Background: an optimization exercise with open tools, aiming at small area and a short achievable clock period. Do not read the settings as production practice.
Only simulation tests tie the RTL to the original design; equivalence was not proved.
Not every run is shown, and edits may drop behaviour that the tests do not exercise.
No activity file was given, so power comes from the tool's default toggle rates.

==> flow/design.v, too long to show whole: its modules and the start of the top module <==
// module Decoder_Unit: 9 lines
// module ALU_MUL: 1481 lines
// module ALU_DIV: 1274 lines
// module ALU_ADDSUB: 44 lines
// module LOGIC_UNIT: 8 lines
// module CMP_UNIT: 11 lines
// module SHIFT_UNIT: 9 lines
// module ALU_TOP: 57 lines
module ALU_TOP (
input wire signed [15:0] A,
input wire signed [15:0] B,
input wire [3:0] ALU_FUNC,
input wire CLK,
input wire RST,
output reg signed [31:0] Arith_OUT,
output reg [15:0] Logic_OUT,
output reg [1:0] CMP_OUT,
output reg [16:0] SHIFT_OUT,
output reg Arith_Flag, Logic_Flag, CMP_Flag, SHIFT_Flag
	);
  // ...
==> flow/run.sh <==
#!/bin/bash
# synth_recipe.tcl (not shown) runs the flow's synth.tcl, then flattens the netlist and writes it again
# the make line also repeats each setting of config.mk as NAME=value (left out here)
make -C /OpenROAD-flow-scripts/flow DESIGN_CONFIG=/design/flow/config.mk WORK_HOME=/design/flow/orfs CLKGATE_MAP_FILE= SYNTH_SCRIPT=/design/flow/synth_recipe.tcl finish
==> flow/config.mk <==
export PLATFORM = sky130hd
export DESIGN_NAME = ALU_TOP
export DESIGN_NICKNAME = ALU_TOP
export VERILOG_FILES = /design/flow/design.v
export SDC_FILE = /design/flow/constraint.sdc
export NUM_CORES = 4
export LEC_CHECK = 0
export ABC_AREA = 1
export CAP_MARGIN = 20
export CORE_MARGIN = 2
export CORE_UTILIZATION = 40
export SLEW_MARGIN = 20
==> flow/constraint.sdc <==
create_clock -name core_clock -period 95.0 [get_ports {CLK}]
set_input_delay 19.0000 -clock core_clock [delete_from_list [all_inputs] [get_ports {CLK}]]
set_output_delay 19.0000 -clock core_clock [all_outputs]
set_load 0.01 [all_outputs]
Figure 1. Critical path on the layout (run 1).
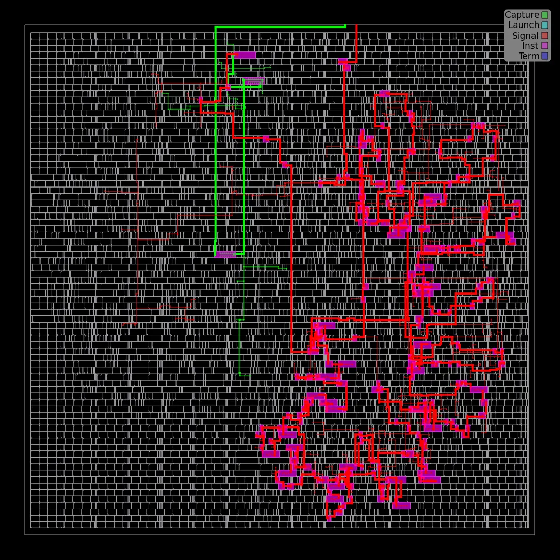
Final WS setup: 41,340 ps
Layout Utilization: 45.0%
Final Non-Filler Cells: 3,056
setup TNS: 0 ps
Tmin final: 53,660 ps

Figure 2. Ports around the boundary (run 1).
Pins as bars across the die edge, other pins in grey.
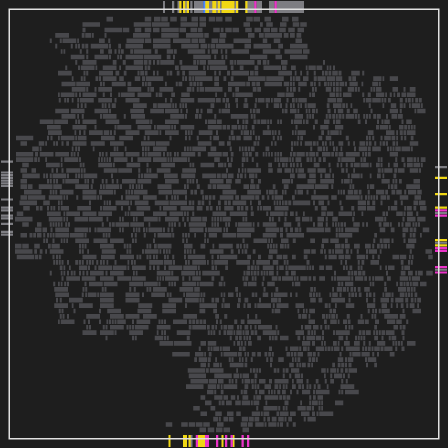
[CMP_Flag] blue | pins: 1 | direction: output | edge: top
[Arith_OUT] yellow | pins: 32 | direction: output | edge: 17 top, 10 bottom, 5 right
[A] magenta | pins: 16 | direction: input | edge: 8 bottom, 6 right, 2 top
all pins by edge: 60 top, 19 bottom, 15 right, 15 left

Figure 3. Cell area per tile (run 1).
The die is cut into 22 by 22 equal tiles; dark purple is low, yellow is high, 0 to 100% covered.
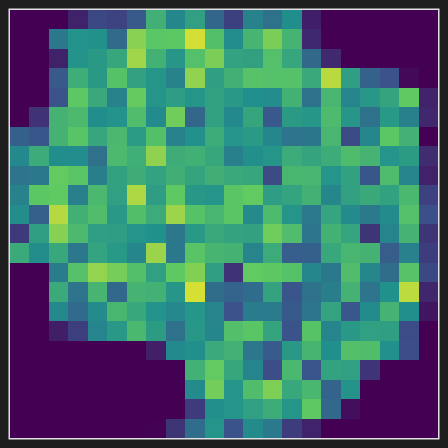
fullest tile: 94%
nearly empty tiles: 21%
emptiest ninth of the die: bottom left
tiles over 75% full: 6.0%

==> results_dict.tcl, run 1 <==
set metrics [dict create \
    yosysSeqAreaShare_pct 9.94 \
    antenna_found_initial 1 \
    ant_nets 0 \
    ys_warn_count 1 \
    n_clock_buffer 11 \
    drc 0 \
    cts_buffers 9 \
    synth.largest_area_cell "fa_1" \
    crit_arrival_ps 53860 \
    ir_drop_mv 0.0166 \
    cts_tree "built" \
    n_sequential_cell 71 \
    area_growth_pct 11.1 \
    synth_ff_type "dfrtp_1" \
    power_uw 401 \
    first_global_vias 16800 \
    multi_input_cells 1788 \
    die-area_mm2 0.0464 \
    pin_count 109 \
    grt_pass1_wl_um 94300 \
    max_slew_margin_pct 43.4 \
    drive_above_1_share_pct 7.31 \
    min_path_type "in2async" \
    p_clk_uw 35.0 \
    avgSynthCellArea_um2 7.44 \
    grtUsageTotal_pct 26.4 \
    synthDistinctLibCells 56 \
    syn_area_mm2 0.0179 \
    cts.sinks 71 \
    rsz0062_at_grt "no" \
    placedCellCount 3038 \
    drt-pass1-iter-count 5 \
    endpoint_kind "register" \
    power_switching_uw 205 \
    top_layer "met4" \
    syn_inst 2403 \
    gr-total-overflow 0 \
    synth_simple_gate_area_share_pct 23.1 \
    async_reset_ff_share_pct 100 \
    drt_iter0_drc 1171 \
    taps 592 \
    pre_cts_ws_ps 41240 \
    route.met3.wl_um 3740 \
    route.vias.total 16000 \
    p_int_uw 196 \
    ys_ff_latch 71 \
    worst_hold_slack_ps 18630 \
    setup_viol 0 \
    synth_area_leaders "fa_1, nand2_1, dfrtp_1, ha_1, inv_1" \
    max_cap_violations 0 \
    place_area_mm2 0.0195 \
    nets 2897 \
    bufAreaShareNonClock_pct 7.41 \
    wl_met2_um 29200 \
    wl_per_cell_um 19.6 \
    cp.buffers_inverters 34 \
    critPathKind "in2reg" \
    power_frac_comb_pct 82.3 \
    cp_top_family "simple AND/OR/NAND/NOR gates" \
    rows 77 \
    slowest_delay_ps 710 \
    multi_input_area_mm2 0.0140 \
    synth.most_common_cell "nand2_1" \
    largest_reg_flops 32 \
    place_hpwl_um 44900 \
    synth_xor_area_share_pct 5.82 \
    n_all_buffers 160 \
    path_max_fanout 20 \
    root_buffer "clkbuf_16" \
    p_comb_uw 330 \
    fmax_mhz 18.6 \
    largestClassByArea "multi-input combinational cells" \
    gr-usage-met1_pct 32.4 \
    cts_hold_buf 0 \
    slowest_stage "a21boi_2" \
    status "no timing/DRC/antenna violations" \
    wl_um 59900 \
    pwr_density_cell_mw_per_mm2 20.2 \
    fin_crit_sh_pct 56.5 \
    use_met2_pct 46.2 \
    top_usage_layer "met2" \
    p_sw_share_pct 51.0 \
    cts_setup_buffers 0 \
    synth-compound-area-share_pct 9.33 \
    synth_top_area_share_pct 30.2 \
    fin_area_mm2 0.0199 \
    power_frac_seq_pct 9.0 \
    n_fill_cell 4530 \
    yosys-top-cells-count "nand2_1, inv_1, fa_1, a21oi_1, ha_1" \
    critPathLaunchType "input port" \
    synth.area.mux_share_pct 0.336 \
]
--- run 2 (changed files replaced; the others as in run 1) ---
removed: flow/run.sh
==> flow/design.v <==
module Decoder_Unit (
input wire [1:0] ALU_FUN,
output wire Arith_Enable, Logic_Enable, CMP_Enable, Shift_Enable
	);
assign Arith_Enable = (ALU_FUN == 2'b00);
assign Logic_Enable = (ALU_FUN == 2'b01);
assign CMP_Enable   = (ALU_FUN == 2'b10);
assign Shift_Enable = (ALU_FUN == 2'b11);
endmodule
module ALU_MUL (
  input  wire [15:0] A,
  input  wire [15:0] B,
  output wire [31:0] P
);
wire one1;
wire two2;
wire neg3;
wire pp4;
wire pp5;
wire pp6;
wire pp7;
wire pp8;
wire pp9;
wire pp10;
wire pp11;
wire pp12;
wire pp13;
wire pp14;
wire pp15;
wire pp16;
wire pp17;
wire pp18;
wire pp19;
wire pp20;
wire one21;
wire two22;
wire neg23;
wire pp24;
wire pp25;
wire pp26;
wire pp27;
wire pp28;
wire pp29;
wire pp30;
wire pp31;
wire pp32;
wire pp33;
wire pp34;
wire pp35;
wire pp36;
wire pp37;
wire pp38;
wire pp39;
wire pp40;
wire one41;
wire two42;
wire neg43;
wire pp44;
wire pp45;
wire pp46;
wire pp47;
wire pp48;
wire pp49;
wire pp50;
wire pp51;
wire pp52;
wire pp53;
wire pp54;
wire pp55;
wire pp56;
wire pp57;
wire pp58;
wire pp59;
wire pp60;
wire one61;
wire two62;
wire neg63;
wire pp64;
wire pp65;
wire pp66;
wire pp67;
wire pp68;
wire pp69;
wire pp70;
wire pp71;
wire pp72;
wire pp73;
wire pp74;
wire pp75;
wire pp76;
wire pp77;
wire pp78;
wire pp79;
wire pp80;
wire one81;
wire two82;
wire neg83;
wire pp84;
wire pp85;
wire pp86;
wire pp87;
wire pp88;
wire pp89;
wire pp90;
wire pp91;
wire pp92;
wire pp93;
wire pp94;
wire pp95;
wire pp96;
wire pp97;
wire pp98;
wire pp99;
wire pp100;
wire one101;
wire two102;
wire neg103;
wire pp104;
wire pp105;
wire pp106;
wire pp107;
wire pp108;
wire pp109;
wire pp110;
wire pp111;
wire pp112;
wire pp113;
wire pp114;
wire pp115;
wire pp116;
wire pp117;
wire pp118;
wire pp119;
wire pp120;
wire one121;
wire two122;
wire neg123;
wire pp124;
wire pp125;
wire pp126;
wire pp127;
wire pp128;
wire pp129;
wire pp130;
wire pp131;
wire pp132;
wire pp133;
wire pp134;
wire pp135;
wire pp136;
wire pp137;
wire pp138;
wire pp139;
wire pp140;
wire one141;
wire two142;
wire neg143;
wire pp144;
wire pp145;
wire pp146;
wire pp147;
wire pp148;
wire pp149;
wire pp150;
wire pp151;
wire pp152;
wire pp153;
wire pp154;
wire pp155;
wire pp156;
wire pp157;
wire pp158;
wire pp159;
wire pp160;
wire s161;
wire c162;
wire s163;
wire c164;
wire s165;
wire c166;
wire s167;
wire c168;
wire s169;
wire c170;
wire s171;
wire c172;
wire s173;
wire c174;
wire s175;
wire c176;
wire s177;
wire c178;
wire s179;
wire c180;
wire s181;
wire c182;
wire s183;
wire c184;
wire s185;
wire c186;
wire s187;
wire c188;
wire s189;
wire c190;
wire s191;
wire c192;
wire s193;
wire c194;
wire s195;
wire c196;
wire s197;
wire c198;
wire s199;
wire c200;
wire s201;
wire c202;
wire s203;
wire c204;
wire s205;
wire c206;
wire s207;
wire c208;
wire s209;
wire c210;
wire s211;
wire c212;
wire s213;
wire c214;
wire s215;
wire c216;
wire s217;
wire c218;
wire s219;
wire c220;
wire s221;
wire c222;
wire s223;
wire c224;
wire s225;
wire c226;
wire s227;
wire c228;
wire s229;
wire c230;
wire s231;
wire c232;
wire s233;
wire c234;
wire s235;
wire c236;
wire s237;
wire c238;
wire s239;
wire c240;
wire s241;
wire c242;
wire s243;
wire c244;
wire s245;
wire c246;
wire s247;
wire c248;
wire s249;
wire c250;
wire s251;
wire c252;
wire s253;
wire c254;
wire s255;
wire c256;
wire s257;
wire c258;
wire s259;
wire c260;
wire s261;
wire c262;
wire s263;
wire c264;
wire s265;
wire c266;
wire s267;
wire c268;
wire s269;
wire c270;
wire s271;
wire c272;
wire s273;
wire c274;
wire s275;
wire c276;
wire s277;
wire c278;
wire s279;
wire c280;
wire s281;
wire c282;
wire s283;
wire c284;
wire s285;
wire c286;
wire s287;
wire c288;
wire s289;
wire c290;
wire s291;
wire c292;
wire s293;
wire c294;
wire s295;
wire c296;
wire s297;
wire c298;
wire s299;
wire c300;
wire s301;
wire c302;
wire s303;
wire c304;
wire s305;
wire c306;
wire s307;
wire c308;
wire s309;
wire c310;
wire s311;
wire c312;
wire s313;
wire c314;
wire s315;
wire c316;
wire s317;
wire c318;
wire s319;
wire c320;
wire s321;
wire c322;
wire s323;
wire c324;
wire s325;
wire c326;
wire s327;
wire c328;
wire s329;
wire c330;
wire s331;
wire c332;
wire s333;
wire c334;
wire s335;
wire c336;
wire s337;
wire c338;
wire s339;
wire c340;
wire s341;
wire c342;
wire s343;
wire c344;
wire s345;
wire c346;
wire s347;
wire c348;
wire s349;
wire c350;
wire s351;
wire c352;
wire s353;
wire c354;
wire s355;
wire c356;
wire s357;
wire c358;
wire s359;
wire c360;
wire s361;
wire c362;
wire s363;
wire c364;
wire s365;
wire c366;
wire s367;
wire c368;
wire s369;
wire c370;
wire s371;
wire c372;
wire s373;
wire c374;
wire s375;
wire c376;
wire s377;
wire c378;
wire s379;
wire c380;
wire s381;
wire c382;
wire s383;
wire c384;
wire s385;
wire c386;
wire s387;
wire c388;
wire s389;
wire c390;
wire s391;
wire c392;
wire s393;
wire c394;
wire s395;
wire c396;
wire s397;
wire c398;
wire s399;
wire c400;
wire s401;
wire c402;
wire s403;
wire c404;
wire s405;
wire c406;
wire s407;
wire c408;
wire s409;
wire c410;
wire s411;
wire c412;
wire s413;
wire c414;
wire s415;
wire c416;
wire s417;
wire c418;
wire s419;
wire c420;
wire s421;
wire c422;
wire s423;
wire c424;
wire s425;
wire c426;
wire s427;
wire c428;
wire s429;
wire c430;
wire s431;
wire c432;
wire s433;
wire c434;
wire s435;
wire c436;
wire s437;
wire c438;
wire s439;
wire c440;
wire s441;
wire c442;
wire s443;
wire c444;
wire s445;
wire c446;
wire s447;
assign one1 = B[0] ^ 1'b0;
assign two2 = (B[1] & ~B[0] & ~1'b0) | (~B[1] & B[0] & 1'b0);
assign neg3 = B[1];
assign pp4 = ((one1 & A[0]) | (two2 & 1'b0)) ^ neg3;
assign pp5 = ((one1 & A[1]) | (two2 & A[0])) ^ neg3;
assign pp6 = ((one1 & A[2]) | (two2 & A[1])) ^ neg3;
assign pp7 = ((one1 & A[3]) | (two2 & A[2])) ^ neg3;
assign pp8 = ((one1 & A[4]) | (two2 & A[3])) ^ neg3;
assign pp9 = ((one1 & A[5]) | (two2 & A[4])) ^ neg3;
assign pp10 = ((one1 & A[6]) | (two2 & A[5])) ^ neg3;
assign pp11 = ((one1 & A[7]) | (two2 & A[6])) ^ neg3;
assign pp12 = ((one1 & A[8]) | (two2 & A[7])) ^ neg3;
assign pp13 = ((one1 & A[9]) | (two2 & A[8])) ^ neg3;
assign pp14 = ((one1 & A[10]) | (two2 & A[9])) ^ neg3;
assign pp15 = ((one1 & A[11]) | (two2 & A[10])) ^ neg3;
assign pp16 = ((one1 & A[12]) | (two2 & A[11])) ^ neg3;
assign pp17 = ((one1 & A[13]) | (two2 & A[12])) ^ neg3;
assign pp18 = ((one1 & A[14]) | (two2 & A[13])) ^ neg3;
assign pp19 = ((one1 & A[15]) | (two2 & A[14])) ^ neg3;
assign pp20 = ~(((one1 & A[15]) | (two2 & A[15])) ^ neg3);
assign one21 = B[2] ^ B[1];
assign two22 = (B[3] & ~B[2] & ~B[1]) | (~B[3] & B[2] & B[1]);
assign neg23 = B[3];
assign pp24 = ((one21 & A[0]) | (two22 & 1'b0)) ^ neg23;
assign pp25 = ((one21 & A[1]) | (two22 & A[0])) ^ neg23;
assign pp26 = ((one21 & A[2]) | (two22 & A[1])) ^ neg23;
assign pp27 = ((one21 & A[3]) | (two22 & A[2])) ^ neg23;
assign pp28 = ((one21 & A[4]) | (two22 & A[3])) ^ neg23;
assign pp29 = ((one21 & A[5]) | (two22 & A[4])) ^ neg23;
assign pp30 = ((one21 & A[6]) | (two22 & A[5])) ^ neg23;
assign pp31 = ((one21 & A[7]) | (two22 & A[6])) ^ neg23;
assign pp32 = ((one21 & A[8]) | (two22 & A[7])) ^ neg23;
assign pp33 = ((one21 & A[9]) | (two22 & A[8])) ^ neg23;
assign pp34 = ((one21 & A[10]) | (two22 & A[9])) ^ neg23;
assign pp35 = ((one21 & A[11]) | (two22 & A[10])) ^ neg23;
assign pp36 = ((one21 & A[12]) | (two22 & A[11])) ^ neg23;
assign pp37 = ((one21 & A[13]) | (two22 & A[12])) ^ neg23;
assign pp38 = ((one21 & A[14]) | (two22 & A[13])) ^ neg23;
assign pp39 = ((one21 & A[15]) | (two22 & A[14])) ^ neg23;
assign pp40 = ~(((one21 & A[15]) | (two22 & A[15])) ^ neg23);
assign one41 = B[4] ^ B[3];
assign two42 = (B[5] & ~B[4] & ~B[3]) | (~B[5] & B[4] & B[3]);
assign neg43 = B[5];
assign pp44 = ((one41 & A[0]) | (two42 & 1'b0)) ^ neg43;
assign pp45 = ((one41 & A[1]) | (two42 & A[0])) ^ neg43;
assign pp46 = ((one41 & A[2]) | (two42 & A[1])) ^ neg43;
assign pp47 = ((one41 & A[3]) | (two42 & A[2])) ^ neg43;
assign pp48 = ((one41 & A[4]) | (two42 & A[3])) ^ neg43;
assign pp49 = ((one41 & A[5]) | (two42 & A[4])) ^ neg43;
assign pp50 = ((one41 & A[6]) | (two42 & A[5])) ^ neg43;
assign pp51 = ((one41 & A[7]) | (two42 & A[6])) ^ neg43;
assign pp52 = ((one41 & A[8]) | (two42 & A[7])) ^ neg43;
assign pp53 = ((one41 & A[9]) | (two42 & A[8])) ^ neg43;
assign pp54 = ((one41 & A[10]) | (two42 & A[9])) ^ neg43;
assign pp55 = ((one41 & A[11]) | (two42 & A[10])) ^ neg43;
assign pp56 = ((one41 & A[12]) | (two42 & A[11])) ^ neg43;
assign pp57 = ((one41 & A[13]) | (two42 & A[12])) ^ neg43;
assign pp58 = ((one41 & A[14]) | (two42 & A[13])) ^ neg43;
assign pp59 = ((one41 & A[15]) | (two42 & A[14])) ^ neg43;
assign pp60 = ~(((one41 & A[15]) | (two42 & A[15])) ^ neg43);
assign one61 = B[6] ^ B[5];
assign two62 = (B[7] & ~B[6] & ~B[5]) | (~B[7] & B[6] & B[5]);
assign neg63 = B[7];
assign pp64 = ((one61 & A[0]) | (two62 & 1'b0)) ^ neg63;
assign pp65 = ((one61 & A[1]) | (two62 & A[0])) ^ neg63;
assign pp66 = ((one61 & A[2]) | (two62 & A[1])) ^ neg63;
assign pp67 = ((one61 & A[3]) | (two62 & A[2])) ^ neg63;
assign pp68 = ((one61 & A[4]) | (two62 & A[3])) ^ neg63;
assign pp69 = ((one61 & A[5]) | (two62 & A[4])) ^ neg63;
assign pp70 = ((one61 & A[6]) | (two62 & A[5])) ^ neg63;
assign pp71 = ((one61 & A[7]) | (two62 & A[6])) ^ neg63;
assign pp72 = ((one61 & A[8]) | (two62 & A[7])) ^ neg63;
assign pp73 = ((one61 & A[9]) | (two62 & A[8])) ^ neg63;
assign pp74 = ((one61 & A[10]) | (two62 & A[9])) ^ neg63;
assign pp75 = ((one61 & A[11]) | (two62 & A[10])) ^ neg63;
assign pp76 = ((one61 & A[12]) | (two62 & A[11])) ^ neg63;
assign pp77 = ((one61 & A[13]) | (two62 & A[12])) ^ neg63;
assign pp78 = ((one61 & A[14]) | (two62 & A[13])) ^ neg63;
assign pp79 = ((one61 & A[15]) | (two62 & A[14])) ^ neg63;
assign pp80 = ~(((one61 & A[15]) | (two62 & A[15])) ^ neg63);
assign one81 = B[8] ^ B[7];
assign two82 = (B[9] & ~B[8] & ~B[7]) | (~B[9] & B[8] & B[7]);
assign neg83 = B[9];
assign pp84 = ((one81 & A[0]) | (two82 & 1'b0)) ^ neg83;
assign pp85 = ((one81 & A[1]) | (two82 & A[0])) ^ neg83;
assign pp86 = ((one81 & A[2]) | (two82 & A[1])) ^ neg83;
assign pp87 = ((one81 & A[3]) | (two82 & A[2])) ^ neg83;
assign pp88 = ((one81 & A[4]) | (two82 & A[3])) ^ neg83;
assign pp89 = ((one81 & A[5]) | (two82 & A[4])) ^ neg83;
assign pp90 = ((one81 & A[6]) | (two82 & A[5])) ^ neg83;
assign pp91 = ((one81 & A[7]) | (two82 & A[6])) ^ neg83;
assign pp92 = ((one81 & A[8]) | (two82 & A[7])) ^ neg83;
assign pp93 = ((one81 & A[9]) | (two82 & A[8])) ^ neg83;
assign pp94 = ((one81 & A[10]) | (two82 & A[9])) ^ neg83;
assign pp95 = ((one81 & A[11]) | (two82 & A[10])) ^ neg83;
assign pp96 = ((one81 & A[12]) | (two82 & A[11])) ^ neg83;
assign pp97 = ((one81 & A[13]) | (two82 & A[12])) ^ neg83;
assign pp98 = ((one81 & A[14]) | (two82 & A[13])) ^ neg83;
assign pp99 = ((one81 & A[15]) | (two82 & A[14])) ^ neg83;
assign pp100 = ~(((one81 & A[15]) | (two82 & A[15])) ^ neg83);
assign one101 = B[10] ^ B[9];
assign two102 = (B[11] & ~B[10] & ~B[9]) | (~B[11] & B[10] & B[9]);
assign neg103 = B[11];
assign pp104 = ((one101 & A[0]) | (two102 & 1'b0)) ^ neg103;
assign pp105 = ((one101 & A[1]) | (two102 & A[0])) ^ neg103;
assign pp106 = ((one101 & A[2]) | (two102 & A[1])) ^ neg103;
assign pp107 = ((one101 & A[3]) | (two102 & A[2])) ^ neg103;
assign pp108 = ((one101 & A[4]) | (two102 & A[3])) ^ neg103;
assign pp109 = ((one101 & A[5]) | (two102 & A[4])) ^ neg103;
assign pp110 = ((one101 & A[6]) | (two102 & A[5])) ^ neg103;
assign pp111 = ((one101 & A[7]) | (two102 & A[6])) ^ neg103;
assign pp112 = ((one101 & A[8]) | (two102 & A[7])) ^ neg103;
assign pp113 = ((one101 & A[9]) | (two102 & A[8])) ^ neg103;
assign pp114 = ((one101 & A[10]) | (two102 & A[9])) ^ neg103;
assign pp115 = ((one101 & A[11]) | (two102 & A[10])) ^ neg103;
assign pp116 = ((one101 & A[12]) | (two102 & A[11])) ^ neg103;
assign pp117 = ((one101 & A[13]) | (two102 & A[12])) ^ neg103;
assign pp118 = ((one101 & A[14]) | (two102 & A[13])) ^ neg103;
assign pp119 = ((one101 & A[15]) | (two102 & A[14])) ^ neg103;
assign pp120 = ~(((one101 & A[15]) | (two102 & A[15])) ^ neg103);
assign one121 = B[12] ^ B[11];
assign two122 = (B[13] & ~B[12] & ~B[11]) | (~B[13] & B[12] & B[11]);
assign neg123 = B[13];
assign pp124 = ((one121 & A[0]) | (two122 & 1'b0)) ^ neg123;
assign pp125 = ((one121 & A[1]) | (two122 & A[0])) ^ neg123;
assign pp126 = ((one121 & A[2]) | (two122 & A[1])) ^ neg123;
assign pp127 = ((one121 & A[3]) | (two122 & A[2])) ^ neg123;
assign pp128 = ((one121 & A[4]) | (two122 & A[3])) ^ neg123;
assign pp129 = ((one121 & A[5]) | (two122 & A[4])) ^ neg123;
assign pp130 = ((one121 & A[6]) | (two122 & A[5])) ^ neg123;
assign pp131 = ((one121 & A[7]) | (two122 & A[6])) ^ neg123;
assign pp132 = ((one121 & A[8]) | (two122 & A[7])) ^ neg123;
assign pp133 = ((one121 & A[9]) | (two122 & A[8])) ^ neg123;
assign pp134 = ((one121 & A[10]) | (two122 & A[9])) ^ neg123;
assign pp135 = ((one121 & A[11]) | (two122 & A[10])) ^ neg123;
assign pp136 = ((one121 & A[12]) | (two122 & A[11])) ^ neg123;
assign pp137 = ((one121 & A[13]) | (two122 & A[12])) ^ neg123;
assign pp138 = ((one121 & A[14]) | (two122 & A[13])) ^ neg123;
assign pp139 = ((one121 & A[15]) | (two122 & A[14])) ^ neg123;
assign pp140 = ~(((one121 & A[15]) | (two122 & A[15])) ^ neg123);
assign one141 = B[14] ^ B[13];
assign two142 = (B[15] & ~B[14] & ~B[13]) | (~B[15] & B[14] & B[13]);
assign neg143 = B[15];
assign pp144 = ((one141 & A[0]) | (two142 & 1'b0)) ^ neg143;
assign pp145 = ((one141 & A[1]) | (two142 & A[0])) ^ neg143;
assign pp146 = ((one141 & A[2]) | (two142 & A[1])) ^ neg143;
assign pp147 = ((one141 & A[3]) | (two142 & A[2])) ^ neg143;
assign pp148 = ((one141 & A[4]) | (two142 & A[3])) ^ neg143;
assign pp149 = ((one141 & A[5]) | (two142 & A[4])) ^ neg143;
assign pp150 = ((one141 & A[6]) | (two142 & A[5])) ^ neg143;
assign pp151 = ((one141 & A[7]) | (two142 & A[6])) ^ neg143;
assign pp152 = ((one141 & A[8]) | (two142 & A[7])) ^ neg143;
assign pp153 = ((one141 & A[9]) | (two142 & A[8])) ^ neg143;
assign pp154 = ((one141 & A[10]) | (two142 & A[9])) ^ neg143;
assign pp155 = ((one141 & A[11]) | (two142 & A[10])) ^ neg143;
assign pp156 = ((one141 & A[12]) | (two142 & A[11])) ^ neg143;
assign pp157 = ((one141 & A[13]) | (two142 & A[12])) ^ neg143;
assign pp158 = ((one141 & A[14]) | (two142 & A[13])) ^ neg143;
assign pp159 = ((one141 & A[15]) | (two142 & A[14])) ^ neg143;
assign pp160 = ~(((one141 & A[15]) | (two142 & A[15])) ^ neg143);
assign s161 = pp14 ^ pp32;
assign c162 = pp14 & pp32;
assign s163 = pp15 ^ pp33;
assign c164 = pp15 & pp33;
assign s165 = pp16 ^ pp34 ^ pp52;
assign c166 = (pp16 & pp34) | (pp52 & (pp16 ^ pp34));
assign s167 = pp70 ^ pp88;
assign c168 = pp70 & pp88;
assign s169 = pp17 ^ pp35 ^ pp53;
assign c170 = (pp17 & pp35) | (pp53 & (pp17 ^ pp35));
assign s171 = pp71 ^ pp89;
assign c172 = pp71 & pp89;
assign s173 = pp18 ^ pp36 ^ pp54;
assign c174 = (pp18 & pp36) | (pp54 & (pp18 ^ pp36));
assign s175 = pp72 ^ pp90 ^ pp108;
assign c176 = (pp72 & pp90) | (pp108 & (pp72 ^ pp90));
assign s177 = pp126 ^ pp144;
assign c178 = pp126 & pp144;
assign s179 = pp19 ^ pp37 ^ pp55;
assign c180 = (pp19 & pp37) | (pp55 & (pp19 ^ pp37));
assign s181 = pp73 ^ pp91 ^ pp109;
assign c182 = (pp73 & pp91) | (pp109 & (pp73 ^ pp91));
assign s183 = pp127 ^ pp145;
assign c184 = pp127 & pp145;
assign s185 = pp20 ^ pp38 ^ pp56;
assign c186 = (pp20 & pp38) | (pp56 & (pp20 ^ pp38));
assign s187 = pp74 ^ pp92 ^ pp110;
assign c188 = (pp74 & pp92) | (pp110 & (pp74 ^ pp92));
assign s189 = ~(pp128 ^ pp146);
assign c190 = pp128 | pp146;
assign s191 = pp39 ^ pp57 ^ pp75;
assign c192 = (pp39 & pp57) | (pp75 & (pp39 ^ pp57));
assign s193 = pp93 ^ pp111 ^ pp129;
assign c194 = (pp93 & pp111) | (pp129 & (pp93 ^ pp111));
assign s195 = ~pp147;
assign c196 = pp147;
assign s197 = pp40 ^ pp58 ^ pp76;
assign c198 = (pp40 & pp58) | (pp76 & (pp40 ^ pp58));
assign s199 = pp94 ^ pp112 ^ pp130;
assign c200 = (pp94 & pp112) | (pp130 & (pp94 ^ pp112));
assign s201 = pp59 ^ pp77 ^ pp95;
assign c202 = (pp59 & pp77) | (pp95 & (pp59 ^ pp77));
assign s203 = pp113 ^ pp131;
assign c204 = pp113 & pp131;
assign s205 = pp60 ^ pp78 ^ pp96;
assign c206 = (pp60 & pp78) | (pp96 & (pp60 ^ pp78));
assign s207 = pp79 ^ pp97;
assign c208 = pp79 & pp97;
assign s209 = pp10 ^ pp28;
assign c210 = pp10 & pp28;
assign s211 = pp11 ^ pp29;
assign c212 = pp11 & pp29;
assign s213 = pp12 ^ pp30 ^ pp48;
assign c214 = (pp12 & pp30) | (pp48 & (pp12 ^ pp30));
assign s215 = pp66 ^ pp84;
assign c216 = pp66 & pp84;
assign s217 = pp13 ^ pp31 ^ pp49;
assign c218 = (pp13 & pp31) | (pp49 & (pp13 ^ pp31));
assign s219 = pp67 ^ pp85;
assign c220 = pp67 & pp85;
assign s221 = s161 ^ pp50 ^ pp68;
assign c222 = (s161 & pp50) | (pp68 & (s161 ^ pp50));
assign s223 = pp86 ^ pp104 ^ neg103;
assign c224 = (pp86 & pp104) | (neg103 & (pp86 ^ pp104));
assign s225 = c162 ^ s163 ^ pp51;
assign c226 = (c162 & s163) | (pp51 & (c162 ^ s163));
assign s227 = pp69 ^ pp87 ^ pp105;
assign c228 = (pp69 & pp87) | (pp105 & (pp69 ^ pp87));
assign s229 = c164 ^ s165 ^ s167;
assign c230 = (c164 & s165) | (s167 & (c164 ^ s165));
assign s231 = pp106 ^ pp124 ^ neg123;
assign c232 = (pp106 & pp124) | (neg123 & (pp106 ^ pp124));
assign s233 = c166 ^ c168 ^ s169;
assign c234 = (c166 & c168) | (s169 & (c166 ^ c168));
assign s235 = s171 ^ pp107 ^ pp125;
assign c236 = (s171 & pp107) | (pp125 & (s171 ^ pp107));
assign s237 = c170 ^ c172 ^ s173;
assign c238 = (c170 & c172) | (s173 & (c170 ^ c172));
assign s239 = s175 ^ s177 ^ neg143;
assign c240 = (s175 & s177) | (neg143 & (s175 ^ s177));
assign s241 = c174 ^ c176 ^ c178;
assign c242 = (c174 & c176) | (c178 & (c174 ^ c176));
assign s243 = s179 ^ s181 ^ s183;
assign c244 = (s179 & s181) | (s183 & (s179 ^ s181));
assign s245 = c180 ^ c182 ^ c184;
assign c246 = (c180 & c182) | (c184 & (c180 ^ c182));
assign s247 = s185 ^ s187 ^ s189;
assign c248 = (s185 & s187) | (s189 & (s185 ^ s187));
assign s249 = c186 ^ c188 ^ c190;
assign c250 = (c186 & c188) | (c190 & (c186 ^ c188));
assign s251 = s191 ^ s193 ^ s195;
assign c252 = (s191 & s193) | (s195 & (s191 ^ s193));
assign s253 = c192 ^ c194 ^ c196;
assign c254 = (c192 & c194) | (c196 & (c192 ^ c194));
assign s255 = s197 ^ s199 ^ pp148;
assign c256 = (s197 & s199) | (pp148 & (s197 ^ s199));
assign s257 = c198 ^ c200 ^ s201;
assign c258 = (c198 & c200) | (s201 & (c198 ^ c200));
assign s259 = ~(s203 ^ pp149);
assign c260 = s203 | pp149;
assign s261 = c202 ^ c204 ^ s205;
assign c262 = (c202 & c204) | (s205 & (c202 ^ c204));
assign s263 = pp114 ^ pp132 ^ pp150;
assign c264 = (pp114 & pp132) | (pp150 & (pp114 ^ pp132));
assign s265 = c206 ^ s207 ^ pp115;
assign c266 = (c206 & s207) | (pp115 & (c206 ^ s207));
assign s267 = ~(pp133 ^ pp151);
assign c268 = pp133 | pp151;
assign s269 = c208 ^ pp80 ^ pp98;
assign c270 = (c208 & pp80) | (pp98 & (c208 ^ pp80));
assign s271 = pp116 ^ pp134 ^ pp152;
assign c272 = (pp116 & pp134) | (pp152 & (pp116 ^ pp134));
assign s273 = pp99 ^ pp117 ^ pp135;
assign c274 = (pp99 & pp117) | (pp135 & (pp99 ^ pp117));
assign s275 = ~pp153;
assign c276 = pp153;
assign s277 = pp100 ^ pp118 ^ pp136;
assign c278 = (pp100 & pp118) | (pp136 & (pp100 ^ pp118));
assign s279 = pp119 ^ pp137;
assign c280 = pp119 & pp137;
assign s281 = pp8 ^ pp26;
assign c282 = pp8 & pp26;
assign s283 = pp9 ^ pp27;
assign c284 = pp9 & pp27;
assign s285 = s209 ^ pp46 ^ pp64;
assign c286 = (s209 & pp46) | (pp64 & (s209 ^ pp46));
assign s287 = c210 ^ s211 ^ pp47;
assign c288 = (c210 & s211) | (pp47 & (c210 ^ s211));
assign s289 = c212 ^ s213 ^ s215;
assign c290 = (c212 & s213) | (s215 & (c212 ^ s213));
assign s291 = c214 ^ c216 ^ s217;
assign c292 = (c214 & c216) | (s217 & (c214 ^ c216));
assign s293 = c218 ^ c220 ^ s221;
assign c294 = (c218 & c220) | (s221 & (c218 ^ c220));
assign s295 = c222 ^ c224 ^ s225;
assign c296 = (c222 & c224) | (s225 & (c222 ^ c224));
assign s297 = c226 ^ c228 ^ s229;
assign c298 = (c226 & c228) | (s229 & (c226 ^ c228));
assign s299 = c230 ^ c232 ^ s233;
assign c300 = (c230 & c232) | (s233 & (c230 ^ c232));
assign s301 = c234 ^ c236 ^ s237;
assign c302 = (c234 & c236) | (s237 & (c234 ^ c236));
assign s303 = c238 ^ c240 ^ s241;
assign c304 = (c238 & c240) | (s241 & (c238 ^ c240));
assign s305 = c242 ^ c244 ^ s245;
assign c306 = (c242 & c244) | (s245 & (c242 ^ c244));
assign s307 = c246 ^ c248 ^ s249;
assign c308 = (c246 & c248) | (s249 & (c246 ^ c248));
assign s309 = c250 ^ c252 ^ s253;
assign c310 = (c250 & c252) | (s253 & (c250 ^ c252));
assign s311 = c254 ^ c256 ^ s257;
assign c312 = (c254 & c256) | (s257 & (c254 ^ c256));
assign s313 = c258 ^ c260 ^ s261;
assign c314 = (c258 & c260) | (s261 & (c258 ^ c260));
assign s315 = c262 ^ c264 ^ s265;
assign c316 = (c262 & c264) | (s265 & (c262 ^ c264));
assign s317 = c266 ^ c268 ^ s269;
assign c318 = (c266 & c268) | (s269 & (c266 ^ c268));
assign s319 = c270 ^ c272 ^ s273;
assign c320 = (c270 & c272) | (s273 & (c270 ^ c272));
assign s321 = c274 ^ c276 ^ s277;
assign c322 = (c274 & c276) | (s277 & (c274 ^ c276));
assign s323 = c278 ^ s279 ^ pp155;
assign c324 = (c278 & s279) | (pp155 & (c278 ^ s279));
assign s325 = c280 ^ pp120 ^ pp138;
assign c326 = (c280 & pp120) | (pp138 & (c280 ^ pp120));
assign s327 = pp139 ^ pp157;
assign c328 = pp139 & pp157;
assign s329 = pp6 ^ pp24;
assign c330 = pp6 & pp24;
assign s331 = pp7 ^ pp25;
assign c332 = pp7 & pp25;
assign s333 = s281 ^ pp44 ^ neg43;
assign c334 = (s281 & pp44) | (neg43 & (s281 ^ pp44));
assign s335 = c282 ^ s283 ^ pp45;
assign c336 = (c282 & s283) | (pp45 & (c282 ^ s283));
assign s337 = c284 ^ s285 ^ neg63;
assign c338 = (c284 & s285) | (neg63 & (c284 ^ s285));
assign s339 = c286 ^ s287 ^ pp65;
assign c340 = (c286 & s287) | (pp65 & (c286 ^ s287));
assign s341 = c288 ^ s289 ^ neg83;
assign c342 = (c288 & s289) | (neg83 & (c288 ^ s289));
assign s343 = c290 ^ s291 ^ s219;
assign c344 = (c290 & s291) | (s219 & (c290 ^ s291));
assign s345 = c292 ^ s293 ^ s223;
assign c346 = (c292 & s293) | (s223 & (c292 ^ s293));
assign s347 = c294 ^ s295 ^ s227;
assign c348 = (c294 & s295) | (s227 & (c294 ^ s295));
assign s349 = c296 ^ s297 ^ s231;
assign c350 = (c296 & s297) | (s231 & (c296 ^ s297));
assign s351 = c298 ^ s299 ^ s235;
assign c352 = (c298 & s299) | (s235 & (c298 ^ s299));
assign s353 = c300 ^ s301 ^ s239;
assign c354 = (c300 & s301) | (s239 & (c300 ^ s301));
assign s355 = c302 ^ s303 ^ s243;
assign c356 = (c302 & s303) | (s243 & (c302 ^ s303));
assign s357 = c304 ^ s305 ^ s247;
assign c358 = (c304 & s305) | (s247 & (c304 ^ s305));
assign s359 = c306 ^ s307 ^ s251;
assign c360 = (c306 & s307) | (s251 & (c306 ^ s307));
assign s361 = c308 ^ s309 ^ s255;
assign c362 = (c308 & s309) | (s255 & (c308 ^ s309));
assign s363 = c310 ^ s311 ^ s259;
assign c364 = (c310 & s311) | (s259 & (c310 ^ s311));
assign s365 = c312 ^ s313 ^ s263;
assign c366 = (c312 & s313) | (s263 & (c312 ^ s313));
assign s367 = c314 ^ s315 ^ s267;
assign c368 = (c314 & s315) | (s267 & (c314 ^ s315));
assign s369 = c316 ^ s317 ^ s271;
assign c370 = (c316 & s317) | (s271 & (c316 ^ s317));
assign s371 = c318 ^ s319 ^ s275;
assign c372 = (c318 & s319) | (s275 & (c318 ^ s319));
assign s373 = c320 ^ s321 ^ pp154;
assign c374 = (c320 & s321) | (pp154 & (c320 ^ s321));
assign s375 = ~(c322 ^ s323);
assign c376 = c322 | s323;
assign s377 = c324 ^ s325 ^ pp156;
assign c378 = (c324 & s325) | (pp156 & (c324 ^ s325));
assign s379 = ~(c326 ^ s327);
assign c380 = c326 | s327;
assign s381 = c328 ^ pp140 ^ pp158;
assign c382 = (c328 & pp140) | (pp158 & (c328 ^ pp140));
assign s383 = ~pp159;
assign c384 = pp159;
assign s385 = pp4 ^ neg3;
assign c386 = pp4 & neg3;
assign s387 = pp5 ^ c386;
assign c388 = pp5 & c386;
assign s389 = s329 ^ neg23 ^ c388;
assign c390 = (s329 & neg23) | (c388 & (s329 ^ neg23));
assign s391 = c330 ^ s331 ^ c390;
assign c392 = (c330 & s331) | (c390 & (c330 ^ s331));
assign s393 = c332 ^ s333 ^ c392;
assign c394 = (c332 & s333) | (c392 & (c332 ^ s333));
assign s395 = c334 ^ s335 ^ c394;
assign c396 = (c334 & s335) | (c394 & (c334 ^ s335));
assign s397 = c336 ^ s337 ^ c396;
assign c398 = (c336 & s337) | (c396 & (c336 ^ s337));
assign s399 = c338 ^ s339 ^ c398;
assign c400 = (c338 & s339) | (c398 & (c338 ^ s339));
assign s401 = c340 ^ s341 ^ c400;
assign c402 = (c340 & s341) | (c400 & (c340 ^ s341));
assign s403 = c342 ^ s343 ^ c402;
assign c404 = (c342 & s343) | (c402 & (c342 ^ s343));
assign s405 = c344 ^ s345 ^ c404;
assign c406 = (c344 & s345) | (c404 & (c344 ^ s345));
assign s407 = c346 ^ s347 ^ c406;
assign c408 = (c346 & s347) | (c406 & (c346 ^ s347));
assign s409 = c348 ^ s349 ^ c408;
assign c410 = (c348 & s349) | (c408 & (c348 ^ s349));
assign s411 = c350 ^ s351 ^ c410;
assign c412 = (c350 & s351) | (c410 & (c350 ^ s351));
assign s413 = c352 ^ s353 ^ c412;
assign c414 = (c352 & s353) | (c412 & (c352 ^ s353));
assign s415 = c354 ^ s355 ^ c414;
assign c416 = (c354 & s355) | (c414 & (c354 ^ s355));
assign s417 = c356 ^ s357 ^ c416;
assign c418 = (c356 & s357) | (c416 & (c356 ^ s357));
assign s419 = c358 ^ s359 ^ c418;
assign c420 = (c358 & s359) | (c418 & (c358 ^ s359));
assign s421 = c360 ^ s361 ^ c420;
assign c422 = (c360 & s361) | (c420 & (c360 ^ s361));
assign s423 = c362 ^ s363 ^ c422;
assign c424 = (c362 & s363) | (c422 & (c362 ^ s363));
assign s425 = c364 ^ s365 ^ c424;
assign c426 = (c364 & s365) | (c424 & (c364 ^ s365));
assign s427 = c366 ^ s367 ^ c426;
assign c428 = (c366 & s367) | (c426 & (c366 ^ s367));
assign s429 = c368 ^ s369 ^ c428;
assign c430 = (c368 & s369) | (c428 & (c368 ^ s369));
assign s431 = c370 ^ s371 ^ c430;
assign c432 = (c370 & s371) | (c430 & (c370 ^ s371));
assign s433 = c372 ^ s373 ^ c432;
assign c434 = (c372 & s373) | (c432 & (c372 ^ s373));
assign s435 = c374 ^ s375 ^ c434;
assign c436 = (c374 & s375) | (c434 & (c374 ^ s375));
assign s437 = c376 ^ s377 ^ c436;
assign c438 = (c376 & s377) | (c436 & (c376 ^ s377));
assign s439 = c378 ^ s379 ^ c438;
assign c440 = (c378 & s379) | (c438 & (c378 ^ s379));
assign s441 = c380 ^ s381 ^ c440;
assign c442 = (c380 & s381) | (c440 & (c380 ^ s381));
assign s443 = c382 ^ s383 ^ c442;
assign c444 = (c382 & s383) | (c442 & (c382 ^ s383));
assign s445 = c384 ^ pp160 ^ c444;
assign c446 = (c384 & pp160) | (c444 & (c384 ^ pp160));
assign s447 = 1'b1 ^ c446;
assign P = {s447, s445, s443, s441, s439, s437, s435, s433, s431, s429, s427, s425, s423, s421, s419, s417, s415, s413, s411, s409, s407, s405, s403, s401, s399, s397, s395, s393, s391, s389, s387, s385};
endmodule
module ALU_DIV (
  input  wire [15:0] A,
  input  wire [15:0] B,
  output wire [16:0] Q    
);
wire sa = A[15];
wire sb = B[15];
wire [15:0] N;
assign N[0] = A[0];
assign N[1] = A[1] ^ (sa & (|A[0:0]));
assign N[2] = A[2] ^ (sa & (|A[1:0]));
assign N[3] = A[3] ^ (sa & (|A[2:0]));
assign N[4] = A[4] ^ (sa & (|A[3:0]));
assign N[5] = A[5] ^ (sa & (|A[4:0]));
assign N[6] = A[6] ^ (sa & (|A[5:0]));
assign N[7] = A[7] ^ (sa & (|A[6:0]));
assign N[8] = A[8] ^ (sa & (|A[7:0]));
assign N[9] = A[9] ^ (sa & (|A[8:0]));
assign N[10] = A[10] ^ (sa & (|A[9:0]));
assign N[11] = A[11] ^ (sa & (|A[10:0]));
assign N[12] = A[12] ^ (sa & (|A[11:0]));
assign N[13] = A[13] ^ (sa & (|A[12:0]));
assign N[14] = A[14] ^ (sa & (|A[13:0]));
assign N[15] = A[15] ^ (sa & (|A[14:0]));
wire ci = ~sb;
wire [15:0] Bx = B ^ {16{ci}};
wire [15:0] q;
wire [0:0] x15;
assign x15 = N[15];
wire [0:0] d15;
wire [1:0] c15;
wire [1:0] t15 = {1'b0, x15} + {1'b0, Bx[0:0]} + ci;
assign d15 = t15[0:0];
assign c15[1] = t15[1];
assign q[15] = c15[1] & (&Bx[15:1]);
wire [0:0] r15 = q[15] ? d15 : x15;
wire [1:0] x14;
assign x14 = {r15, N[14]};
wire [1:0] d14;
wire [2:0] c14;
wire [2:0] t14 = {1'b0, x14} + {1'b0, Bx[1:0]} + ci;
assign d14 = t14[1:0];
assign c14[2] = t14[2];
assign q[14] = c14[2] & (&Bx[15:2]);
wire [1:0] r14 = q[14] ? d14 : x14;
wire [2:0] x13;
assign x13 = {r14, N[13]};
wire [2:0] d13;
wire [3:0] c13;
wire [3:0] t13 = {1'b0, x13} + {1'b0, Bx[2:0]} + ci;
assign d13 = t13[2:0];
assign c13[3] = t13[3];
assign q[13] = c13[3] & (&Bx[15:3]);
wire [2:0] r13 = q[13] ? d13 : x13;
wire [3:0] x12;
assign x12 = {r13, N[12]};
wire [3:0] d12;
wire [4:0] c12;
wire [4:0] t12 = {1'b0, x12} + {1'b0, Bx[3:0]} + ci;
assign d12 = t12[3:0];
assign c12[4] = t12[4];
assign q[12] = c12[4] & (&Bx[15:4]);
wire [3:0] r12 = q[12] ? d12 : x12;
wire [4:0] x11;
assign x11 = {r12, N[11]};
wire [4:0] d11;
wire [5:0] c11;
wire [5:0] t11 = {1'b0, x11} + {1'b0, Bx[4:0]} + ci;
assign d11 = t11[4:0];
assign c11[5] = t11[5];
assign q[11] = c11[5] & (&Bx[15:5]);
wire [4:0] r11 = q[11] ? d11 : x11;
wire [5:0] x10;
assign x10 = {r11, N[10]};
wire [5:0] d10;
wire [6:0] c10;
wire [6:0] t10 = {1'b0, x10} + {1'b0, Bx[5:0]} + ci;
assign d10 = t10[5:0];
assign c10[6] = t10[6];
assign q[10] = c10[6] & (&Bx[15:6]);
wire [5:0] r10 = q[10] ? d10 : x10;
wire [6:0] x9;
assign x9 = {r10, N[9]};
wire [6:0] d9;
wire [7:0] c9;
wire [7:0] t9 = {1'b0, x9} + {1'b0, Bx[6:0]} + ci;
assign d9 = t9[6:0];
assign c9[7] = t9[7];
assign q[9] = c9[7] & (&Bx[15:7]);
wire [6:0] r9 = q[9] ? d9 : x9;
wire [7:0] x8;
assign x8 = {r9, N[8]};
wire [7:0] d8;
wire [8:0] c8;
wire [8:0] t8 = {1'b0, x8} + {1'b0, Bx[7:0]} + ci;
assign d8 = t8[7:0];
assign c8[8] = t8[8];
assign q[8] = c8[8] & (&Bx[15:8]);
wire [7:0] r8 = q[8] ? d8 : x8;
wire [8:0] x7;
assign x7 = {r8, N[7]};
wire [8:0] d7;
wire [9:0] c7;
wire [9:0] t7 = {1'b0, x7} + {1'b0, Bx[8:0]} + ci;
assign d7 = t7[8:0];
assign c7[9] = t7[9];
assign q[7] = c7[9] & (&Bx[15:9]);
wire [8:0] r7 = q[7] ? d7 : x7;
wire [9:0] x6;
assign x6 = {r7, N[6]};
wire [9:0] d6;
wire [10:0] c6;
wire [10:0] t6 = {1'b0, x6} + {1'b0, Bx[9:0]} + ci;
assign d6 = t6[9:0];
assign c6[10] = t6[10];
assign q[6] = c6[10] & (&Bx[15:10]);
wire [9:0] r6 = q[6] ? d6 : x6;
wire [10:0] x5;
assign x5 = {r6, N[5]};
wire [10:0] d5;
wire [11:0] c5;
wire [11:0] t5 = {1'b0, x5} + {1'b0, Bx[10:0]} + ci;
assign d5 = t5[10:0];
assign c5[11] = t5[11];
assign q[5] = c5[11] & (&Bx[15:11]);
wire [10:0] r5 = q[5] ? d5 : x5;
wire [11:0] x4;
assign x4 = {r5, N[4]};
wire [11:0] d4;
wire [12:0] c4;
wire [12:0] t4 = {1'b0, x4} + {1'b0, Bx[11:0]} + ci;
assign d4 = t4[11:0];
assign c4[12] = t4[12];
assign q[4] = c4[12] & (&Bx[15:12]);
wire [11:0] r4 = q[4] ? d4 : x4;
wire [12:0] x3;
assign x3 = {r4, N[3]};
wire [12:0] d3;
wire [13:0] c3;
wire [13:0] t3 = {1'b0, x3} + {1'b0, Bx[12:0]} + ci;
assign d3 = t3[12:0];
assign c3[13] = t3[13];
assign q[3] = c3[13] & (&Bx[15:13]);
wire [12:0] r3 = q[3] ? d3 : x3;
wire [13:0] x2;
assign x2 = {r3, N[2]};
wire [13:0] d2;
wire [14:0] c2;
wire [14:0] t2 = {1'b0, x2} + {1'b0, Bx[13:0]} + ci;
assign d2 = t2[13:0];
assign c2[14] = t2[14];
assign q[2] = c2[14] & (&Bx[15:14]);
wire [13:0] r2 = q[2] ? d2 : x2;
wire [14:0] x1;
assign x1 = {r2, N[1]};
wire [14:0] d1;
wire [15:0] c1;
wire [15:0] t1 = {1'b0, x1} + {1'b0, Bx[14:0]} + ci;
assign d1 = t1[14:0];
assign c1[15] = t1[15];
assign q[1] = c1[15] & (&Bx[15:15]);
wire [14:0] r1 = q[1] ? d1 : x1;
wire [15:0] x0;
assign x0 = {r1, N[0]};
wire [15:0] d0;
wire [16:0] c0;
wire [16:0] t0 = {1'b0, x0} + {1'b0, Bx[15:0]} + ci;
assign d0 = t0[15:0];
assign c0[16] = t0[16];
assign q[0] = c0[16];
wire sq = sa ^ sb;
wire [16:0] qn;
assign qn[0] = q[0];
assign qn[1] = q[1] ^ (sq & (|q[0:0]));
assign qn[2] = q[2] ^ (sq & (|q[1:0]));
assign qn[3] = q[3] ^ (sq & (|q[2:0]));
assign qn[4] = q[4] ^ (sq & (|q[3:0]));
assign qn[5] = q[5] ^ (sq & (|q[4:0]));
assign qn[6] = q[6] ^ (sq & (|q[5:0]));
assign qn[7] = q[7] ^ (sq & (|q[6:0]));
assign qn[8] = q[8] ^ (sq & (|q[7:0]));
assign qn[9] = q[9] ^ (sq & (|q[8:0]));
assign qn[10] = q[10] ^ (sq & (|q[9:0]));
assign qn[11] = q[11] ^ (sq & (|q[10:0]));
assign qn[12] = q[12] ^ (sq & (|q[11:0]));
assign qn[13] = q[13] ^ (sq & (|q[12:0]));
assign qn[14] = q[14] ^ (sq & (|q[13:0]));
assign qn[15] = q[15] ^ (sq & (|q[14:0]));
assign qn[16] = sq & (|q);
assign Q = qn;
endmodule
module ALU_ADDSUB (
  input  wire [15:0] A,
  input  wire [15:0] B,
  input  wire SUB,
  output wire [16:0] S    
);
wire [16:0] a = {A[15], A};
wire [16:0] b = {B[15], B} ^ {17{SUB}};
wire [17:0] c;
assign c[0] = SUB;
assign S[0] = a[0] ^ b[0] ^ c[0];
assign c[1] = (a[0] & b[0]) | (c[0] & (a[0] ^ b[0]));
assign S[1] = a[1] ^ b[1] ^ c[1];
assign c[2] = (a[1] & b[1]) | (c[1] & (a[1] ^ b[1]));
assign S[2] = a[2] ^ b[2] ^ c[2];
assign c[3] = (a[2] & b[2]) | (c[2] & (a[2] ^ b[2]));
assign S[3] = a[3] ^ b[3] ^ c[3];
assign c[4] = (a[3] & b[3]) | (c[3] & (a[3] ^ b[3]));
assign S[4] = a[4] ^ b[4] ^ c[4];
assign c[5] = (a[4] & b[4]) | (c[4] & (a[4] ^ b[4]));
assign S[5] = a[5] ^ b[5] ^ c[5];
assign c[6] = (a[5] & b[5]) | (c[5] & (a[5] ^ b[5]));
assign S[6] = a[6] ^ b[6] ^ c[6];
assign c[7] = (a[6] & b[6]) | (c[6] & (a[6] ^ b[6]));
assign S[7] = a[7] ^ b[7] ^ c[7];
assign c[8] = (a[7] & b[7]) | (c[7] & (a[7] ^ b[7]));
assign S[8] = a[8] ^ b[8] ^ c[8];
assign c[9] = (a[8] & b[8]) | (c[8] & (a[8] ^ b[8]));
assign S[9] = a[9] ^ b[9] ^ c[9];
assign c[10] = (a[9] & b[9]) | (c[9] & (a[9] ^ b[9]));
assign S[10] = a[10] ^ b[10] ^ c[10];
assign c[11] = (a[10] & b[10]) | (c[10] & (a[10] ^ b[10]));
assign S[11] = a[11] ^ b[11] ^ c[11];
assign c[12] = (a[11] & b[11]) | (c[11] & (a[11] ^ b[11]));
assign S[12] = a[12] ^ b[12] ^ c[12];
assign c[13] = (a[12] & b[12]) | (c[12] & (a[12] ^ b[12]));
assign S[13] = a[13] ^ b[13] ^ c[13];
assign c[14] = (a[13] & b[13]) | (c[13] & (a[13] ^ b[13]));
assign S[14] = a[14] ^ b[14] ^ c[14];
assign c[15] = (a[14] & b[14]) | (c[14] & (a[14] ^ b[14]));
assign S[15] = a[15] ^ b[15] ^ c[15];
assign c[16] = (a[15] & b[15]) | (c[15] & (a[15] ^ b[15]));
assign S[16] = a[16] ^ b[16] ^ c[16];
endmodule
module LOGIC_UNIT (
input wire [15:0] A,
input wire [15:0] B,
input wire [1:0] ALU_FUN,
output wire [15:0] Y
	);
assign Y = (ALU_FUN[0] ? (A | B) : (A & B)) ^ {16{ALU_FUN[1]}};
endmodule
module CMP_UNIT (
input wire [16:0] D,       
input wire [1:0] ALU_FUN,
output wire [1:0] Y
	);
wire eq = ~|D[15:0];
wire lt = D[16];
wire gt = ~lt & ~eq;
assign Y[1] = ALU_FUN[1] & (ALU_FUN[0] ? lt : gt);
assign Y[0] = ALU_FUN[0] & (ALU_FUN[1] ? lt : eq);
endmodule
module SHIFT_UNIT (
input wire [15:0] A,
input wire [15:0] B,
input wire [1:0] ALU_FUN,
output wire [16:0] Y
	);
wire [15:0] X = ALU_FUN[1] ? B : A;
assign Y = ALU_FUN[0] ? {X, 1'b0} : {1'b0, X[15], X[15:1]};
endmodule
module ALU_TOP (
input wire signed [15:0] A,
input wire signed [15:0] B,
input wire [3:0] ALU_FUNC,
input wire CLK,
input wire RST,
output reg signed [31:0] Arith_OUT,
output reg [15:0] Logic_OUT,
output reg [1:0] CMP_OUT,
output reg [16:0] SHIFT_OUT,
output reg Arith_Flag, Logic_Flag, CMP_Flag, SHIFT_Flag
	);
wire Arith_Enable, Logic_Enable, CMP_Enable, Shift_Enable;
Decoder_Unit Decoder (
.ALU_FUN(ALU_FUNC[3:2]),
.Arith_Enable(Arith_Enable),
.Logic_Enable(Logic_Enable),
.CMP_Enable(CMP_Enable),
.Shift_Enable(Shift_Enable)
	);
wire sub = ALU_FUNC[0] | ALU_FUNC[3];
wire [16:0] sum;
ALU_ADDSUB AddSub (.A(A), .B(B), .SUB(sub), .S(sum));
wire [31:0] prod;
ALU_MUL Mul (.A(A), .B(B), .P(prod));
wire [16:0] quo;
ALU_DIV Div (.A(A), .B(B), .Q(quo));
wire div_ok = |B;
wire sel_add = Arith_Enable & ~ALU_FUNC[1];
wire sel_mul = Arith_Enable & ALU_FUNC[1] & ~ALU_FUNC[0];
wire sel_div = Arith_Enable & ALU_FUNC[1] & ALU_FUNC[0] & div_ok;
wire [31:0] arith = ({32{sel_add}} & {{15{sum[16]}}, sum})
                  | ({32{sel_mul}} & prod)
                  | ({32{sel_div}} & {{15{quo[16]}}, quo});
wire [15:0] logic_res;
LOGIC_UNIT Logic (.A(A), .B(B), .ALU_FUN(ALU_FUNC[1:0]), .Y(logic_res));
wire [1:0] cmp_res;
CMP_UNIT Cmp (.D(sum), .ALU_FUN(ALU_FUNC[1:0]), .Y(cmp_res));
wire [16:0] shift_res;
SHIFT_UNIT Shift (.A(A), .B(B), .ALU_FUN(ALU_FUNC[1:0]), .Y(shift_res));
always @(posedge CLK or negedge RST) begin
if (!RST) begin
	Arith_OUT <= 32'b0;
	Logic_OUT <= 16'b0;
	CMP_OUT <= 2'b0;
	SHIFT_OUT <= 17'b0;
	Arith_Flag <= 1'b0;
	Logic_Flag <= 1'b0;
	CMP_Flag <= 1'b0;
	SHIFT_Flag <= 1'b0;
end else begin
	Arith_OUT <= arith;
	Logic_OUT <= Logic_Enable ? logic_res : 16'b0;
	CMP_OUT <= CMP_Enable ? cmp_res : 2'b0;
	SHIFT_OUT <= Shift_Enable ? shift_res : 17'b0;
	Arith_Flag <= Arith_Enable;
	Logic_Flag <= Logic_Enable;
	CMP_Flag <= CMP_Enable;
	SHIFT_Flag <= Shift_Enable;
end
end
endmodule
==> flow/flow/run.sh <==
#!/bin/bash
# The standard layout (standard.sh), with every port buffered by the smallest buffer cell
# instead of the one buffer_ports picks by default. Each tool's output lands in the ORFS logs
# under orfs/logs/; make's own output goes to standard_flow.log in this folder.
set -euo pipefail
bash standard.sh "BUFFER_PORTS_ARGS=-buffer_cell sky130_fd_sc_hd__buf_1" finish > standard_flow.log 2>&1
==> flow/standard.sh <==
#!/bin/bash
# synth_recipe.tcl (not shown) runs the flow's synth.tcl, then flattens the netlist and writes it again
# the make line also repeats each setting of config.mk as NAME=value (left out here)
make -C /OpenROAD-flow-scripts/flow DESIGN_CONFIG=/design/flow/config.mk WORK_HOME=/design/flow/orfs CLKGATE_MAP_FILE= SYNTH_SCRIPT=/design/flow/synth_recipe.tcl "${@:-finish}"
==> flow/config.mk <==
export PLATFORM = sky130hd
export DESIGN_NAME = ALU_TOP
export DESIGN_NICKNAME = ALU_TOP
export VERILOG_FILES = /design/flow/design.v
export SDC_FILE = /design/flow/constraint.sdc
export NUM_CORES = 4
export LEC_CHECK = 0
export CAP_MARGIN = 20
export CORE_MARGIN = 2
export CORE_UTILIZATION = 40
export SLEW_MARGIN = 20
==> run 2 against run 1 <==
Compared with the run above: still clean on timing, DRC and antenna; worst setup slack better by 860 ps; sequential share of layout area hardly changed; combinational power is 5% higher; synthesized cell count is 0.42% higher; die area is 4.1% higher; routed wire length is 20% higher; final area is 0.23% higher; sequential power is 3% higher; non-clock buffer count is 19 higher.
==> results_dict.tcl, run 2 <==
set metrics [dict create \
    status "no timing/DRC/antenna violations" \
    synth_top_area_share_pct 15.2 \
    ys_warn_count 1 \
    cts_hold_buf 0 \
    power_frac_seq_pct 8.8 \
    top_layer "met4" \
    gr-total-overflow 0 \
    multi_input_cells 2009 \
    synthDistinctLibCells 89 \
    synth.largest_area_cell "fa_1" \
    p_sw_share_pct 52.7 \
    pin_count 109 \
    top_usage_layer "met2" \
    drive_above_1_share_pct 8.76 \
    path_max_fanout 43 \
    yosys-top-cells-count "nor2_1, nand2_1, clkbuf_1, a21oi_1, ha_1" \
    cts.sinks 71 \
    critPathLaunchType "input port" \
    power_frac_comb_pct 82.4 \
    largestClassByArea "multi-input combinational cells" \
    root_buffer "clkbuf_16" \
    async_reset_ff_share_pct 100 \
    setup_viol 0 \
    worst_hold_slack_ps 18870 \
    avgSynthCellArea_um2 7.72 \
    first_global_vias 18900 \
    n_all_buffers 179 \
    n_sequential_cell 71 \
    route.met3.wl_um 6360 \
    n_fill_cell 4744 \
    cts_setup_buffers 0 \
    area_growth_pct 6.82 \
    slowest_delay_ps 740 \
    cp_top_family "compound AO/OA/AOI/OAI gates" \
    place_area_mm2 0.0196 \
    bufAreaShareNonClock_pct 4.89 \
    rsz0062_at_grt "no" \
    synth.area.mux_share_pct 4.56 \
    grt_pass1_wl_um 111000 \
    die-area_mm2 0.0483 \
    max_cap_violations 0 \
    syn_inst 2413 \
    synth_xor_area_share_pct 8.79 \
    n_clock_buffer 11 \
    cp.buffers_inverters 7 \
    syn_area_mm2 0.0186 \
    synth_area_leaders "fa_1, ha_1, dfrtp_1, xnor2_1, nor2_1" \
    pwr_density_cell_mw_per_mm2 21.2 \
    ys_ff_latch 71 \
    largest_reg_flops 32 \
    wl_per_cell_um 23.8 \
    power_uw 421 \
    cts_buffers 9 \
    gr-usage-met1_pct 37.9 \
    critPathKind "in2reg" \
    power_switching_uw 222 \
    wl_met2_um 32700 \
    crit_arrival_ps 53010 \
    grtUsageTotal_pct 29.9 \
    ant_nets 0 \
    p_comb_uw 347 \
    p_clk_uw 37.0 \
    synth.most_common_cell "nor2_1" \
    fin_setup_tns_ps 0 \
]
Figure 4. Sequential cells coloured by netlist name (run 2).
Other sequential cells in the stronger grey, the rest of the logic in the fainter grey.
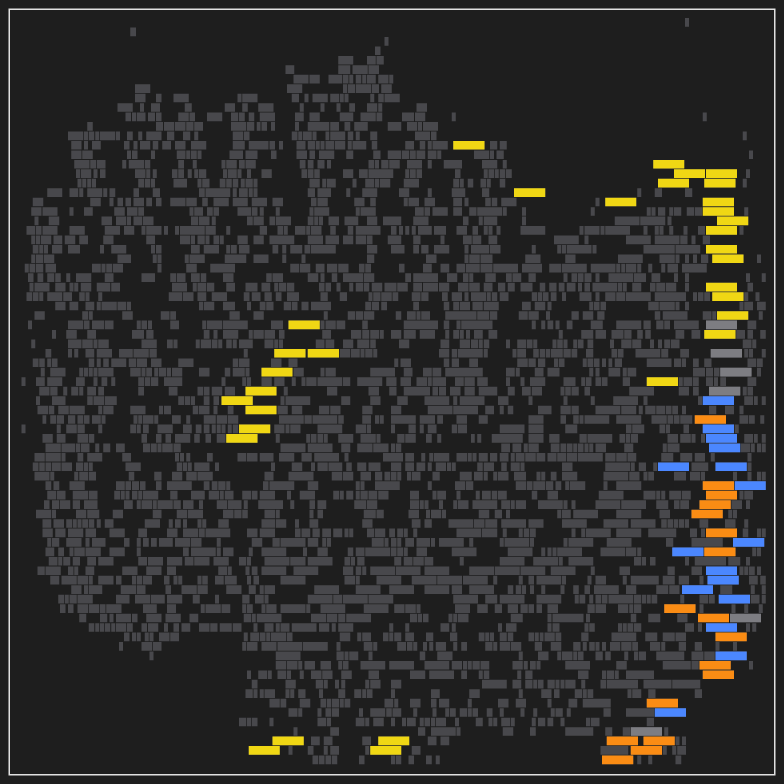
[Arith_OUT] yellow | placed flops: 32 | where: all over the die
[SHIFT_OUT] orange | placed flops: 17 | where: bottom right
[Logic_OUT] blue | placed flops: 16

Figure 5. Cell area per tile (run 2).
The die is cut into 22 by 22 equal tiles; dark purple is low, yellow is high, 0 to 100% covered.
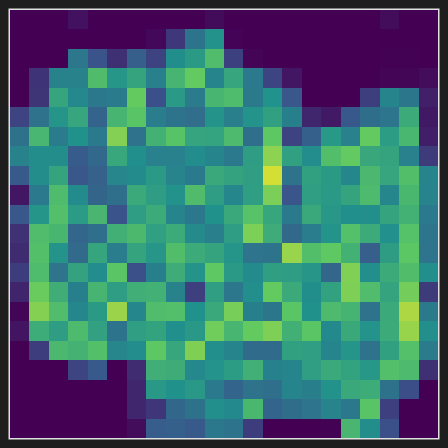
Layout Utilization: 43.0%
core box area: 0.0463 mm²
Initial Util: 40.3%

Figure 6. Wiring by layer (run 2).
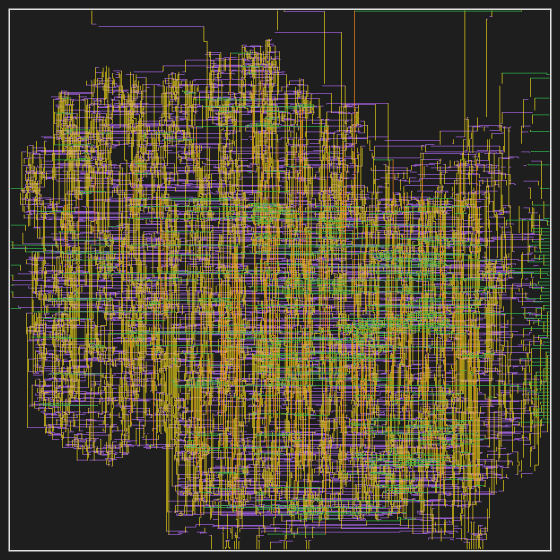
[M1] purple | wire length: 28.6 mm
[M4] orange | wire length: 3,920 µm
[M2] yellow | wire length: 32.7 mm
[M3] green | wire length: 6,360 µm

Figure 7. Critical path on the layout (run 2).
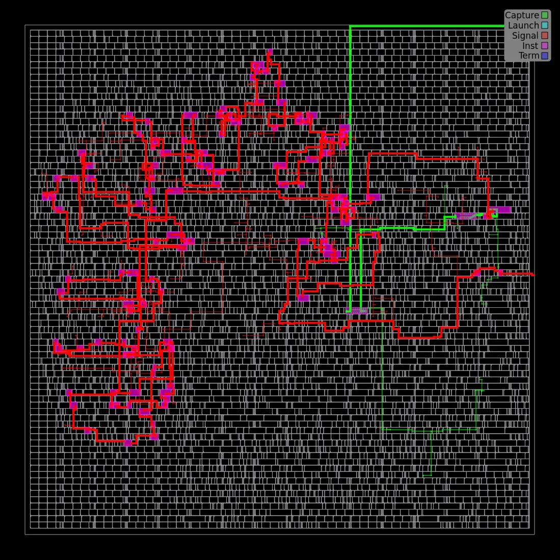
Tmin final: 52,800 ps
Final Non-Filler Cells: 3,004
Final WS setup: 42,200 ps

==> inputs of run 3 (changes only) <==
--- a/flow/config.mk
+++ b/flow/config.mk
@@ -7,2 +7,3 @@
 export LEC_CHECK = 0
+export ABC_AREA = 1
 export CAP_MARGIN = 20
==> run 3 against run 2 <==
Compared with the run above: synthesized area fell by 12%; total power fell by 8.5%; flip-flop and latch count did not move; routed wire length fell by 23%; worst hold slack improved by 34 ps; largest power group unchanged.
==> results_dict.tcl, run 3 <==
set metrics [dict create \
    path_max_fanout 29 \
    grt_pass1_wl_um 85900 \
    slew_violations 0 \
    p_sw_share_pct 52.3 \
    fin_setup_tns_ps 0 \
    slowest_stage "buf_4" \
    async_reset_ff_share_pct 100 \
    drt-pass1-iter-count 8 \
    synth_ff_type "dfrtp_1" \
    pin_count 109 \
    synth_xor_area_share_pct 15.0 \
    die-area_mm2 0.0424 \
    rsz0062_at_grt "no" \
    synth-compound-area-share_pct 18.3 \
    synth_top_family_by_area "adder cells" \
    area_growth_pct 7.24 \
    top_usage_layer "met2" \
    clkPwrFrac_pct 9.6 \
    synth_top_area_share_pct 17.3 \
    synth.area.mux_share_pct 0.0614 \
    place_hpwl_um 41700 \
    max_cap_violations 0 \
    die_h_um 206 \
    bufAreaShareNonClock_pct 3.96 \
    initial_core_util_pct 40.8 \
    p_comb_uw 312 \
    root_buffer "clkbuf_16" \
    placedCellCount 2696 \
    status "no timing/DRC/antenna violations" \
    cp.buffers_inverters 24 \
    ys_warn_count 1 \
    timing.critical_path.mode_cell "nand2_1" \
    n_sequential_cell 71 \
    ys_ff_latch 71 \
    syn_area_mm2 0.0163 \
    drive_above_1_share_pct 8.46 \
    syn_inst 2134 \
    use_met2_pct 44.1 \
    cp_top_family "compound AO/OA/AOI/OAI gates" \
    cts_buffers 9 \
    min_path_type "in2async" \
    route.met3.wl_um 3750 \
    fin_crit_sh_pct 53.6 \
    largest_reg_flops 32 \
    n_clock_buffer 9 \
    rows 73 \
    wl_um 55400 \
    synth_area_leaders "fa_1, xor2_1, ha_1, dfrtp_1, nand2_1" \
    cts_hold_buf 0 \
    cts_tree "built" \
    ir_drop_mv 0.0318 \
    setup_viol 0 \
    crit_arrival_ps 51080 \
    syn_nets 2463 \
    pre_cts_ws_ps 44140 \
    core_area_mm2 0.0400 \
    synth.most_common_cell "nand2_1" \
    critPathKind "in2reg" \
    power_uw 385 \
    largestClassByArea "multi-input combinational cells" \
    grtUsageTotal_pct 26.5 \
    pwr_density_cell_mw_per_mm2 22.0 \
    multi_input_cells 1711 \
    n_fill_cell 4082 \
    fin_area_mm2 0.0175 \
    synthAdderAreaFrac_pct 28.8 \
    antenna_found_initial 0 \
    synth.largest_area_cell "fa_1" \
    gr-usage-met1_pct 33.7 \
    vias_per_cell 5.61 \
    cts_setup_buffers 0 \
    slowest_delay_ps 470 \
    synthDistinctLibCells 60 \
    power_frac_seq_pct 9.4 \
    top_layer "met4" \
    n_all_buffers 145 \
    worst_hold_slack_ps 18910 \
    most-common-layout-cells "nand2_1, inv_1, xor2_1, ha_1, fa_1" \
    fmax_mhz 19.7 \
    wl_per_cell_um 20.4 \
    synth_simple_gate_area_share_pct 18.4 \
    yosys-top-cells-count "nand2_1, inv_1, xor2_1, ha_1, fa_1" \
    wl_met2_um 26200 \
    avgSynthCellArea_um2 7.64 \
    multi_input_area_mm2 0.0132 \
    p_clk_uw 37.0 \
    worst-endpoint-required_ps 95200 \
    place_area_mm2 0.0172 \
    yosysSeqAreaShare_pct 10.9 \
    cts.sinks 71 \
    nets 2511 \
    ant_nets 0 \
    power_switching_uw 202 \
    first_global_vias 15500 \
    endpoint_kind "register" \
    taps 525 \
    route.vias.total 15200 \
    gr-total-overflow 0 \
    p_int_uw 184 \
    power_frac_comb_pct 81.1 \
    critPathLaunchType "input port" \
    drc 0 \
    max_slew_margin_pct 24.8 \
    drt_iter0_drc 1449 \
]
Figure 8. Critical path on the layout (run 3).
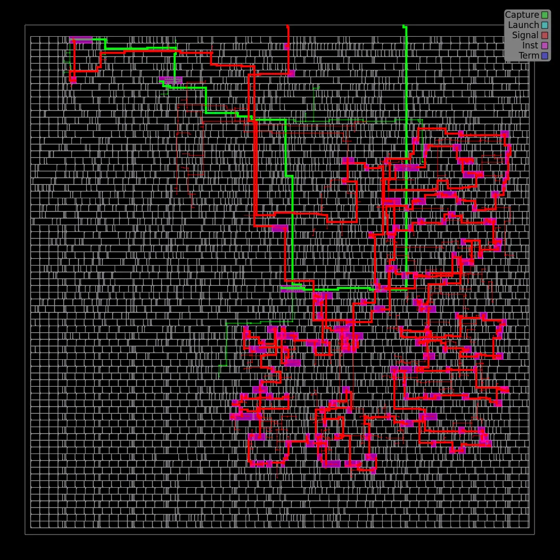
Layout Utilization: 43.7%
Tmin final: 50,880 ps
Final Non-Filler Cells: 2,711
Final WS setup: 44,120 ps

Figure 9. Cell area per tile (run 3).
The die is cut into 21 by 21 equal tiles; dark purple is low, yellow is high, 0 to 100% covered.
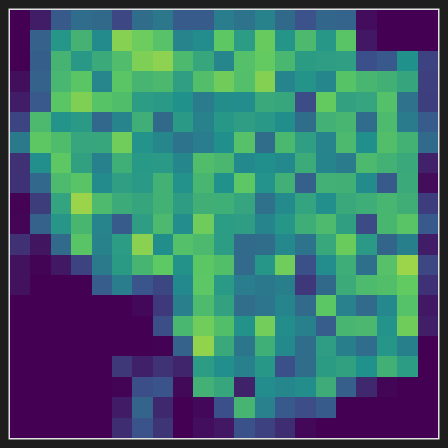
fullest tile: 85%
emptiest ninth of the die: bottom left
mean over tiles: 40%
nearly empty tiles: 17%

Figure 10. Wiring by layer (run 3).
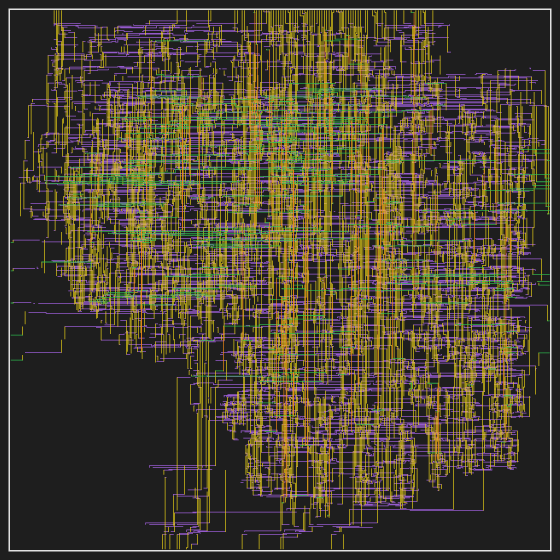
[M1] purple | wire length: 22.9 mm
[M2] yellow | wire length: 26.2 mm
[M3] green | wire length: 3,750 µm
[M4] orange | wire length: 2,460 µm

Figure 11. Sequential cells coloured by netlist name (run 3).
Other sequential cells in the stronger grey, the rest of the logic in the fainter grey.
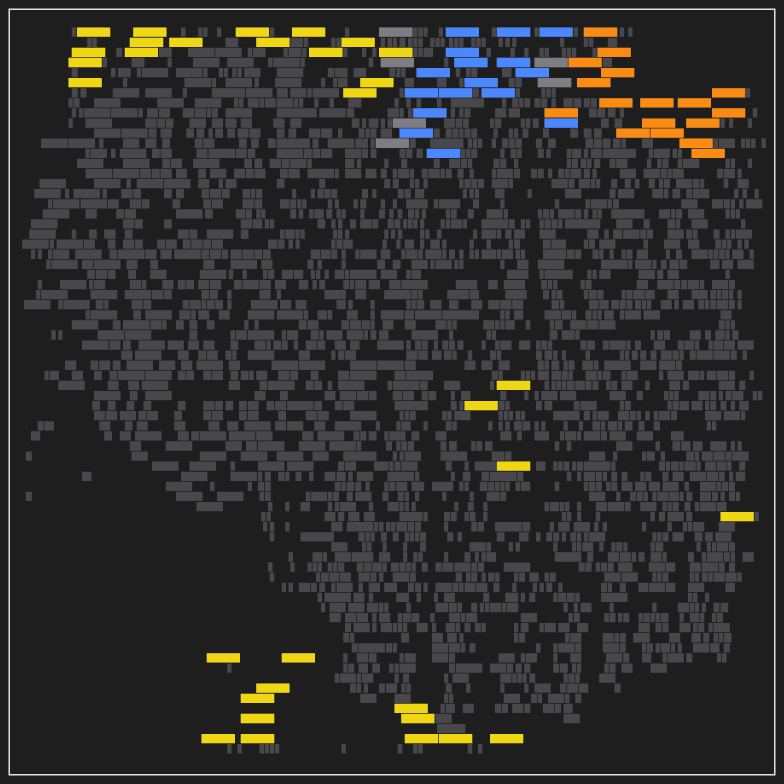
[SHIFT_OUT] orange | placed flops: 17 | where: top right
[Arith_OUT] yellow | placed flops: 32
[Logic_OUT] blue | placed flops: 16 | where: top middle

==> inputs of run 4 (changes only) <==
==> flow/flow/run.sh (replaced) <==
#!/bin/bash
# The standard layout (standard.sh) with two changes:
#  - every port is buffered by the smallest buffer cell instead of the one buffer_ports
#    picks by default;
#  - repair_timing aims for 47 ns of setup slack (SETUP_SLACK_MARGIN) instead of 0, so the
#    resizer upsizes the critical path; the clock and constraints stay the design's.
# Each tool's output lands in the ORFS logs under orfs/logs/; make's own output goes to
# standard_flow.log in this folder.
set -euo pipefail
bash standard.sh "BUFFER_PORTS_ARGS=-buffer_cell sky130_fd_sc_hd__buf_1" \
  SETUP_SLACK_MARGIN=47 finish > standard_flow.log 2>&1
==> run 4 against run 3 <==
Compared with the run above: routed wire length rose by 3.2%; first-iteration DRC count rose by 5.7%; total power rose by 3.9%.
==> results_dict.tcl, run 4 <==
set metrics [dict create \
    synth.area.mux_share_pct 0.0614 \
    grt_pass1_wl_um 86900 \
    p_comb_uw 327 \
    synth-compound-area-share_pct 18.3 \
    taps 525 \
    slowest_stage "fa_1" \
    setup_viol 0 \
    min_path_type "in2async" \
    cts_hold_buf 0 \
    synth.most_common_cell "nand2_1" \
    cp.buffers_inverters 30 \
    drive_above_1_share_pct 13.8 \
    max_slew_margin_pct 30.3 \
    core_area_mm2 0.0400 \
    cts_buffers 9 \
    worst_hold_slack_ps 18910 \
    clkPwrFrac_pct 9.3 \
    cts_setup_buffers 3 \
    synthAdderAreaFrac_pct 28.8 \
    critPathLaunchType "input port" \
    antenna_found_initial 0 \
    slew_violations 0 \
    synth.largest_area_cell "fa_1" \
    n_clock_buffer 9 \
    synth_area_leaders "fa_1, xor2_1, ha_1, dfrtp_1, nand2_1" \
    ys_ff_latch 71 \
    avgSynthCellArea_um2 7.64 \
    slowest_delay_ps 440 \
    endpoint_kind "register" \
    pwr_density_cell_mw_per_mm2 21.8 \
    first_global_vias 15700 \
    die-area_mm2 0.0424 \
    synth_ff_type "dfrtp_1" \
    cts_tree "built" \
    p_sw_share_pct 52.4 \
    area_growth_pct 12.8 \
    top_layer "met4" \
    synth_xor_area_share_pct 15.0 \
    power_uw 401 \
    cp_top_family "compound AO/OA/AOI/OAI gates" \
    root_buffer "clkbuf_16" \
    ir_drop_mv 0.0318 \
    syn_nets 2463 \
    route.met3.wl_um 4080 \
    path_max_fanout 15 \
    status "no timing/DRC/antenna violations" \
    pin_count 109 \
    worst-endpoint-required_ps 95240 \
    drt_iter0_drc 1531 \
    top_usage_layer "met2" \
    place_hpwl_um 41700 \
    rsz0062_at_grt "no" \
    power_frac_comb_pct 81.7 \
    power_frac_seq_pct 9.0 \
    yosysSeqAreaShare_pct 10.9 \
    die_h_um 206 \
    max_cap_violations 0 \
    n_all_buffers 195 \
    synth_top_family_by_area "adder cells" \
    use_met2_pct 44.5 \
    syn_inst 2134 \
    crit_arrival_ps 46370 \
    drc 0 \
    most-common-layout-cells "nand2_1, inv_1, xor2_1, ha_1, fa_1" \
    synth_top_area_share_pct 17.3 \
    pre_cts_ws_ps 44140 \
    syn_area_mm2 0.0163 \
    p_int_uw 191 \
    synthDistinctLibCells 60 \
    cts.sinks 71 \
    yosys-top-cells-count "nand2_1, inv_1, xor2_1, ha_1, fa_1" \
    place_area_mm2 0.0172 \
    critPathKind "in2reg" \
    fin_area_mm2 0.0184 \
    gr-total-overflow 0 \
]
Figure 12. Wiring by layer (run 4).
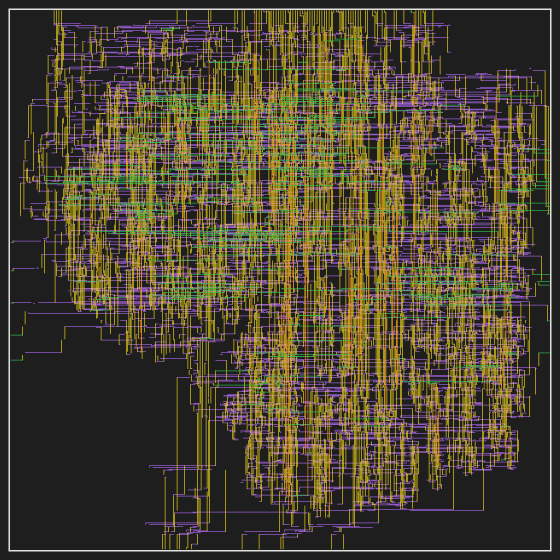
DR WL/cell: 20.6 µm
gr usage total: 26.8%
total number of vias: 15,600
Final Routed Wirelength: 57,200 µm

Figure 13. Cell area per tile (run 4).
The die is cut into 21 by 21 equal tiles; dark purple is low, yellow is high, 0 to 100% covered.
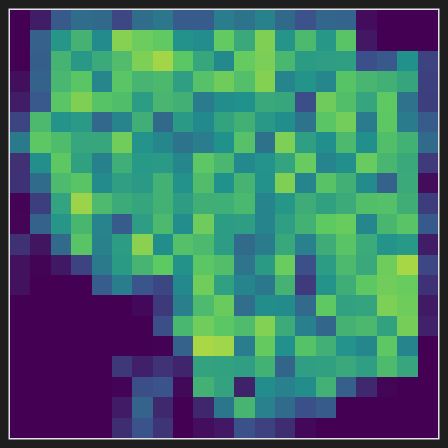
nearly empty tiles: 17%
fullest tile: 87%
emptiest ninth of the die: bottom left
tiles over 75% full: 8.8%
mean over tiles: 42%

Figure 14. Sequential cells coloured by netlist name (run 4).
Other sequential cells in the stronger grey, the rest of the logic in the fainter grey.
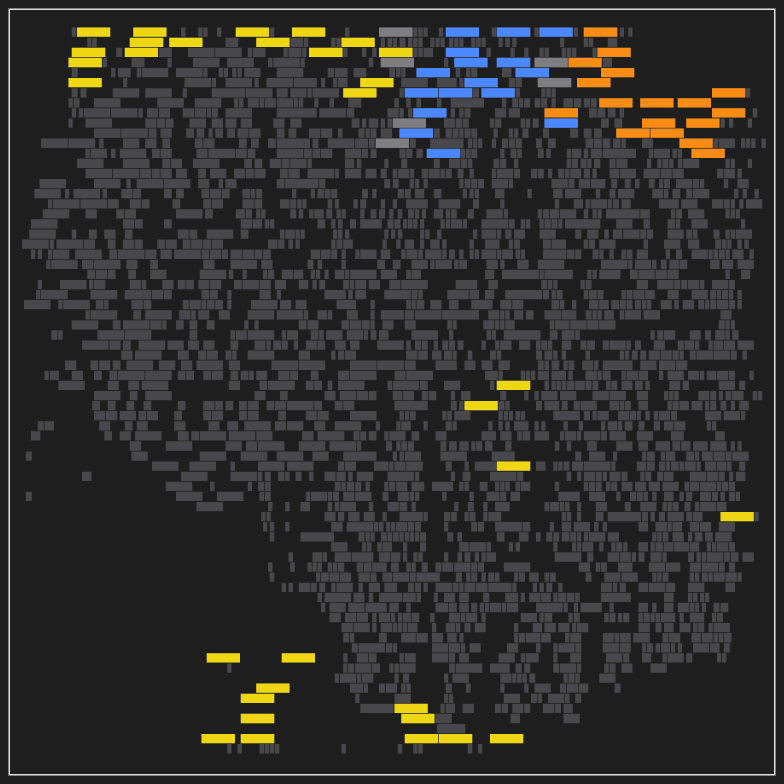
[Logic_OUT] blue | placed flops: 16 | where: top middle
[Arith_OUT] yellow | placed flops: 32
[SHIFT_OUT] orange | placed flops: 17 | where: top right
not coloured: 6

Figure 15. Critical path on the layout (run 4).
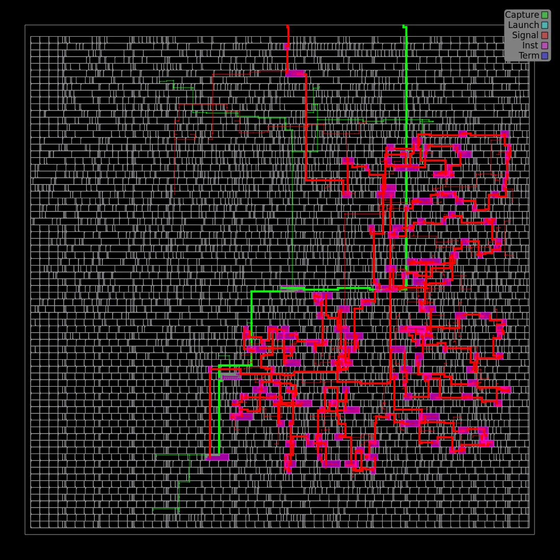
Final Non-Filler Cells: 2,769
Layout Utilization: 46.0%
Tmin final: 46,130 ps
Final WS setup: 48,870 ps

==> inputs of run 5 (changes only) <==
--- a/flow/flow/run.sh
+++ b/flow/flow/run.sh
@@ -4,3 +4,3 @@
 #    picks by default;
-#  - repair_timing aims for 47 ns of setup slack (SETUP_SLACK_MARGIN) instead of 0, so the
+#  - repair_timing aims for 42 ns of setup slack (SETUP_SLACK_MARGIN) instead of 0, so the
 #    resizer upsizes the critical path; the clock and constraints stay the design's.
@@ -10,2 +10,2 @@
 bash standard.sh "BUFFER_PORTS_ARGS=-buffer_cell sky130_fd_sc_hd__buf_1" \
-  SETUP_SLACK_MARGIN=47 finish > standard_flow.log 2>&1
+  SETUP_SLACK_MARGIN=42 finish > standard_flow.log 2>&1
==> run 5 against run 4 <==
Compared with the run above: routed wire length fell by 2.8%; non-clock buffer count fell by 50; sequential power barely moved; cell count fell by 2.1%; maximum frequency fell by 7.4%; still clean; critical path type unchanged; synthesized area did not move; die area did not move.
==> results_dict.tcl, run 5 <==
set metrics [dict create \
    status "no timing/DRC/antenna violations" \
    pre_cts_ws_ps 44140 \
    first_global_vias 15500 \
    worst_hold_slack_ps 18910 \
    grt_pass1_wl_um 85900 \
    power_frac_comb_pct 81.0 \
    top_layer "met4" \
    synth-compound-area-share_pct 18.3 \
    yosysSeqAreaShare_pct 10.9 \
    die_h_um 206 \
    inv_count 245 \
    cts_tree "built" \
    cts_buffers 9 \
    ys_ff_latch 71 \
    max_slew_margin_pct 21.3 \
    critPathLaunchType "input port" \
    syn_inst 2134 \
    cts-htree-levels 3 \
    syn_area_mm2 0.0163 \
    die_w_um 206 \
    fin_setup_tns_ps 0 \
    top_usage_layer "met2" \
    max_cap_violations 0 \
    die-area_mm2 0.0424 \
    cts-resized-gates 0 \
    multi_input_cells 1711 \
    wl_met1_um 23000 \
    synth-edff-count 0 \
    pwr_density_cell_mw_per_mm2 21.9 \
    most-common-layout-cells "nand2_1, inv_1, xor2_1, ha_1, fa_1" \
    grtUsageTotal_pct 26.5 \
    wl_met2_um 26300 \
    path_max_fanout 27 \
    largestClassByArea "multi-input combinational cells" \
    cp.buffers_inverters 24 \
    wl_per_cell_um 20.5 \
    route.met3.wl_um 3820 \
    synth_ff_type "dfrtp_1" \
    synth.largest_area_cell "fa_1" \
    p_sw_share_pct 52.2 \
    clockBufferDepth 2 \
    synth.area.mux_share_pct 0.0614 \
    cp_num_cells 182 \
    rsz0062_at_grt "no" \
    fin_crit_sh_pct 52.5 \
    gp_congestion 0.924 \
    synthAdderAreaFrac_pct 28.8 \
    place_hpwl_um 41700 \
    power.leakage_uw 0.00867 \
    crit_arrival_ps 50030 \
    power_leader "combinational logic" \
    drt_iter0_drc 1387 \
    synth_top_family_by_area "adder cells" \
    grt_max_degree 72 \
    slew_violations 0 \
    cts.sinks 71 \
    syn_nets 2463 \
    use_met3_pct 4.13 \
    pin_count 109 \
    root_buffer "clkbuf_16" \
    async_reset_ff_share_pct 100 \
    taps 525 \
    use_met2_pct 44.1 \
    synthDistinctLibCells 60 \
    gr-usage-met1_pct 33.7 \
    drive_above_1_share_pct 8.73 \
    avgSynthCellArea_um2 7.64 \
    ys_warn_count 1 \
    synth_xor_area_share_pct 15.0 \
    clkTransAtPathRegs_ps 80 \
    cts_hold_buf 0 \
    vias_per_cell 5.61 \
    tightest_slew_ps 1180 \
    largest_reg_flops 32 \
    fmax_mhz 20.1 \
    drc 0 \
    gr-total-overflow 0 \
    initial_core_util_pct 40.8 \
    power_uw 385 \
    port_buffers 108 \
    synth_top_area_share_pct 17.3 \
    multi_input_area_mm2 0.0132 \
    synth.most_common_cell "nand2_1" \
    ir_drop_mv 0.0318 \
    antenna_found_initial 0 \
    bufAreaShareNonClock_pct 3.98 \
    rows 73 \
    n_all_buffers 145 \
    synth_simple_gate_area_share_pct 18.4 \
    p_clk_uw 36.9 \
    clock_area_share_pct 1.64 \
    multi_input_area_share_pct 75.2 \
    place_area_mm2 0.0172 \
    critPathKind "in2reg" \
    slowest_delay_ps 470 \
    drt-pass1-iter-count 8 \
    p_int_uw 184 \
    nets 2512 \
    antenna_cells 0 \
    clkPwrFrac_pct 9.6 \
    n_clock_buffer 9 \
    cp_top_family "compound AO/OA/AOI/OAI gates" \
    ant_nets 0 \
    slowest_stage "fa_1" \
    area_growth_pct 7.45 \
    setup_viol 0 \
    power_switching_uw 201 \
    min_path_type "in2async" \
    endpoint_kind "register" \
    placedCellCount 2696 \
    hold_viol 0 \
    cts_setup_buffers 0 \
    power_frac_seq_pct 9.4 \
    yosys-top-cells-count "nand2_1, inv_1, xor2_1, ha_1, fa_1" \
    p_comb_uw 312 \
    route.vias.total 15200 \
    layout_commonest_cell "nand2_1" \
    n_fill_cell 4083 \
    core_area_mm2 0.0400 \
    wl_um 55500 \
    n_sequential_cell 71 \
    fin_area_mm2 0.0175 \
    worst-endpoint-required_ps 95200 \
    synth_area_leaders "fa_1, xor2_1, ha_1, dfrtp_1, nand2_1" \
    timing.critical_path.mode_cell "nand2_1" \
]
Figure 16. Sequential cells coloured by netlist name (run 5).
Other sequential cells in the stronger grey, the rest of the logic in the fainter grey.
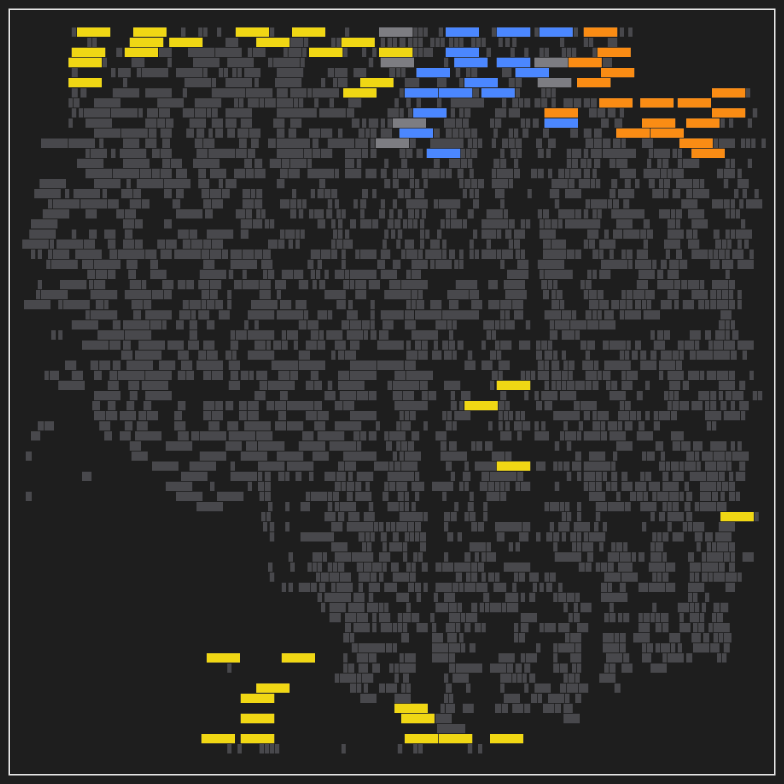
P_seq: 36.0 µW
fraction of area in registers: 10.1%
register cell area after layout: 0.00178 mm²
Layout Utilization: 43.8%

Figure 17. Ports around the boundary (run 5).
Pins as bars across the die edge, other pins in grey.
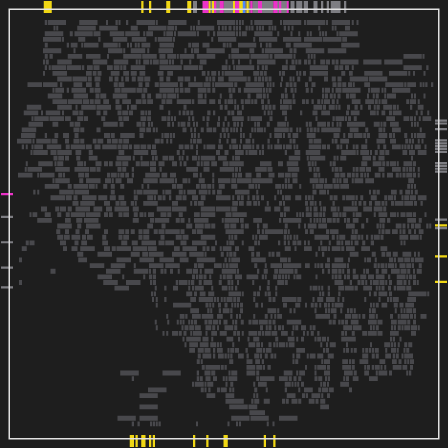
[A] magenta | pins: 16 | direction: input | edge: 15 top, 1 left
[CMP_Flag] blue | pins: 1 | direction: output | edge: top
[Arith_OUT] yellow | pins: 32 | direction: output | edge: 16 top, 13 bottom, 3 right
all pins by edge: 74 top, 17 right, 13 bottom, 5 left

Figure 18. Wiring by layer (run 5).
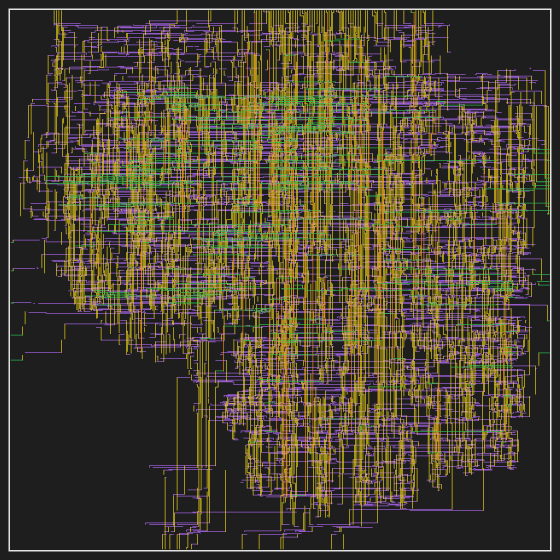
[M4] orange | wire length: 2,460 µm
[M2] yellow | wire length: 26.3 mm
[M3] green | wire length: 3,820 µm
[M1] purple | wire length: 23.0 mm

Figure 19. Critical path on the layout (run 5).
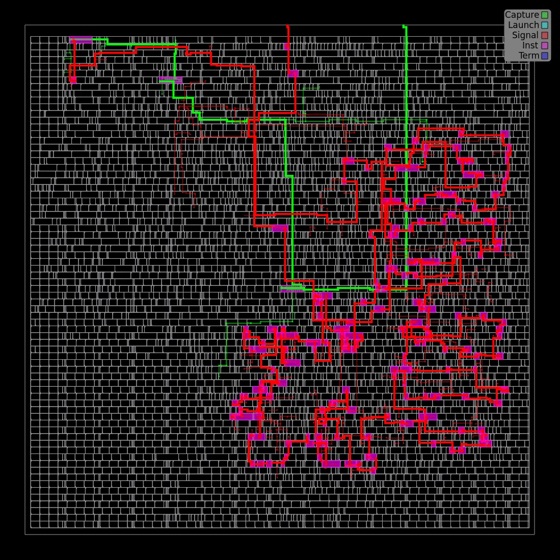
Tmin final: 49,830 ps
Final WS setup: 45,170 ps
Final Non-Filler Cells: 2,712

==> inputs of run 6 (changes only) <==
--- a/flow/flow/run.sh
+++ b/flow/flow/run.sh
@@ -4,3 +4,3 @@
 #    picks by default;
-#  - repair_timing aims for 42 ns of setup slack (SETUP_SLACK_MARGIN) instead of 0, so the
+#  - repair_timing aims for 45 ns of setup slack (SETUP_SLACK_MARGIN) instead of 0, so the
 #    resizer upsizes the critical path; the clock and constraints stay the design's.
@@ -10,2 +10,2 @@
 bash standard.sh "BUFFER_PORTS_ARGS=-buffer_cell sky130_fd_sc_hd__buf_1" \
-  SETUP_SLACK_MARGIN=42 finish > standard_flow.log 2>&1
+  SETUP_SLACK_MARGIN=45 finish > standard_flow.log 2>&1
==> run 6 against run 5 <==
Compared with the run above: still clean on timing, DRC and antenna; utilization increased by 0.69 points; non-clock buffer count up 10; cell count is 0.52% higher; highest routed layer unchanged.
==> results_dict.tcl, run 6 <==
set metrics [dict create \
    status "no timing/DRC/antenna violations" \
    core_area_mm2 0.0400 \
    multi_input_area_share_pct 74.9 \
    die_w_um 206 \
    cts-htree-levels 3 \
    avgSynthCellArea_um2 7.64 \
    power_frac_comb_pct 81.3 \
    cp_num_cells 179 \
    layout_commonest_cell "nand2_1" \
    critPathKind "in2reg" \
    cts-resized-gates 5 \
    pwr_density_cell_mw_per_mm2 22.0 \
    initial_core_util_pct 40.8 \
    synthAdderAreaFrac_pct 28.8 \
    drt-pass1-iter-count 6 \
    largest_reg_flops 32 \
    clkTransAtPathRegs_ps 80 \
    synth_top_area_share_pct 17.3 \
    wl_per_cell_um 20.6 \
    placedCellCount 2696 \
    gr-total-overflow 0 \
    p_clk_uw 37.0 \
    route.met3.wl_um 4030 \
    clkPwrFrac_pct 9.5 \
    wl_met2_um 26700 \
    top_layer "met4" \
    vias_per_cell 5.63 \
    power_frac_seq_pct 9.2 \
    slowest_stage "clkinvlp_2" \
    wl_met1_um 23000 \
    route.vias.total 15300 \
    critPathLaunchType "input port" \
    first_global_vias 15500 \
    yosys-top-cells-count "nand2_1, inv_1, xor2_1, ha_1, fa_1" \
    wl_um 56200 \
    grt_max_degree 72 \
    fin_area_mm2 0.0178 \
    ys_warn_count 1 \
    n_fill_cell 4061 \
    p_sw_share_pct 52.3 \
    synth-edff-count 0 \
    drive_above_1_share_pct 10.2 \
    cts_buffers 9 \
    pin_count 109 \
    slew_violations 0 \
    syn_area_mm2 0.0163 \
    endpoint_kind "register" \
    setup_viol 0 \
    path_max_fanout 19 \
    die_h_um 206 \
    gp_congestion 0.924 \
    p_comb_uw 318 \
    drt_iter0_drc 1451 \
    synth_ff_type "dfrtp_1" \
    power_uw 391 \
    most-common-layout-cells "nand2_1, inv_1, xor2_1, ha_1, fa_1" \
    taps 525 \
    rsz0062_at_grt "no" \
    gr-usage-met1_pct 33.8 \
    cts_setup_buffers 0 \
    multi_input_cells 1714 \
    power.leakage_uw 0.00884 \
    hold_viol 0 \
    synth_xor_area_share_pct 15.0 \
    crit_arrival_ps 47640 \
    multi_input_area_mm2 0.0133 \
    final-seq-area_mm2 0.00178 \
    synth_top_family_by_area "adder cells" \
    place_hpwl_um 41700 \
    max_cap_violations 0 \
    cts_tree "built" \
    power_leader "combinational logic" \
    inv_count 245 \
    place_area_mm2 0.0172 \
    fmax_mhz 21.1 \
    synth.area.mux_share_pct 0.0614 \
    yosysSeqAreaShare_pct 10.9 \
    async_reset_ff_share_pct 100 \
    synth-compound-area-share_pct 18.3 \
    die-area_mm2 0.0424 \
    n_clock_buffer 9 \
    fin_crit_sh_pct 49.9 \
    cp_top_family "compound AO/OA/AOI/OAI gates" \
    area_growth_pct 9.14 \
    cts.sinks 71 \
    grt_pass1_wl_um 86100 \
    worst_hold_slack_ps 18910 \
    pre_cts_ws_ps 44140 \
    root_buffer "clkbuf_16" \
    timing.critical_path.mode_cell "nand2_1" \
    grtUsageTotal_pct 26.5 \
    top_usage_layer "met2" \
    bufAreaShareNonClock_pct 4.56 \
    n_sequential_cell 71 \
    cts_hold_buf 0 \
    seq_share_pct 9.98 \
    syn_nets 2463 \
]
Figure 20. Ports around the boundary (run 6).
Pins as bars across the die edge, other pins in grey.
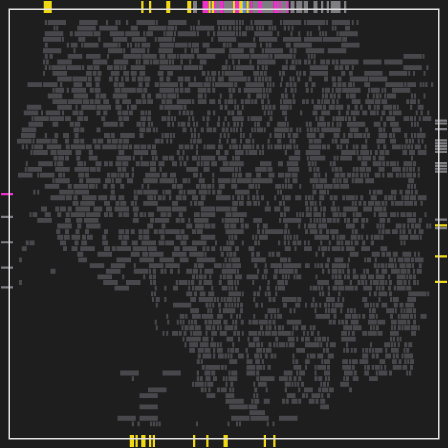
[CMP_Flag] blue | pins: 1 | direction: output | edge: top
[Arith_OUT] yellow | pins: 32 | direction: output | edge: 16 top, 13 bottom, 3 right
[A] magenta | pins: 16 | direction: input | edge: 15 top, 1 left
all pins by edge: 74 top, 17 right, 13 bottom, 5 left

Figure 21. Critical path on the layout (run 6).
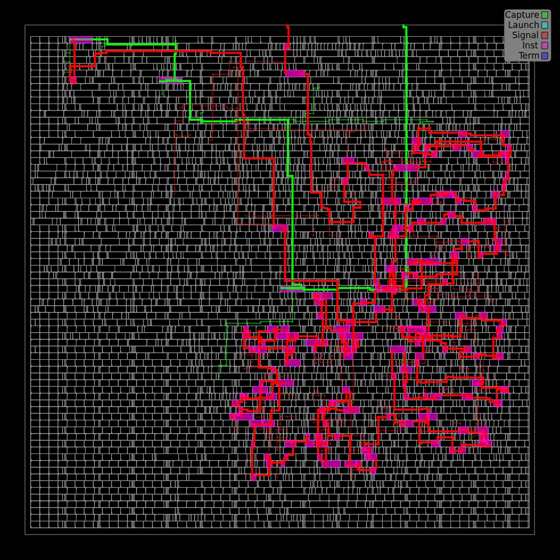
Layout Utilization: 44.5%
Final WS setup: 47,560 ps
Final Non-Filler Cells: 2,726

Figure 22. Cell area per tile (run 6).
The die is cut into 21 by 21 equal tiles; dark purple is low, yellow is high, 0 to 100% covered.
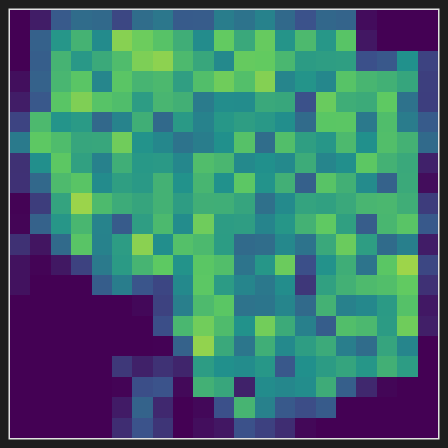
mean over tiles: 40%
emptiest ninth of the die: bottom left
nearly empty tiles: 17%

Figure 23. Wiring by layer (run 6).
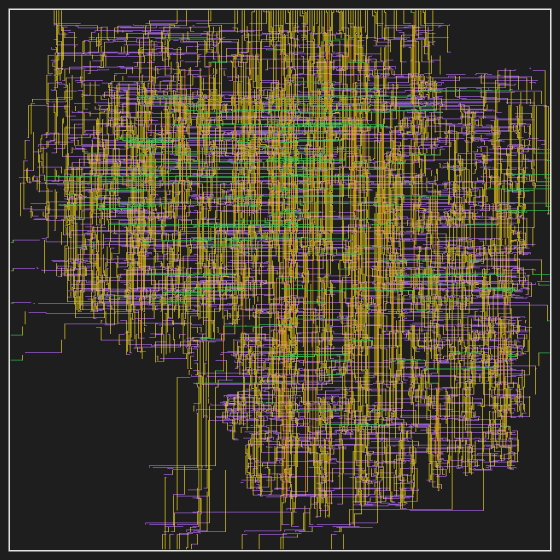
[M2] yellow | wire length: 26.7 mm
[M3] green | wire length: 4,030 µm
[M1] purple | wire length: 23.0 mm
[M4] orange | wire length: 2,420 µm

==> inputs of run 7 (changes only) <==
==> flow/flow/run.sh (replaced) <==
#!/bin/bash
# The standard layout (standard.sh) with two changes:
#  - synthesis is the standard synthesis with ABC's mapping script replaced by
#    flow/abc.script (flow/synth.tcl); the registers are the standard synthesis's;
#  - every port is buffered by the smallest buffer cell instead of the one buffer_ports
#    picks by default.
# Each tool's output lands in the ORFS logs under orfs/logs/; make's own output goes to
# standard_flow.log in this folder.
set -euo pipefail
bash standard.sh "SYNTH_SCRIPT=$PWD/flow/synth.tcl" \
  "BUFFER_PORTS_ARGS=-buffer_cell sky130_fd_sc_hd__buf_1" finish > standard_flow.log 2>&1
==> flow/flow/abc.script (new file) <==
strash
dch
map -B 0.9
topo
stime -c
==> flow/flow/synth.tcl (new file) <==
# The standard synthesis (synth_recipe.tcl in the work folder), with ABC's mapping script
# replaced by flow/abc.script. Only the combinational mapping changes; the registers are the
# standard synthesis's.
set my_flow_dir [file dirname [file normalize [info script]]]
proc abc {args} {
  set i [lsearch -exact $args -script]
  if {$i >= 0} { lset args [expr {$i + 1}] [file join $::my_flow_dir abc.script] }
  yosys abc {*}$args
}
source [file join [file dirname $my_flow_dir] synth_recipe.tcl]
==> run 7 against run 6 <==
Compared with the run above: maximum frequency down 12%; worst setup slack worse by 6600 ps; first-iteration DRC count is 20% lower; non-clock buffer count is 13 lower; flip-flop and latch count unchanged; sequential share of layout area grew 0.48 points; synthesized area down 6.1%; routed wire length down 5.7%; total power shrank 3.8%; utilization up 0.58 points; combinational power fell by 6%; synthesized cell count shrank 5.1%; critical path type unchanged; highest routed layer unchanged.
==> results_dict.tcl, run 7 <==
set metrics [dict create \
    route.vias.total 15200 \
    synthAdderAreaFrac_pct 30.7 \
    async_reset_ff_share_pct 100 \
    avgSynthCellArea_um2 7.56 \
    ys_warn_count 1 \
    largestClassByArea "multi-input combinational cells" \
    slowest_delay_ps 630 \
    cts_buffers 9 \
    port_buffers 108 \
    route.met3.wl_um 3440 \
    n_all_buffers 142 \
    yosys-top-cells-count "nand2_1, clkinv_1, xor2_1, o21ai_0, ha_1" \
    critPathKind "in2reg" \
    core_area_mm2 0.0377 \
    first_global_vias 15400 \
    multi_input_cells 1711 \
    gr-usage-met1_pct 34.1 \
    multi_input_area_mm2 0.0126 \
    ir_drop_mv 0.0357 \
    clkTransAtPathRegs_ps 70 \
    cts_hold_buf 0 \
    max_slew_margin_pct 31.7 \
    vias_per_cell 5.64 \
    wl_met1_um 21600 \
    layout_commonest_cell "nand2_1" \
    max_cap_violations 0 \
    setup_viol 0 \
    die-area_mm2 0.0399 \
    synth_simple_gate_area_share_pct 17.7 \
    n_clock_buffer 10 \
    cts.sinks 71 \
    use_met3_pct 3.16 \
    cts-htree-levels 3 \
    synth.area.mux_share_pct 0.0653 \
    min_path_type "in2async" \
    taps 511 \
    root_buffer "clkbuf_16" \
    p_comb_uw 299 \
    cp.buffers_inverters 23 \
    antenna_cells 0 \
    endpoint_kind "register" \
    fin_area_mm2 0.0170 \
    power_frac_seq_pct 9.7 \
    most-common-layout-cells "nand2_1, clkinv_1, xor2_1, o21ai_0, ha_1" \
    grt_pass1_wl_um 83900 \
    cp_top_family "compound AO/OA/AOI/OAI gates" \
    power_switching_uw 193 \
    ys_ff_latch 71 \
    tightest_slew_ps 1020 \
    synthDistinctLibCells 32 \
    cts_setup_buffers 0 \
    clock_area_share_pct 1.95 \
    grt_max_degree 72 \
    p_int_uw 183 \
    initial_core_util_pct 40.7 \
    synth_ff_type "dfrtp_1" \
    pin_count 109 \
    clkPwrFrac_pct 10.8 \
    cts_tree "built" \
    path_max_fanout 29 \
    wl_met2_um 25800 \
    slew_violations 0 \
    fin_setup_tns_ps 0 \
    critPathLaunchType "input port" \
    synth_area_leaders "fa_1, xor2_1, ha_1, dfrtp_1, nand2_1" \
    gp_congestion 0.915 \
    n_fill_cell 3827 \
    rsz0062_at_grt "no" \
    placedCellCount 2679 \
    cts-resized-gates 0 \
    n_sequential_cell 71 \
    fmax_mhz 18.5 \
    synth-edff-count 0 \
    wl_per_cell_um 19.7 \
    drt_iter0_drc 1166 \
    place_area_mm2 0.0166 \
    place_hpwl_um 39600 \
    top_layer "met4" \
    ant_nets 0 \
    crit_arrival_ps 54280 \
    synth_top_area_share_pct 18.4 \
    status "no timing/DRC/antenna violations" \
    power.leakage_uw 0.00748 \
    timing.critical_path.mode_cell "nand2_1" \
    top_usage_layer "met2" \
    power_uw 376 \
    grtUsageTotal_pct 27.3 \
    worst_hold_slack_ps 18900 \
    synth.largest_area_cell "fa_1" \
    wl_um 53000 \
    use_met2_pct 47.6 \
    synth-compound-area-share_pct 18.5 \
    cp_num_cells 179 \
    largest_reg_flops 32 \
    pwr_density_cell_mw_per_mm2 22.1 \
    syn_area_mm2 0.0153 \
    area_growth_pct 10.8 \
    drt-pass1-iter-count 5 \
    syn_nets 2355 \
    inv_count 244 \
    antenna_found_initial 0 \
    drc 0 \
    synth_top_family_by_area "adder cells" \
    yosysSeqAreaShare_pct 11.6 \
    power_leader "combinational logic" \
    slowest_stage "nand3_1" \
    fin_crit_sh_pct 56.9 \
    p_sw_share_pct 51.2 \
    hold_viol 0 \
    pre_cts_ws_ps 41090 \
    die_h_um 200 \
    synth_xor_area_share_pct 15.4 \
    syn_inst 2026 \
    gr-total-overflow 0 \
    clockBufferDepth 2 \
    die_w_um 200 \
    nets 2508 \
    p_clk_uw 40.4 \
    bufAreaShareNonClock_pct 3.94 \
    power_frac_comb_pct 79.6 \
    worst-endpoint-required_ps 95190 \
    synth.most_common_cell "nand2_1" \
    drive_above_1_share_pct 4.08 \
    final-seq-area_mm2 0.00178 \
    multi_input_area_share_pct 74.5 \
]
Figure 24. Sequential cells coloured by netlist name (run 7).
Other sequential cells in the stronger grey, the rest of the logic in the fainter grey.
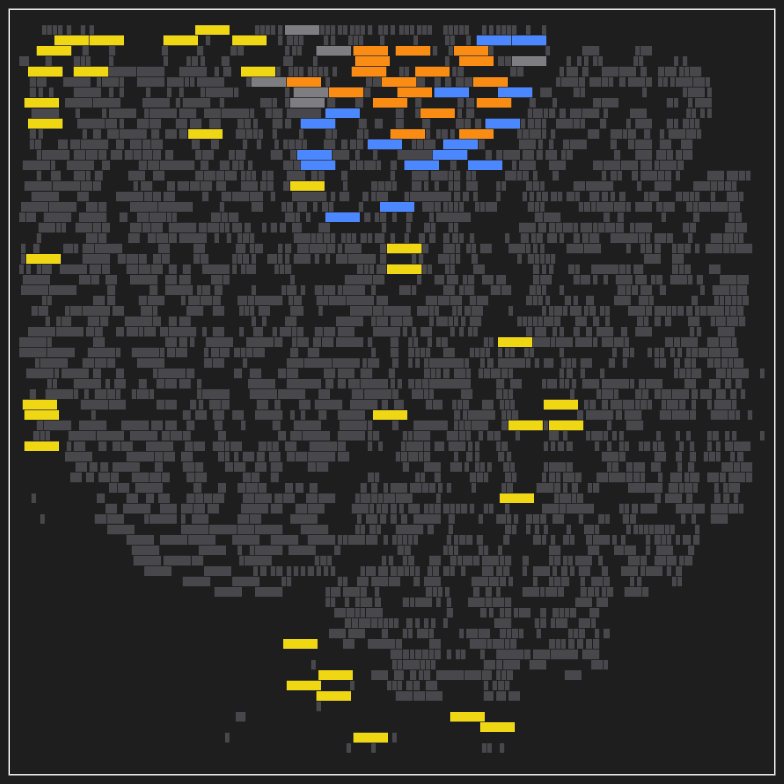
Layout Utilization: 45.1%
fraction of area in registers: 10.5%
P_seq: 36.4 µW

Figure 25. Ports around the boundary (run 7).
Pins as bars across the die edge, other pins in grey.
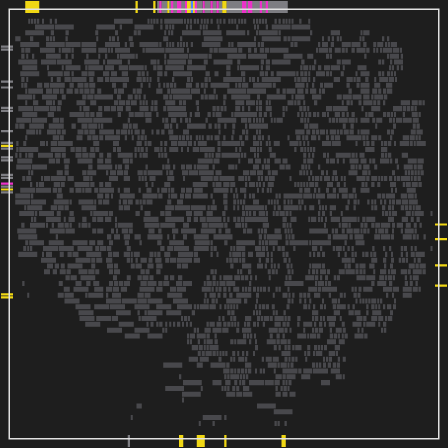
[Arith_OUT] yellow | pins: 32 | direction: output | edge: 15 top, 9 bottom, 4 right, 4 left
[A] magenta | pins: 16 | direction: input | edge: 15 top, 1 left
[CMP_Flag] blue | pins: 1 | direction: output | edge: top
all pins by edge: 75 top, 20 left, 10 bottom, 4 right

Figure 26. Critical path on the layout (run 7).
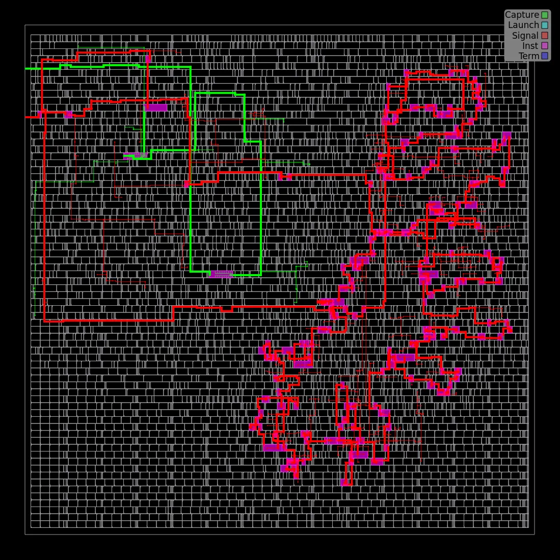
Final WS setup: 40,910 ps
Tmin final: 54,090 ps
Final Non-Filler Cells: 2,695

Figure 27. Cell area per tile (run 7).
The die is cut into 20 by 20 equal tiles; dark purple is low, yellow is high, 0 to 100% covered.
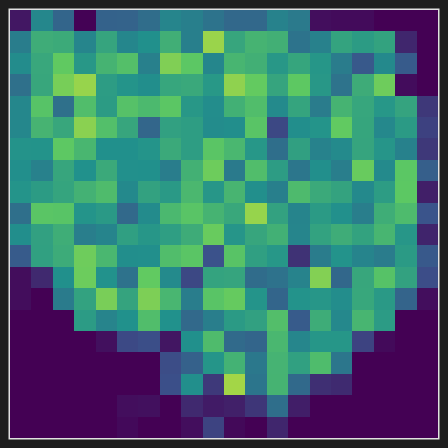
tiles over 75% full: 5.5%
fullest tile: 86%
nearly empty tiles: 17%

==> inputs of run 8 (changes only) <==
==> flow/flow/abc.script (replaced) <==
strash
dch
map -a
topo
stime -c
==> run 8 against run 7 <==
Compared with the run above: synthesized cell count fell by 6.6%; via count fell by 3.8%; critical endpoint is now Arith_OUT[30]; clock-buffer cell count fell by 1; flip-flop and latch count did not move; worst setup slack got worse by 1800 ps; sequential share of layout area rose by 0.34 points; first-iteration DRC count fell by 7.3%.
==> results_dict.tcl, run 8 <==
set metrics [dict create \
    status "no timing/DRC/antenna violations" \
    final-seq-area_mm2 0.00178 \
    wl_per_cell_um 20.1 \
    place_hpwl_um 38100 \
    nets 2388 \
    power.leakage_uw 0.00711 \
    vias_per_cell 5.77 \
    synth.largest_area_cell "fa_1" \
    cp_num_cells 192 \
    worst_hold_slack_ps 18880 \
    synth_top_area_share_pct 19.1 \
    antenna_cells 1 \
    drt-pass1-iter-count 6 \
    cp.buffers_inverters 22 \
    use_met2_pct 44.5 \
    pwr_density_cell_mw_per_mm2 22.9 \
    gr-usage-met1_pct 34.8 \
    p_int_uw 180 \
    synth_ff_type "dfrtp_1" \
    pre_cts_ws_ps 39390 \
    fin_crit_sh_pct 58.9 \
    route.vias.total 14600 \
    synth_simple_gate_area_share_pct 13.1 \
    async_reset_ff_share_pct 100 \
    use_met3_pct 3.80 \
    first_global_vias 14700 \
    path_max_fanout 28 \
    critPathKind "in2reg" \
    cts_buffers 9 \
    synth_xor_area_share_pct 15.7 \
    ys_ff_latch 71 \
    top_usage_layer "met2" \
    syn_area_mm2 0.0148 \
    crit_arrival_ps 56130 \
    seq_share_pct 10.8 \
    ys_warn_count 1 \
    clkTransAtPathRegs_ps 60 \
    cts_setup_buffers 0 \
    antenna_found_initial 1 \
    multi_input_area_mm2 0.0122 \
    pin_count 109 \
    cts.sinks 71 \
    synthDistinctLibCells 35 \
    slew_violations 0 \
    rows 70 \
    largestClassByArea "multi-input combinational cells" \
    initial_core_util_pct 40.5 \
    timing.critical_path.mode_cell "nand2_1" \
    ir_drop_mv 0.0343 \
    n_all_buffers 155 \
    port_buffers 108 \
    cts_hold_buf 0 \
    die_h_um 196 \
    p_sw_share_pct 52.1 \
    p_comb_uw 305 \
    place_area_mm2 0.0161 \
    n_sequential_cell 71 \
    power_uw 376 \
    clock_area_share_pct 1.75 \
    n_fill_cell 3713 \
    fin_area_mm2 0.0164 \
    synth.most_common_cell "nand2_1" \
    synth_area_leaders "fa_1, xor2_1, ha_1, dfrtp_1, nand2_1" \
    tightest_slew_ps 1020 \
    route.met3.wl_um 3350 \
    power_switching_uw 196 \
    slowest_stage "clkinv_1" \
    gp_congestion 0.908 \
    top_layer "met4" \
    synth-edff-count 0 \
    synth-compound-area-share_pct 21.7 \
    die-area_mm2 0.0385 \
    gr-total-overflow 0 \
    hold_viol 0 \
    inv_count 218 \
    synthAdderAreaFrac_pct 31.8 \
    p_clk_uw 34.2 \
    clockBufferDepth 2 \
    yosys-top-cells-count "nand2_1, xor2_1, clkinv_1, a21oi_1, o21ai_0" \
    endpoint_kind "register" \
    grt_max_degree 72 \
    ant_nets 0 \
    min_path_type "in2async" \
    synth_top_family_by_area "adder cells" \
    yosysSeqAreaShare_pct 12.0 \
    power_leader "combinational logic" \
    fmax_mhz 17.9 \
    bufAreaShareNonClock_pct 4.69 \
    n_clock_buffer 9 \
    max_cap_violations 0 \
    wl_met1_um 21400 \
    area_growth_pct 11.2 \
    multi_input_area_share_pct 74.2 \
    syn_nets 2222 \
    fin_setup_tns_ps 0 \
    critPathLaunchType "input port" \
    avgSynthCellArea_um2 7.81 \
    most-common-layout-cells "nand2_1, xor2_1, clkinv_1, a21oi_1, o21ai_0" \
    wl_um 51000 \
    rsz0062_at_grt "no" \
    syn_inst 1893 \
    power_frac_seq_pct 9.8 \
    largest_reg_flops 32 \
    die_w_um 196 \
    grt_pass1_wl_um 80500 \
    drc 0 \
    worst-endpoint-required_ps 95220 \
    power_frac_comb_pct 81.1 \
    synth.area.mux_share_pct 0.144 \
    taps 468 \
    clkPwrFrac_pct 9.1 \
    cts-resized-gates 0 \
    grtUsageTotal_pct 26.8 \
    p_seq_uw 36.8 \
    placedCellCount 2516 \
    drt_iter0_drc 1081 \
    slowest_delay_ps 1010 \
    drive_above_1_share_pct 4.65 \
    core_area_mm2 0.0365 \
    cp_top_family "compound AO/OA/AOI/OAI gates" \
    cts_tree "built" \
    setup_viol 0 \
    cts-htree-levels 3 \
    multi_input_cells 1604 \
    layout_commonest_cell "nand2_1" \
    root_buffer "clkbuf_16" \
    wl_met2_um 23800 \
    max_slew_margin_pct 32.0 \
]
Figure 28. Cell area per tile (run 8).
The die is cut into 20 by 20 equal tiles; dark purple is low, yellow is high, 0 to 100% covered.
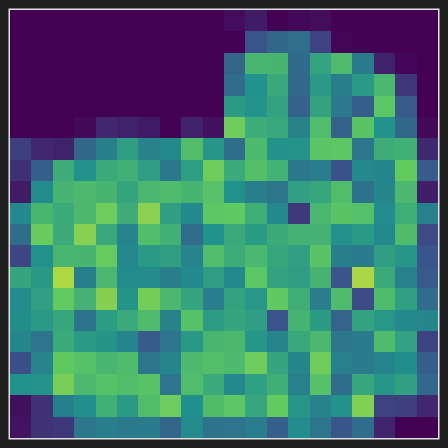
fullest tile: 87%
mean over tiles: 41%
emptiest ninth of the die: top left
tiles over 75% full: 5.5%
nearly empty tiles: 18%

Figure 29. Ports around the boundary (run 8).
Pins as bars across the die edge, other pins in grey.
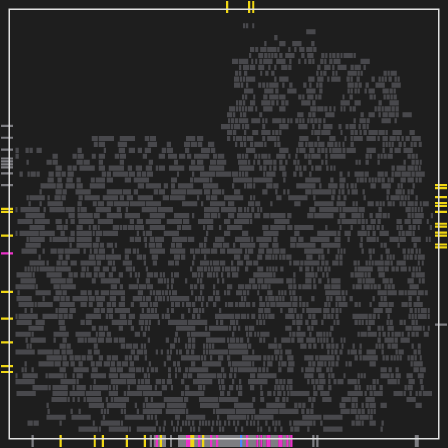
[A] magenta | pins: 16 | direction: input | edge: 15 bottom, 1 left
[Arith_OUT] yellow | pins: 32 | direction: output | edge: 12 right, 9 bottom, 8 left, 3 top
[CMP_Flag] blue | pins: 1 | direction: output | edge: bottom
all pins by edge: 75 bottom, 18 left, 13 right, 3 top

Figure 30. Wiring by layer (run 8).
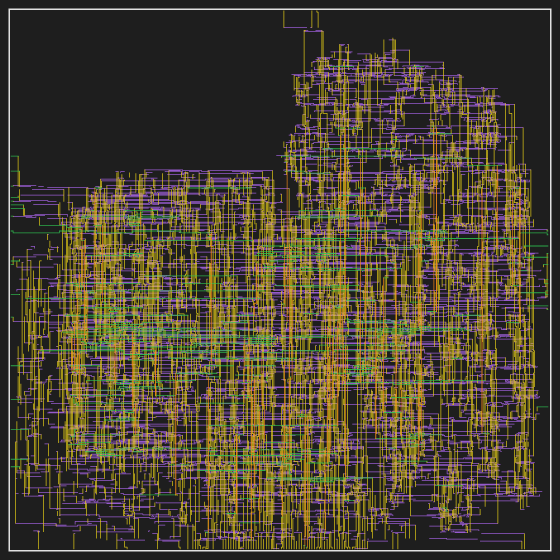
[M1] purple | wire length: 21.4 mm
[M4] orange | wire length: 2,350 µm
[M3] green | wire length: 3,350 µm
[M2] yellow | wire length: 23.8 mm

Figure 31. Critical path on the layout (run 8).
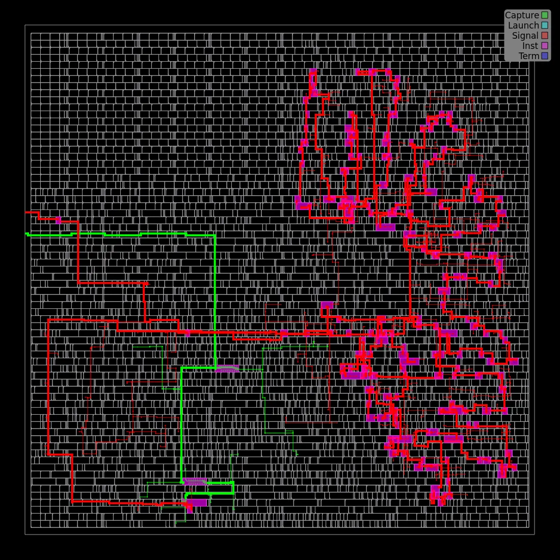
Final WS setup: 39,090 ps
Final Non-Filler Cells: 2,533
Layout Utilization: 45.0%
Tmin final: 55,910 ps

==> inputs of run 9 (changes only) <==
==> flow/flow/run.sh (replaced) <==
#!/bin/bash
# The standard layout (standard.sh) with three changes:
#  - synthesis is the standard synthesis with ABC's mapping script replaced by
#    flow/abc.script (flow/synth.tcl); the registers are the standard synthesis's;
#  - every port is buffered by the smallest buffer cell instead of the one buffer_ports
#    picks by default;
#  - repair_timing aims for 49 ns of setup slack (SETUP_SLACK_MARGIN) instead of 0, so the
#    resizer upsizes the critical path; the clock and constraints stay the design's.
# Each tool's output lands in the ORFS logs under orfs/logs/; make's own output goes to
# standard_flow.log in this folder.
set -euo pipefail
bash standard.sh "SYNTH_SCRIPT=$PWD/flow/synth.tcl" \
  "BUFFER_PORTS_ARGS=-buffer_cell sky130_fd_sc_hd__buf_1" \
  SETUP_SLACK_MARGIN=49 finish > standard_flow.log 2>&1
==> run 9 against run 8 <==
Compared with the run above: cell count grew 7.7%; sequential share of layout area shrank 1.7 points; flip-flop and latch count is the same; non-clock buffer count grew 189; global-route usage grew 1.8 points; still clean; combinational power grew 18%; sequential power is essentially flat; die area is the same; via count grew 7.9%; maximum frequency grew 24%; critical path depth shrank 3; synthesized area is the same.
==> results_dict.tcl, run 9 <==
set metrics [dict create \
    gp_congestion 0.912 \
    cts.sinks 71 \
    p_comb_uw 360 \
    path_max_fanout 10 \
    die-area_mm2 0.0385 \
    hold_viol 0 \
    clock_area_share_pct 1.67 \
    p_seq_uw 36.9 \
    slowest_stage "buf_1" \
    crit_arrival_ps 45450 \
    power_frac_comb_pct 82.6 \
    synth_simple_gate_area_share_pct 13.1 \
    power_switching_uw 219 \
    inv_count 220 \
    die_w_um 196 \
    pin_count 109 \
    root_buffer "clkbuf_16" \
    max_slew_margin_pct 35.6 \
    initial_core_util_pct 40.5 \
    cp.buffers_inverters 22 \
    grt_max_degree 72 \
    cp_num_cells 189 \
    largest_reg_flops 32 \
    multi_input_area_mm2 0.0136 \
    gr-usage-met1_pct 35.1 \
    fmax_mhz 22.1 \
    wl_met1_um 22000 \
    bufAreaShareNonClock_pct 12.1 \
    clkPwrFrac_pct 8.9 \
    syn_area_mm2 0.0148 \
    gr-total-overflow 0 \
    synth-compound-area-share_pct 21.7 \
    die_h_um 196 \
    cts_buffers 9 \
    route.vias.total 15800 \
    place_hpwl_um 38600 \
    clockBufferDepth 2 \
    timing.critical_path.mode_cell "a21oi_2" \
    fin_area_mm2 0.0196 \
    power_frac_seq_pct 8.5 \
    synth_area_leaders "fa_1, xor2_1, ha_1, dfrtp_1, nand2_1" \
    synth_ff_type "dfrtp_1" \
    n_fill_cell 3394 \
    drt-pass1-iter-count 7 \
    yosysSeqAreaShare_pct 12.0 \
    fin_setup_tns_ps 0 \
    antenna_found_initial 0 \
    rsz0062_at_grt "yes" \
    fin_crit_sh_pct 47.6 \
    top_usage_layer "met2" \
    status "no timing/DRC/antenna violations" \
    tightest_slew_ps 965 \
    multi_input_cells 1609 \
    cts-resized-gates 103 \
    first_global_vias 15600 \
    cts_hold_buf 0 \
    slowest_delay_ps 480 \
    area_growth_pct 32.5 \
    drive_above_1_share_pct 23.9 \
    taps 468 \
    final-seq-area_mm2 0.00178 \
    p_clk_uw 39.0 \
    cts_tree "built" \
    top_layer "met4" \
    power_leader "combinational logic" \
    synth_xor_area_share_pct 15.7 \
    synthAdderAreaFrac_pct 31.8 \
    max_cap_violations 0 \
    core_area_mm2 0.0365 \
    power.leakage_uw 0.00860 \
    clkTransAtPathRegs_ps 70 \
    drc 0 \
    power_uw 436 \
    synth_top_area_share_pct 19.1 \
    critPathKind "in2reg" \
    wl_per_cell_um 20.8 \
    cts-htree-levels 3 \
    synth-edff-count 0 \
    ys_ff_latch 71 \
    synth.most_common_cell "nand2_1" \
    most-common-layout-cells "nand2_1, xor2_1, buf_4, clkinv_1, a21oi_1" \
    async_reset_ff_share_pct 100 \
]
Figure 32. Critical path on the layout (run 9).
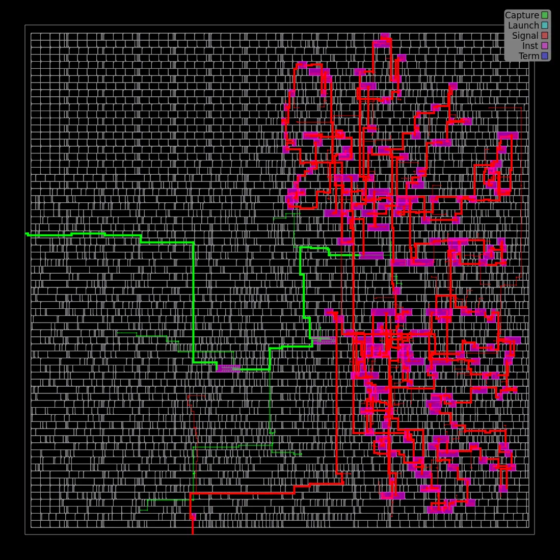
Layout Utilization: 53.6%
Final Non-Filler Cells: 2,728
Tmin final: 45,240 ps
Final WS setup: 49,760 ps

Figure 33. Ports around the boundary (run 9).
Pins as bars across the die edge, other pins in grey.
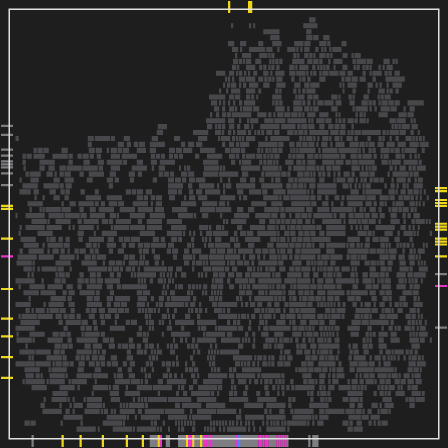
[A] magenta | pins: 16 | direction: input | edge: 14 bottom, 1 left, 1 right
[Arith_OUT] yellow | pins: 32 | direction: output | edge: 12 right, 9 bottom, 8 left, 3 top
[CMP_Flag] blue | pins: 1 | direction: output | edge: bottom
all pins by edge: 73 bottom, 18 left, 15 right, 3 top

Figure 34. Sequential cells coloured by netlist name (run 9).
Other sequential cells in the stronger grey, the rest of the logic in the fainter grey.
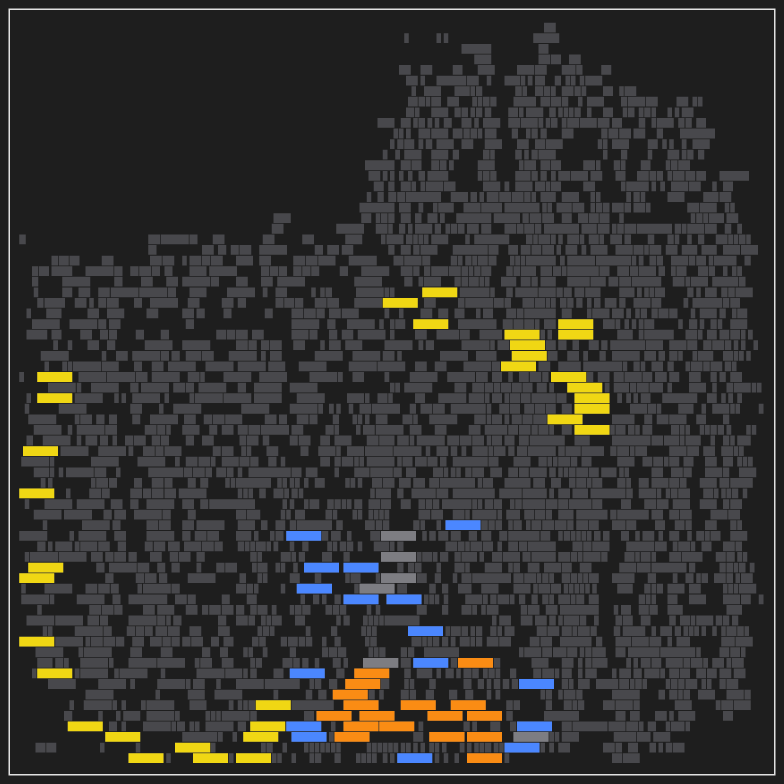
[Logic_OUT] blue | placed flops: 16 | where: bottom middle
[SHIFT_OUT] orange | placed flops: 17 | where: bottom middle
[Arith_OUT] yellow | placed flops: 32
not coloured: 6

Figure 35. Cell area per tile (run 9).
The die is cut into 20 by 20 equal tiles; dark purple is low, yellow is high, 0 to 100% covered.
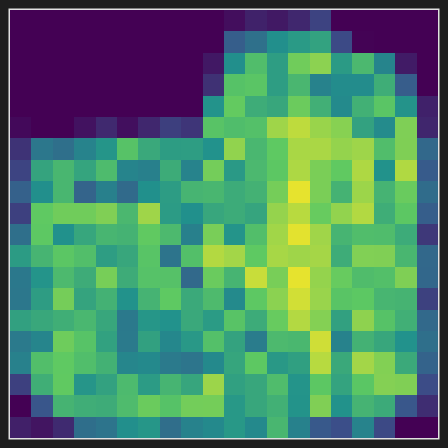
mean over tiles: 49%
tiles over 75% full: 20%
fullest tile: 96%


==> gallery <==
Ports around the boundary.
Pins as bars across the die edge, other pins in grey.
picture 1
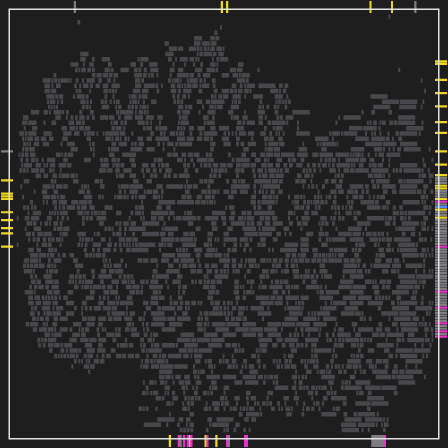
picture 2
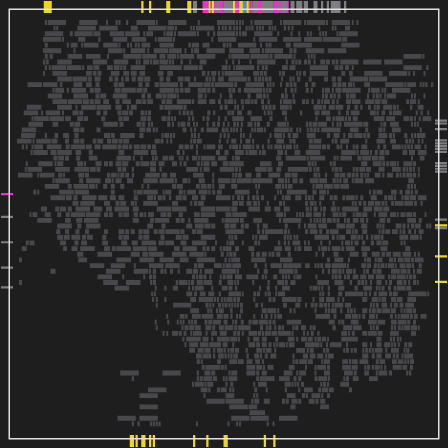
Picture 1 comes from run 2.
Picture 2 comes from run 4.

Key to picture 1:
[A] magenta | pins: 16 | direction: input | edge: 9 bottom, 7 right
[CMP_Flag] blue | pins: 1 | direction: output | edge: right
[Arith_OUT] yellow | pins: 32 | direction: output | edge: 15 right, 9 left, 4 bottom, 4 top


## Gallery

Wiring by layer.
shot_01.png
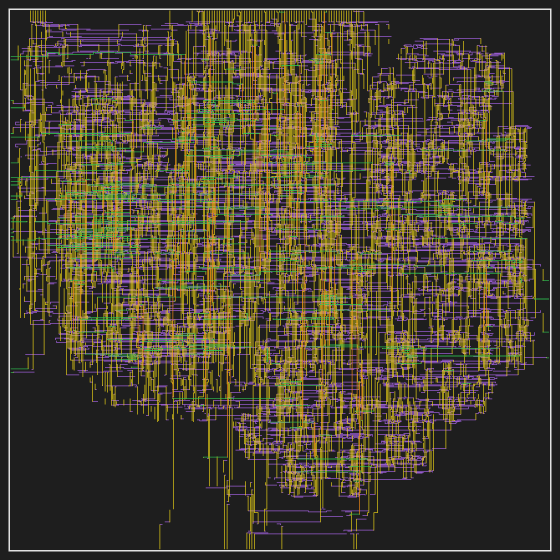
shot_02.png
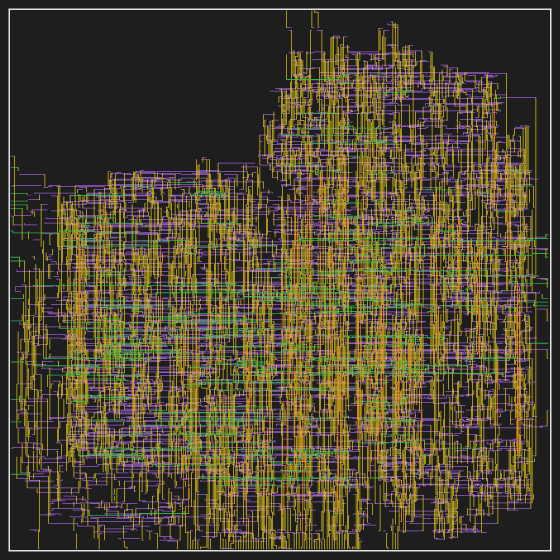
- run 7 = shot_01.png
- run 9 = shot_02.png

Key to shot_02.png:
[M2] yellow | wire length: 27.4 mm
[M1] purple | wire length: 22.0 mm
[M4] orange | wire length: 3,080 µm
[M3] green | wire length: 4,250 µm

-- separate check: timing with driven ports --
In the flow no input, the clock included, has a driving cell. The finished layouts below were timed again as built, in two steps. Step 1: set_driving_cell puts a clkbuf_16 on CLK and a buf_2 on each other input, an assumption about the parent block. Step 2 times the ports against the registers' clock, not the clock port: input delays grow and output delays shrink by t, the midpoint of the rising clock arrivals with the driver on. Three values: no drivers, after step 1, after step 2; two values: the first two.
run	t (ns)	setup WS [ns]	hold WS [ns]	clock arrival spread, ns	worst register clock-pin slew, ns
run 1	0.393	41.342 / 41.355 / 40.962	18.634 / 18.619 / 19.012	0.015 / 0.015	0.07 / 0.07
run 2	0.414	42.200 / 42.215 / 41.801	18.873 / 18.844 / 19.258	0.025 / 0.024	0.08 / 0.08
run 3	0.421	44.122 / 44.149 / 43.728	18.906 / 18.884 / 19.305	0.023 / 0.024	0.08 / 0.08
run 4	0.425	48.871 / 48.899 / 48.474	18.907 / 18.884 / 19.309	0.023 / 0.022	0.08 / 0.08
run 5	0.421	45.169 / 45.196 / 44.774	18.912 / 18.890 / 19.311	0.024 / 0.023	0.08 / 0.08
run 6	0.422	47.558 / 47.568 / 47.146	18.910 / 18.888 / 19.310	0.026 / 0.026	0.08 / 0.08
run 7	0.408	40.911 / 40.939 / 40.531	18.895 / 18.868 / 19.277	0.015 / 0.015	0.07 / 0.07
run 8	0.395	39.085 / 39.103 / 38.708	18.881 / 18.859 / 19.253	0.015 / 0.015	0.08 / 0.08
run 9	0.396	49.762 / 49.753 / 49.357	18.888 / 18.867 / 19.263	0.009 / 0.009	0.07 / 0.07
After both steps setup and hold are still met in every run listed. For run 6, which loses most, drivers alone change the setup slack by +0.010 ns; drivers and shift together by -0.412 ns.
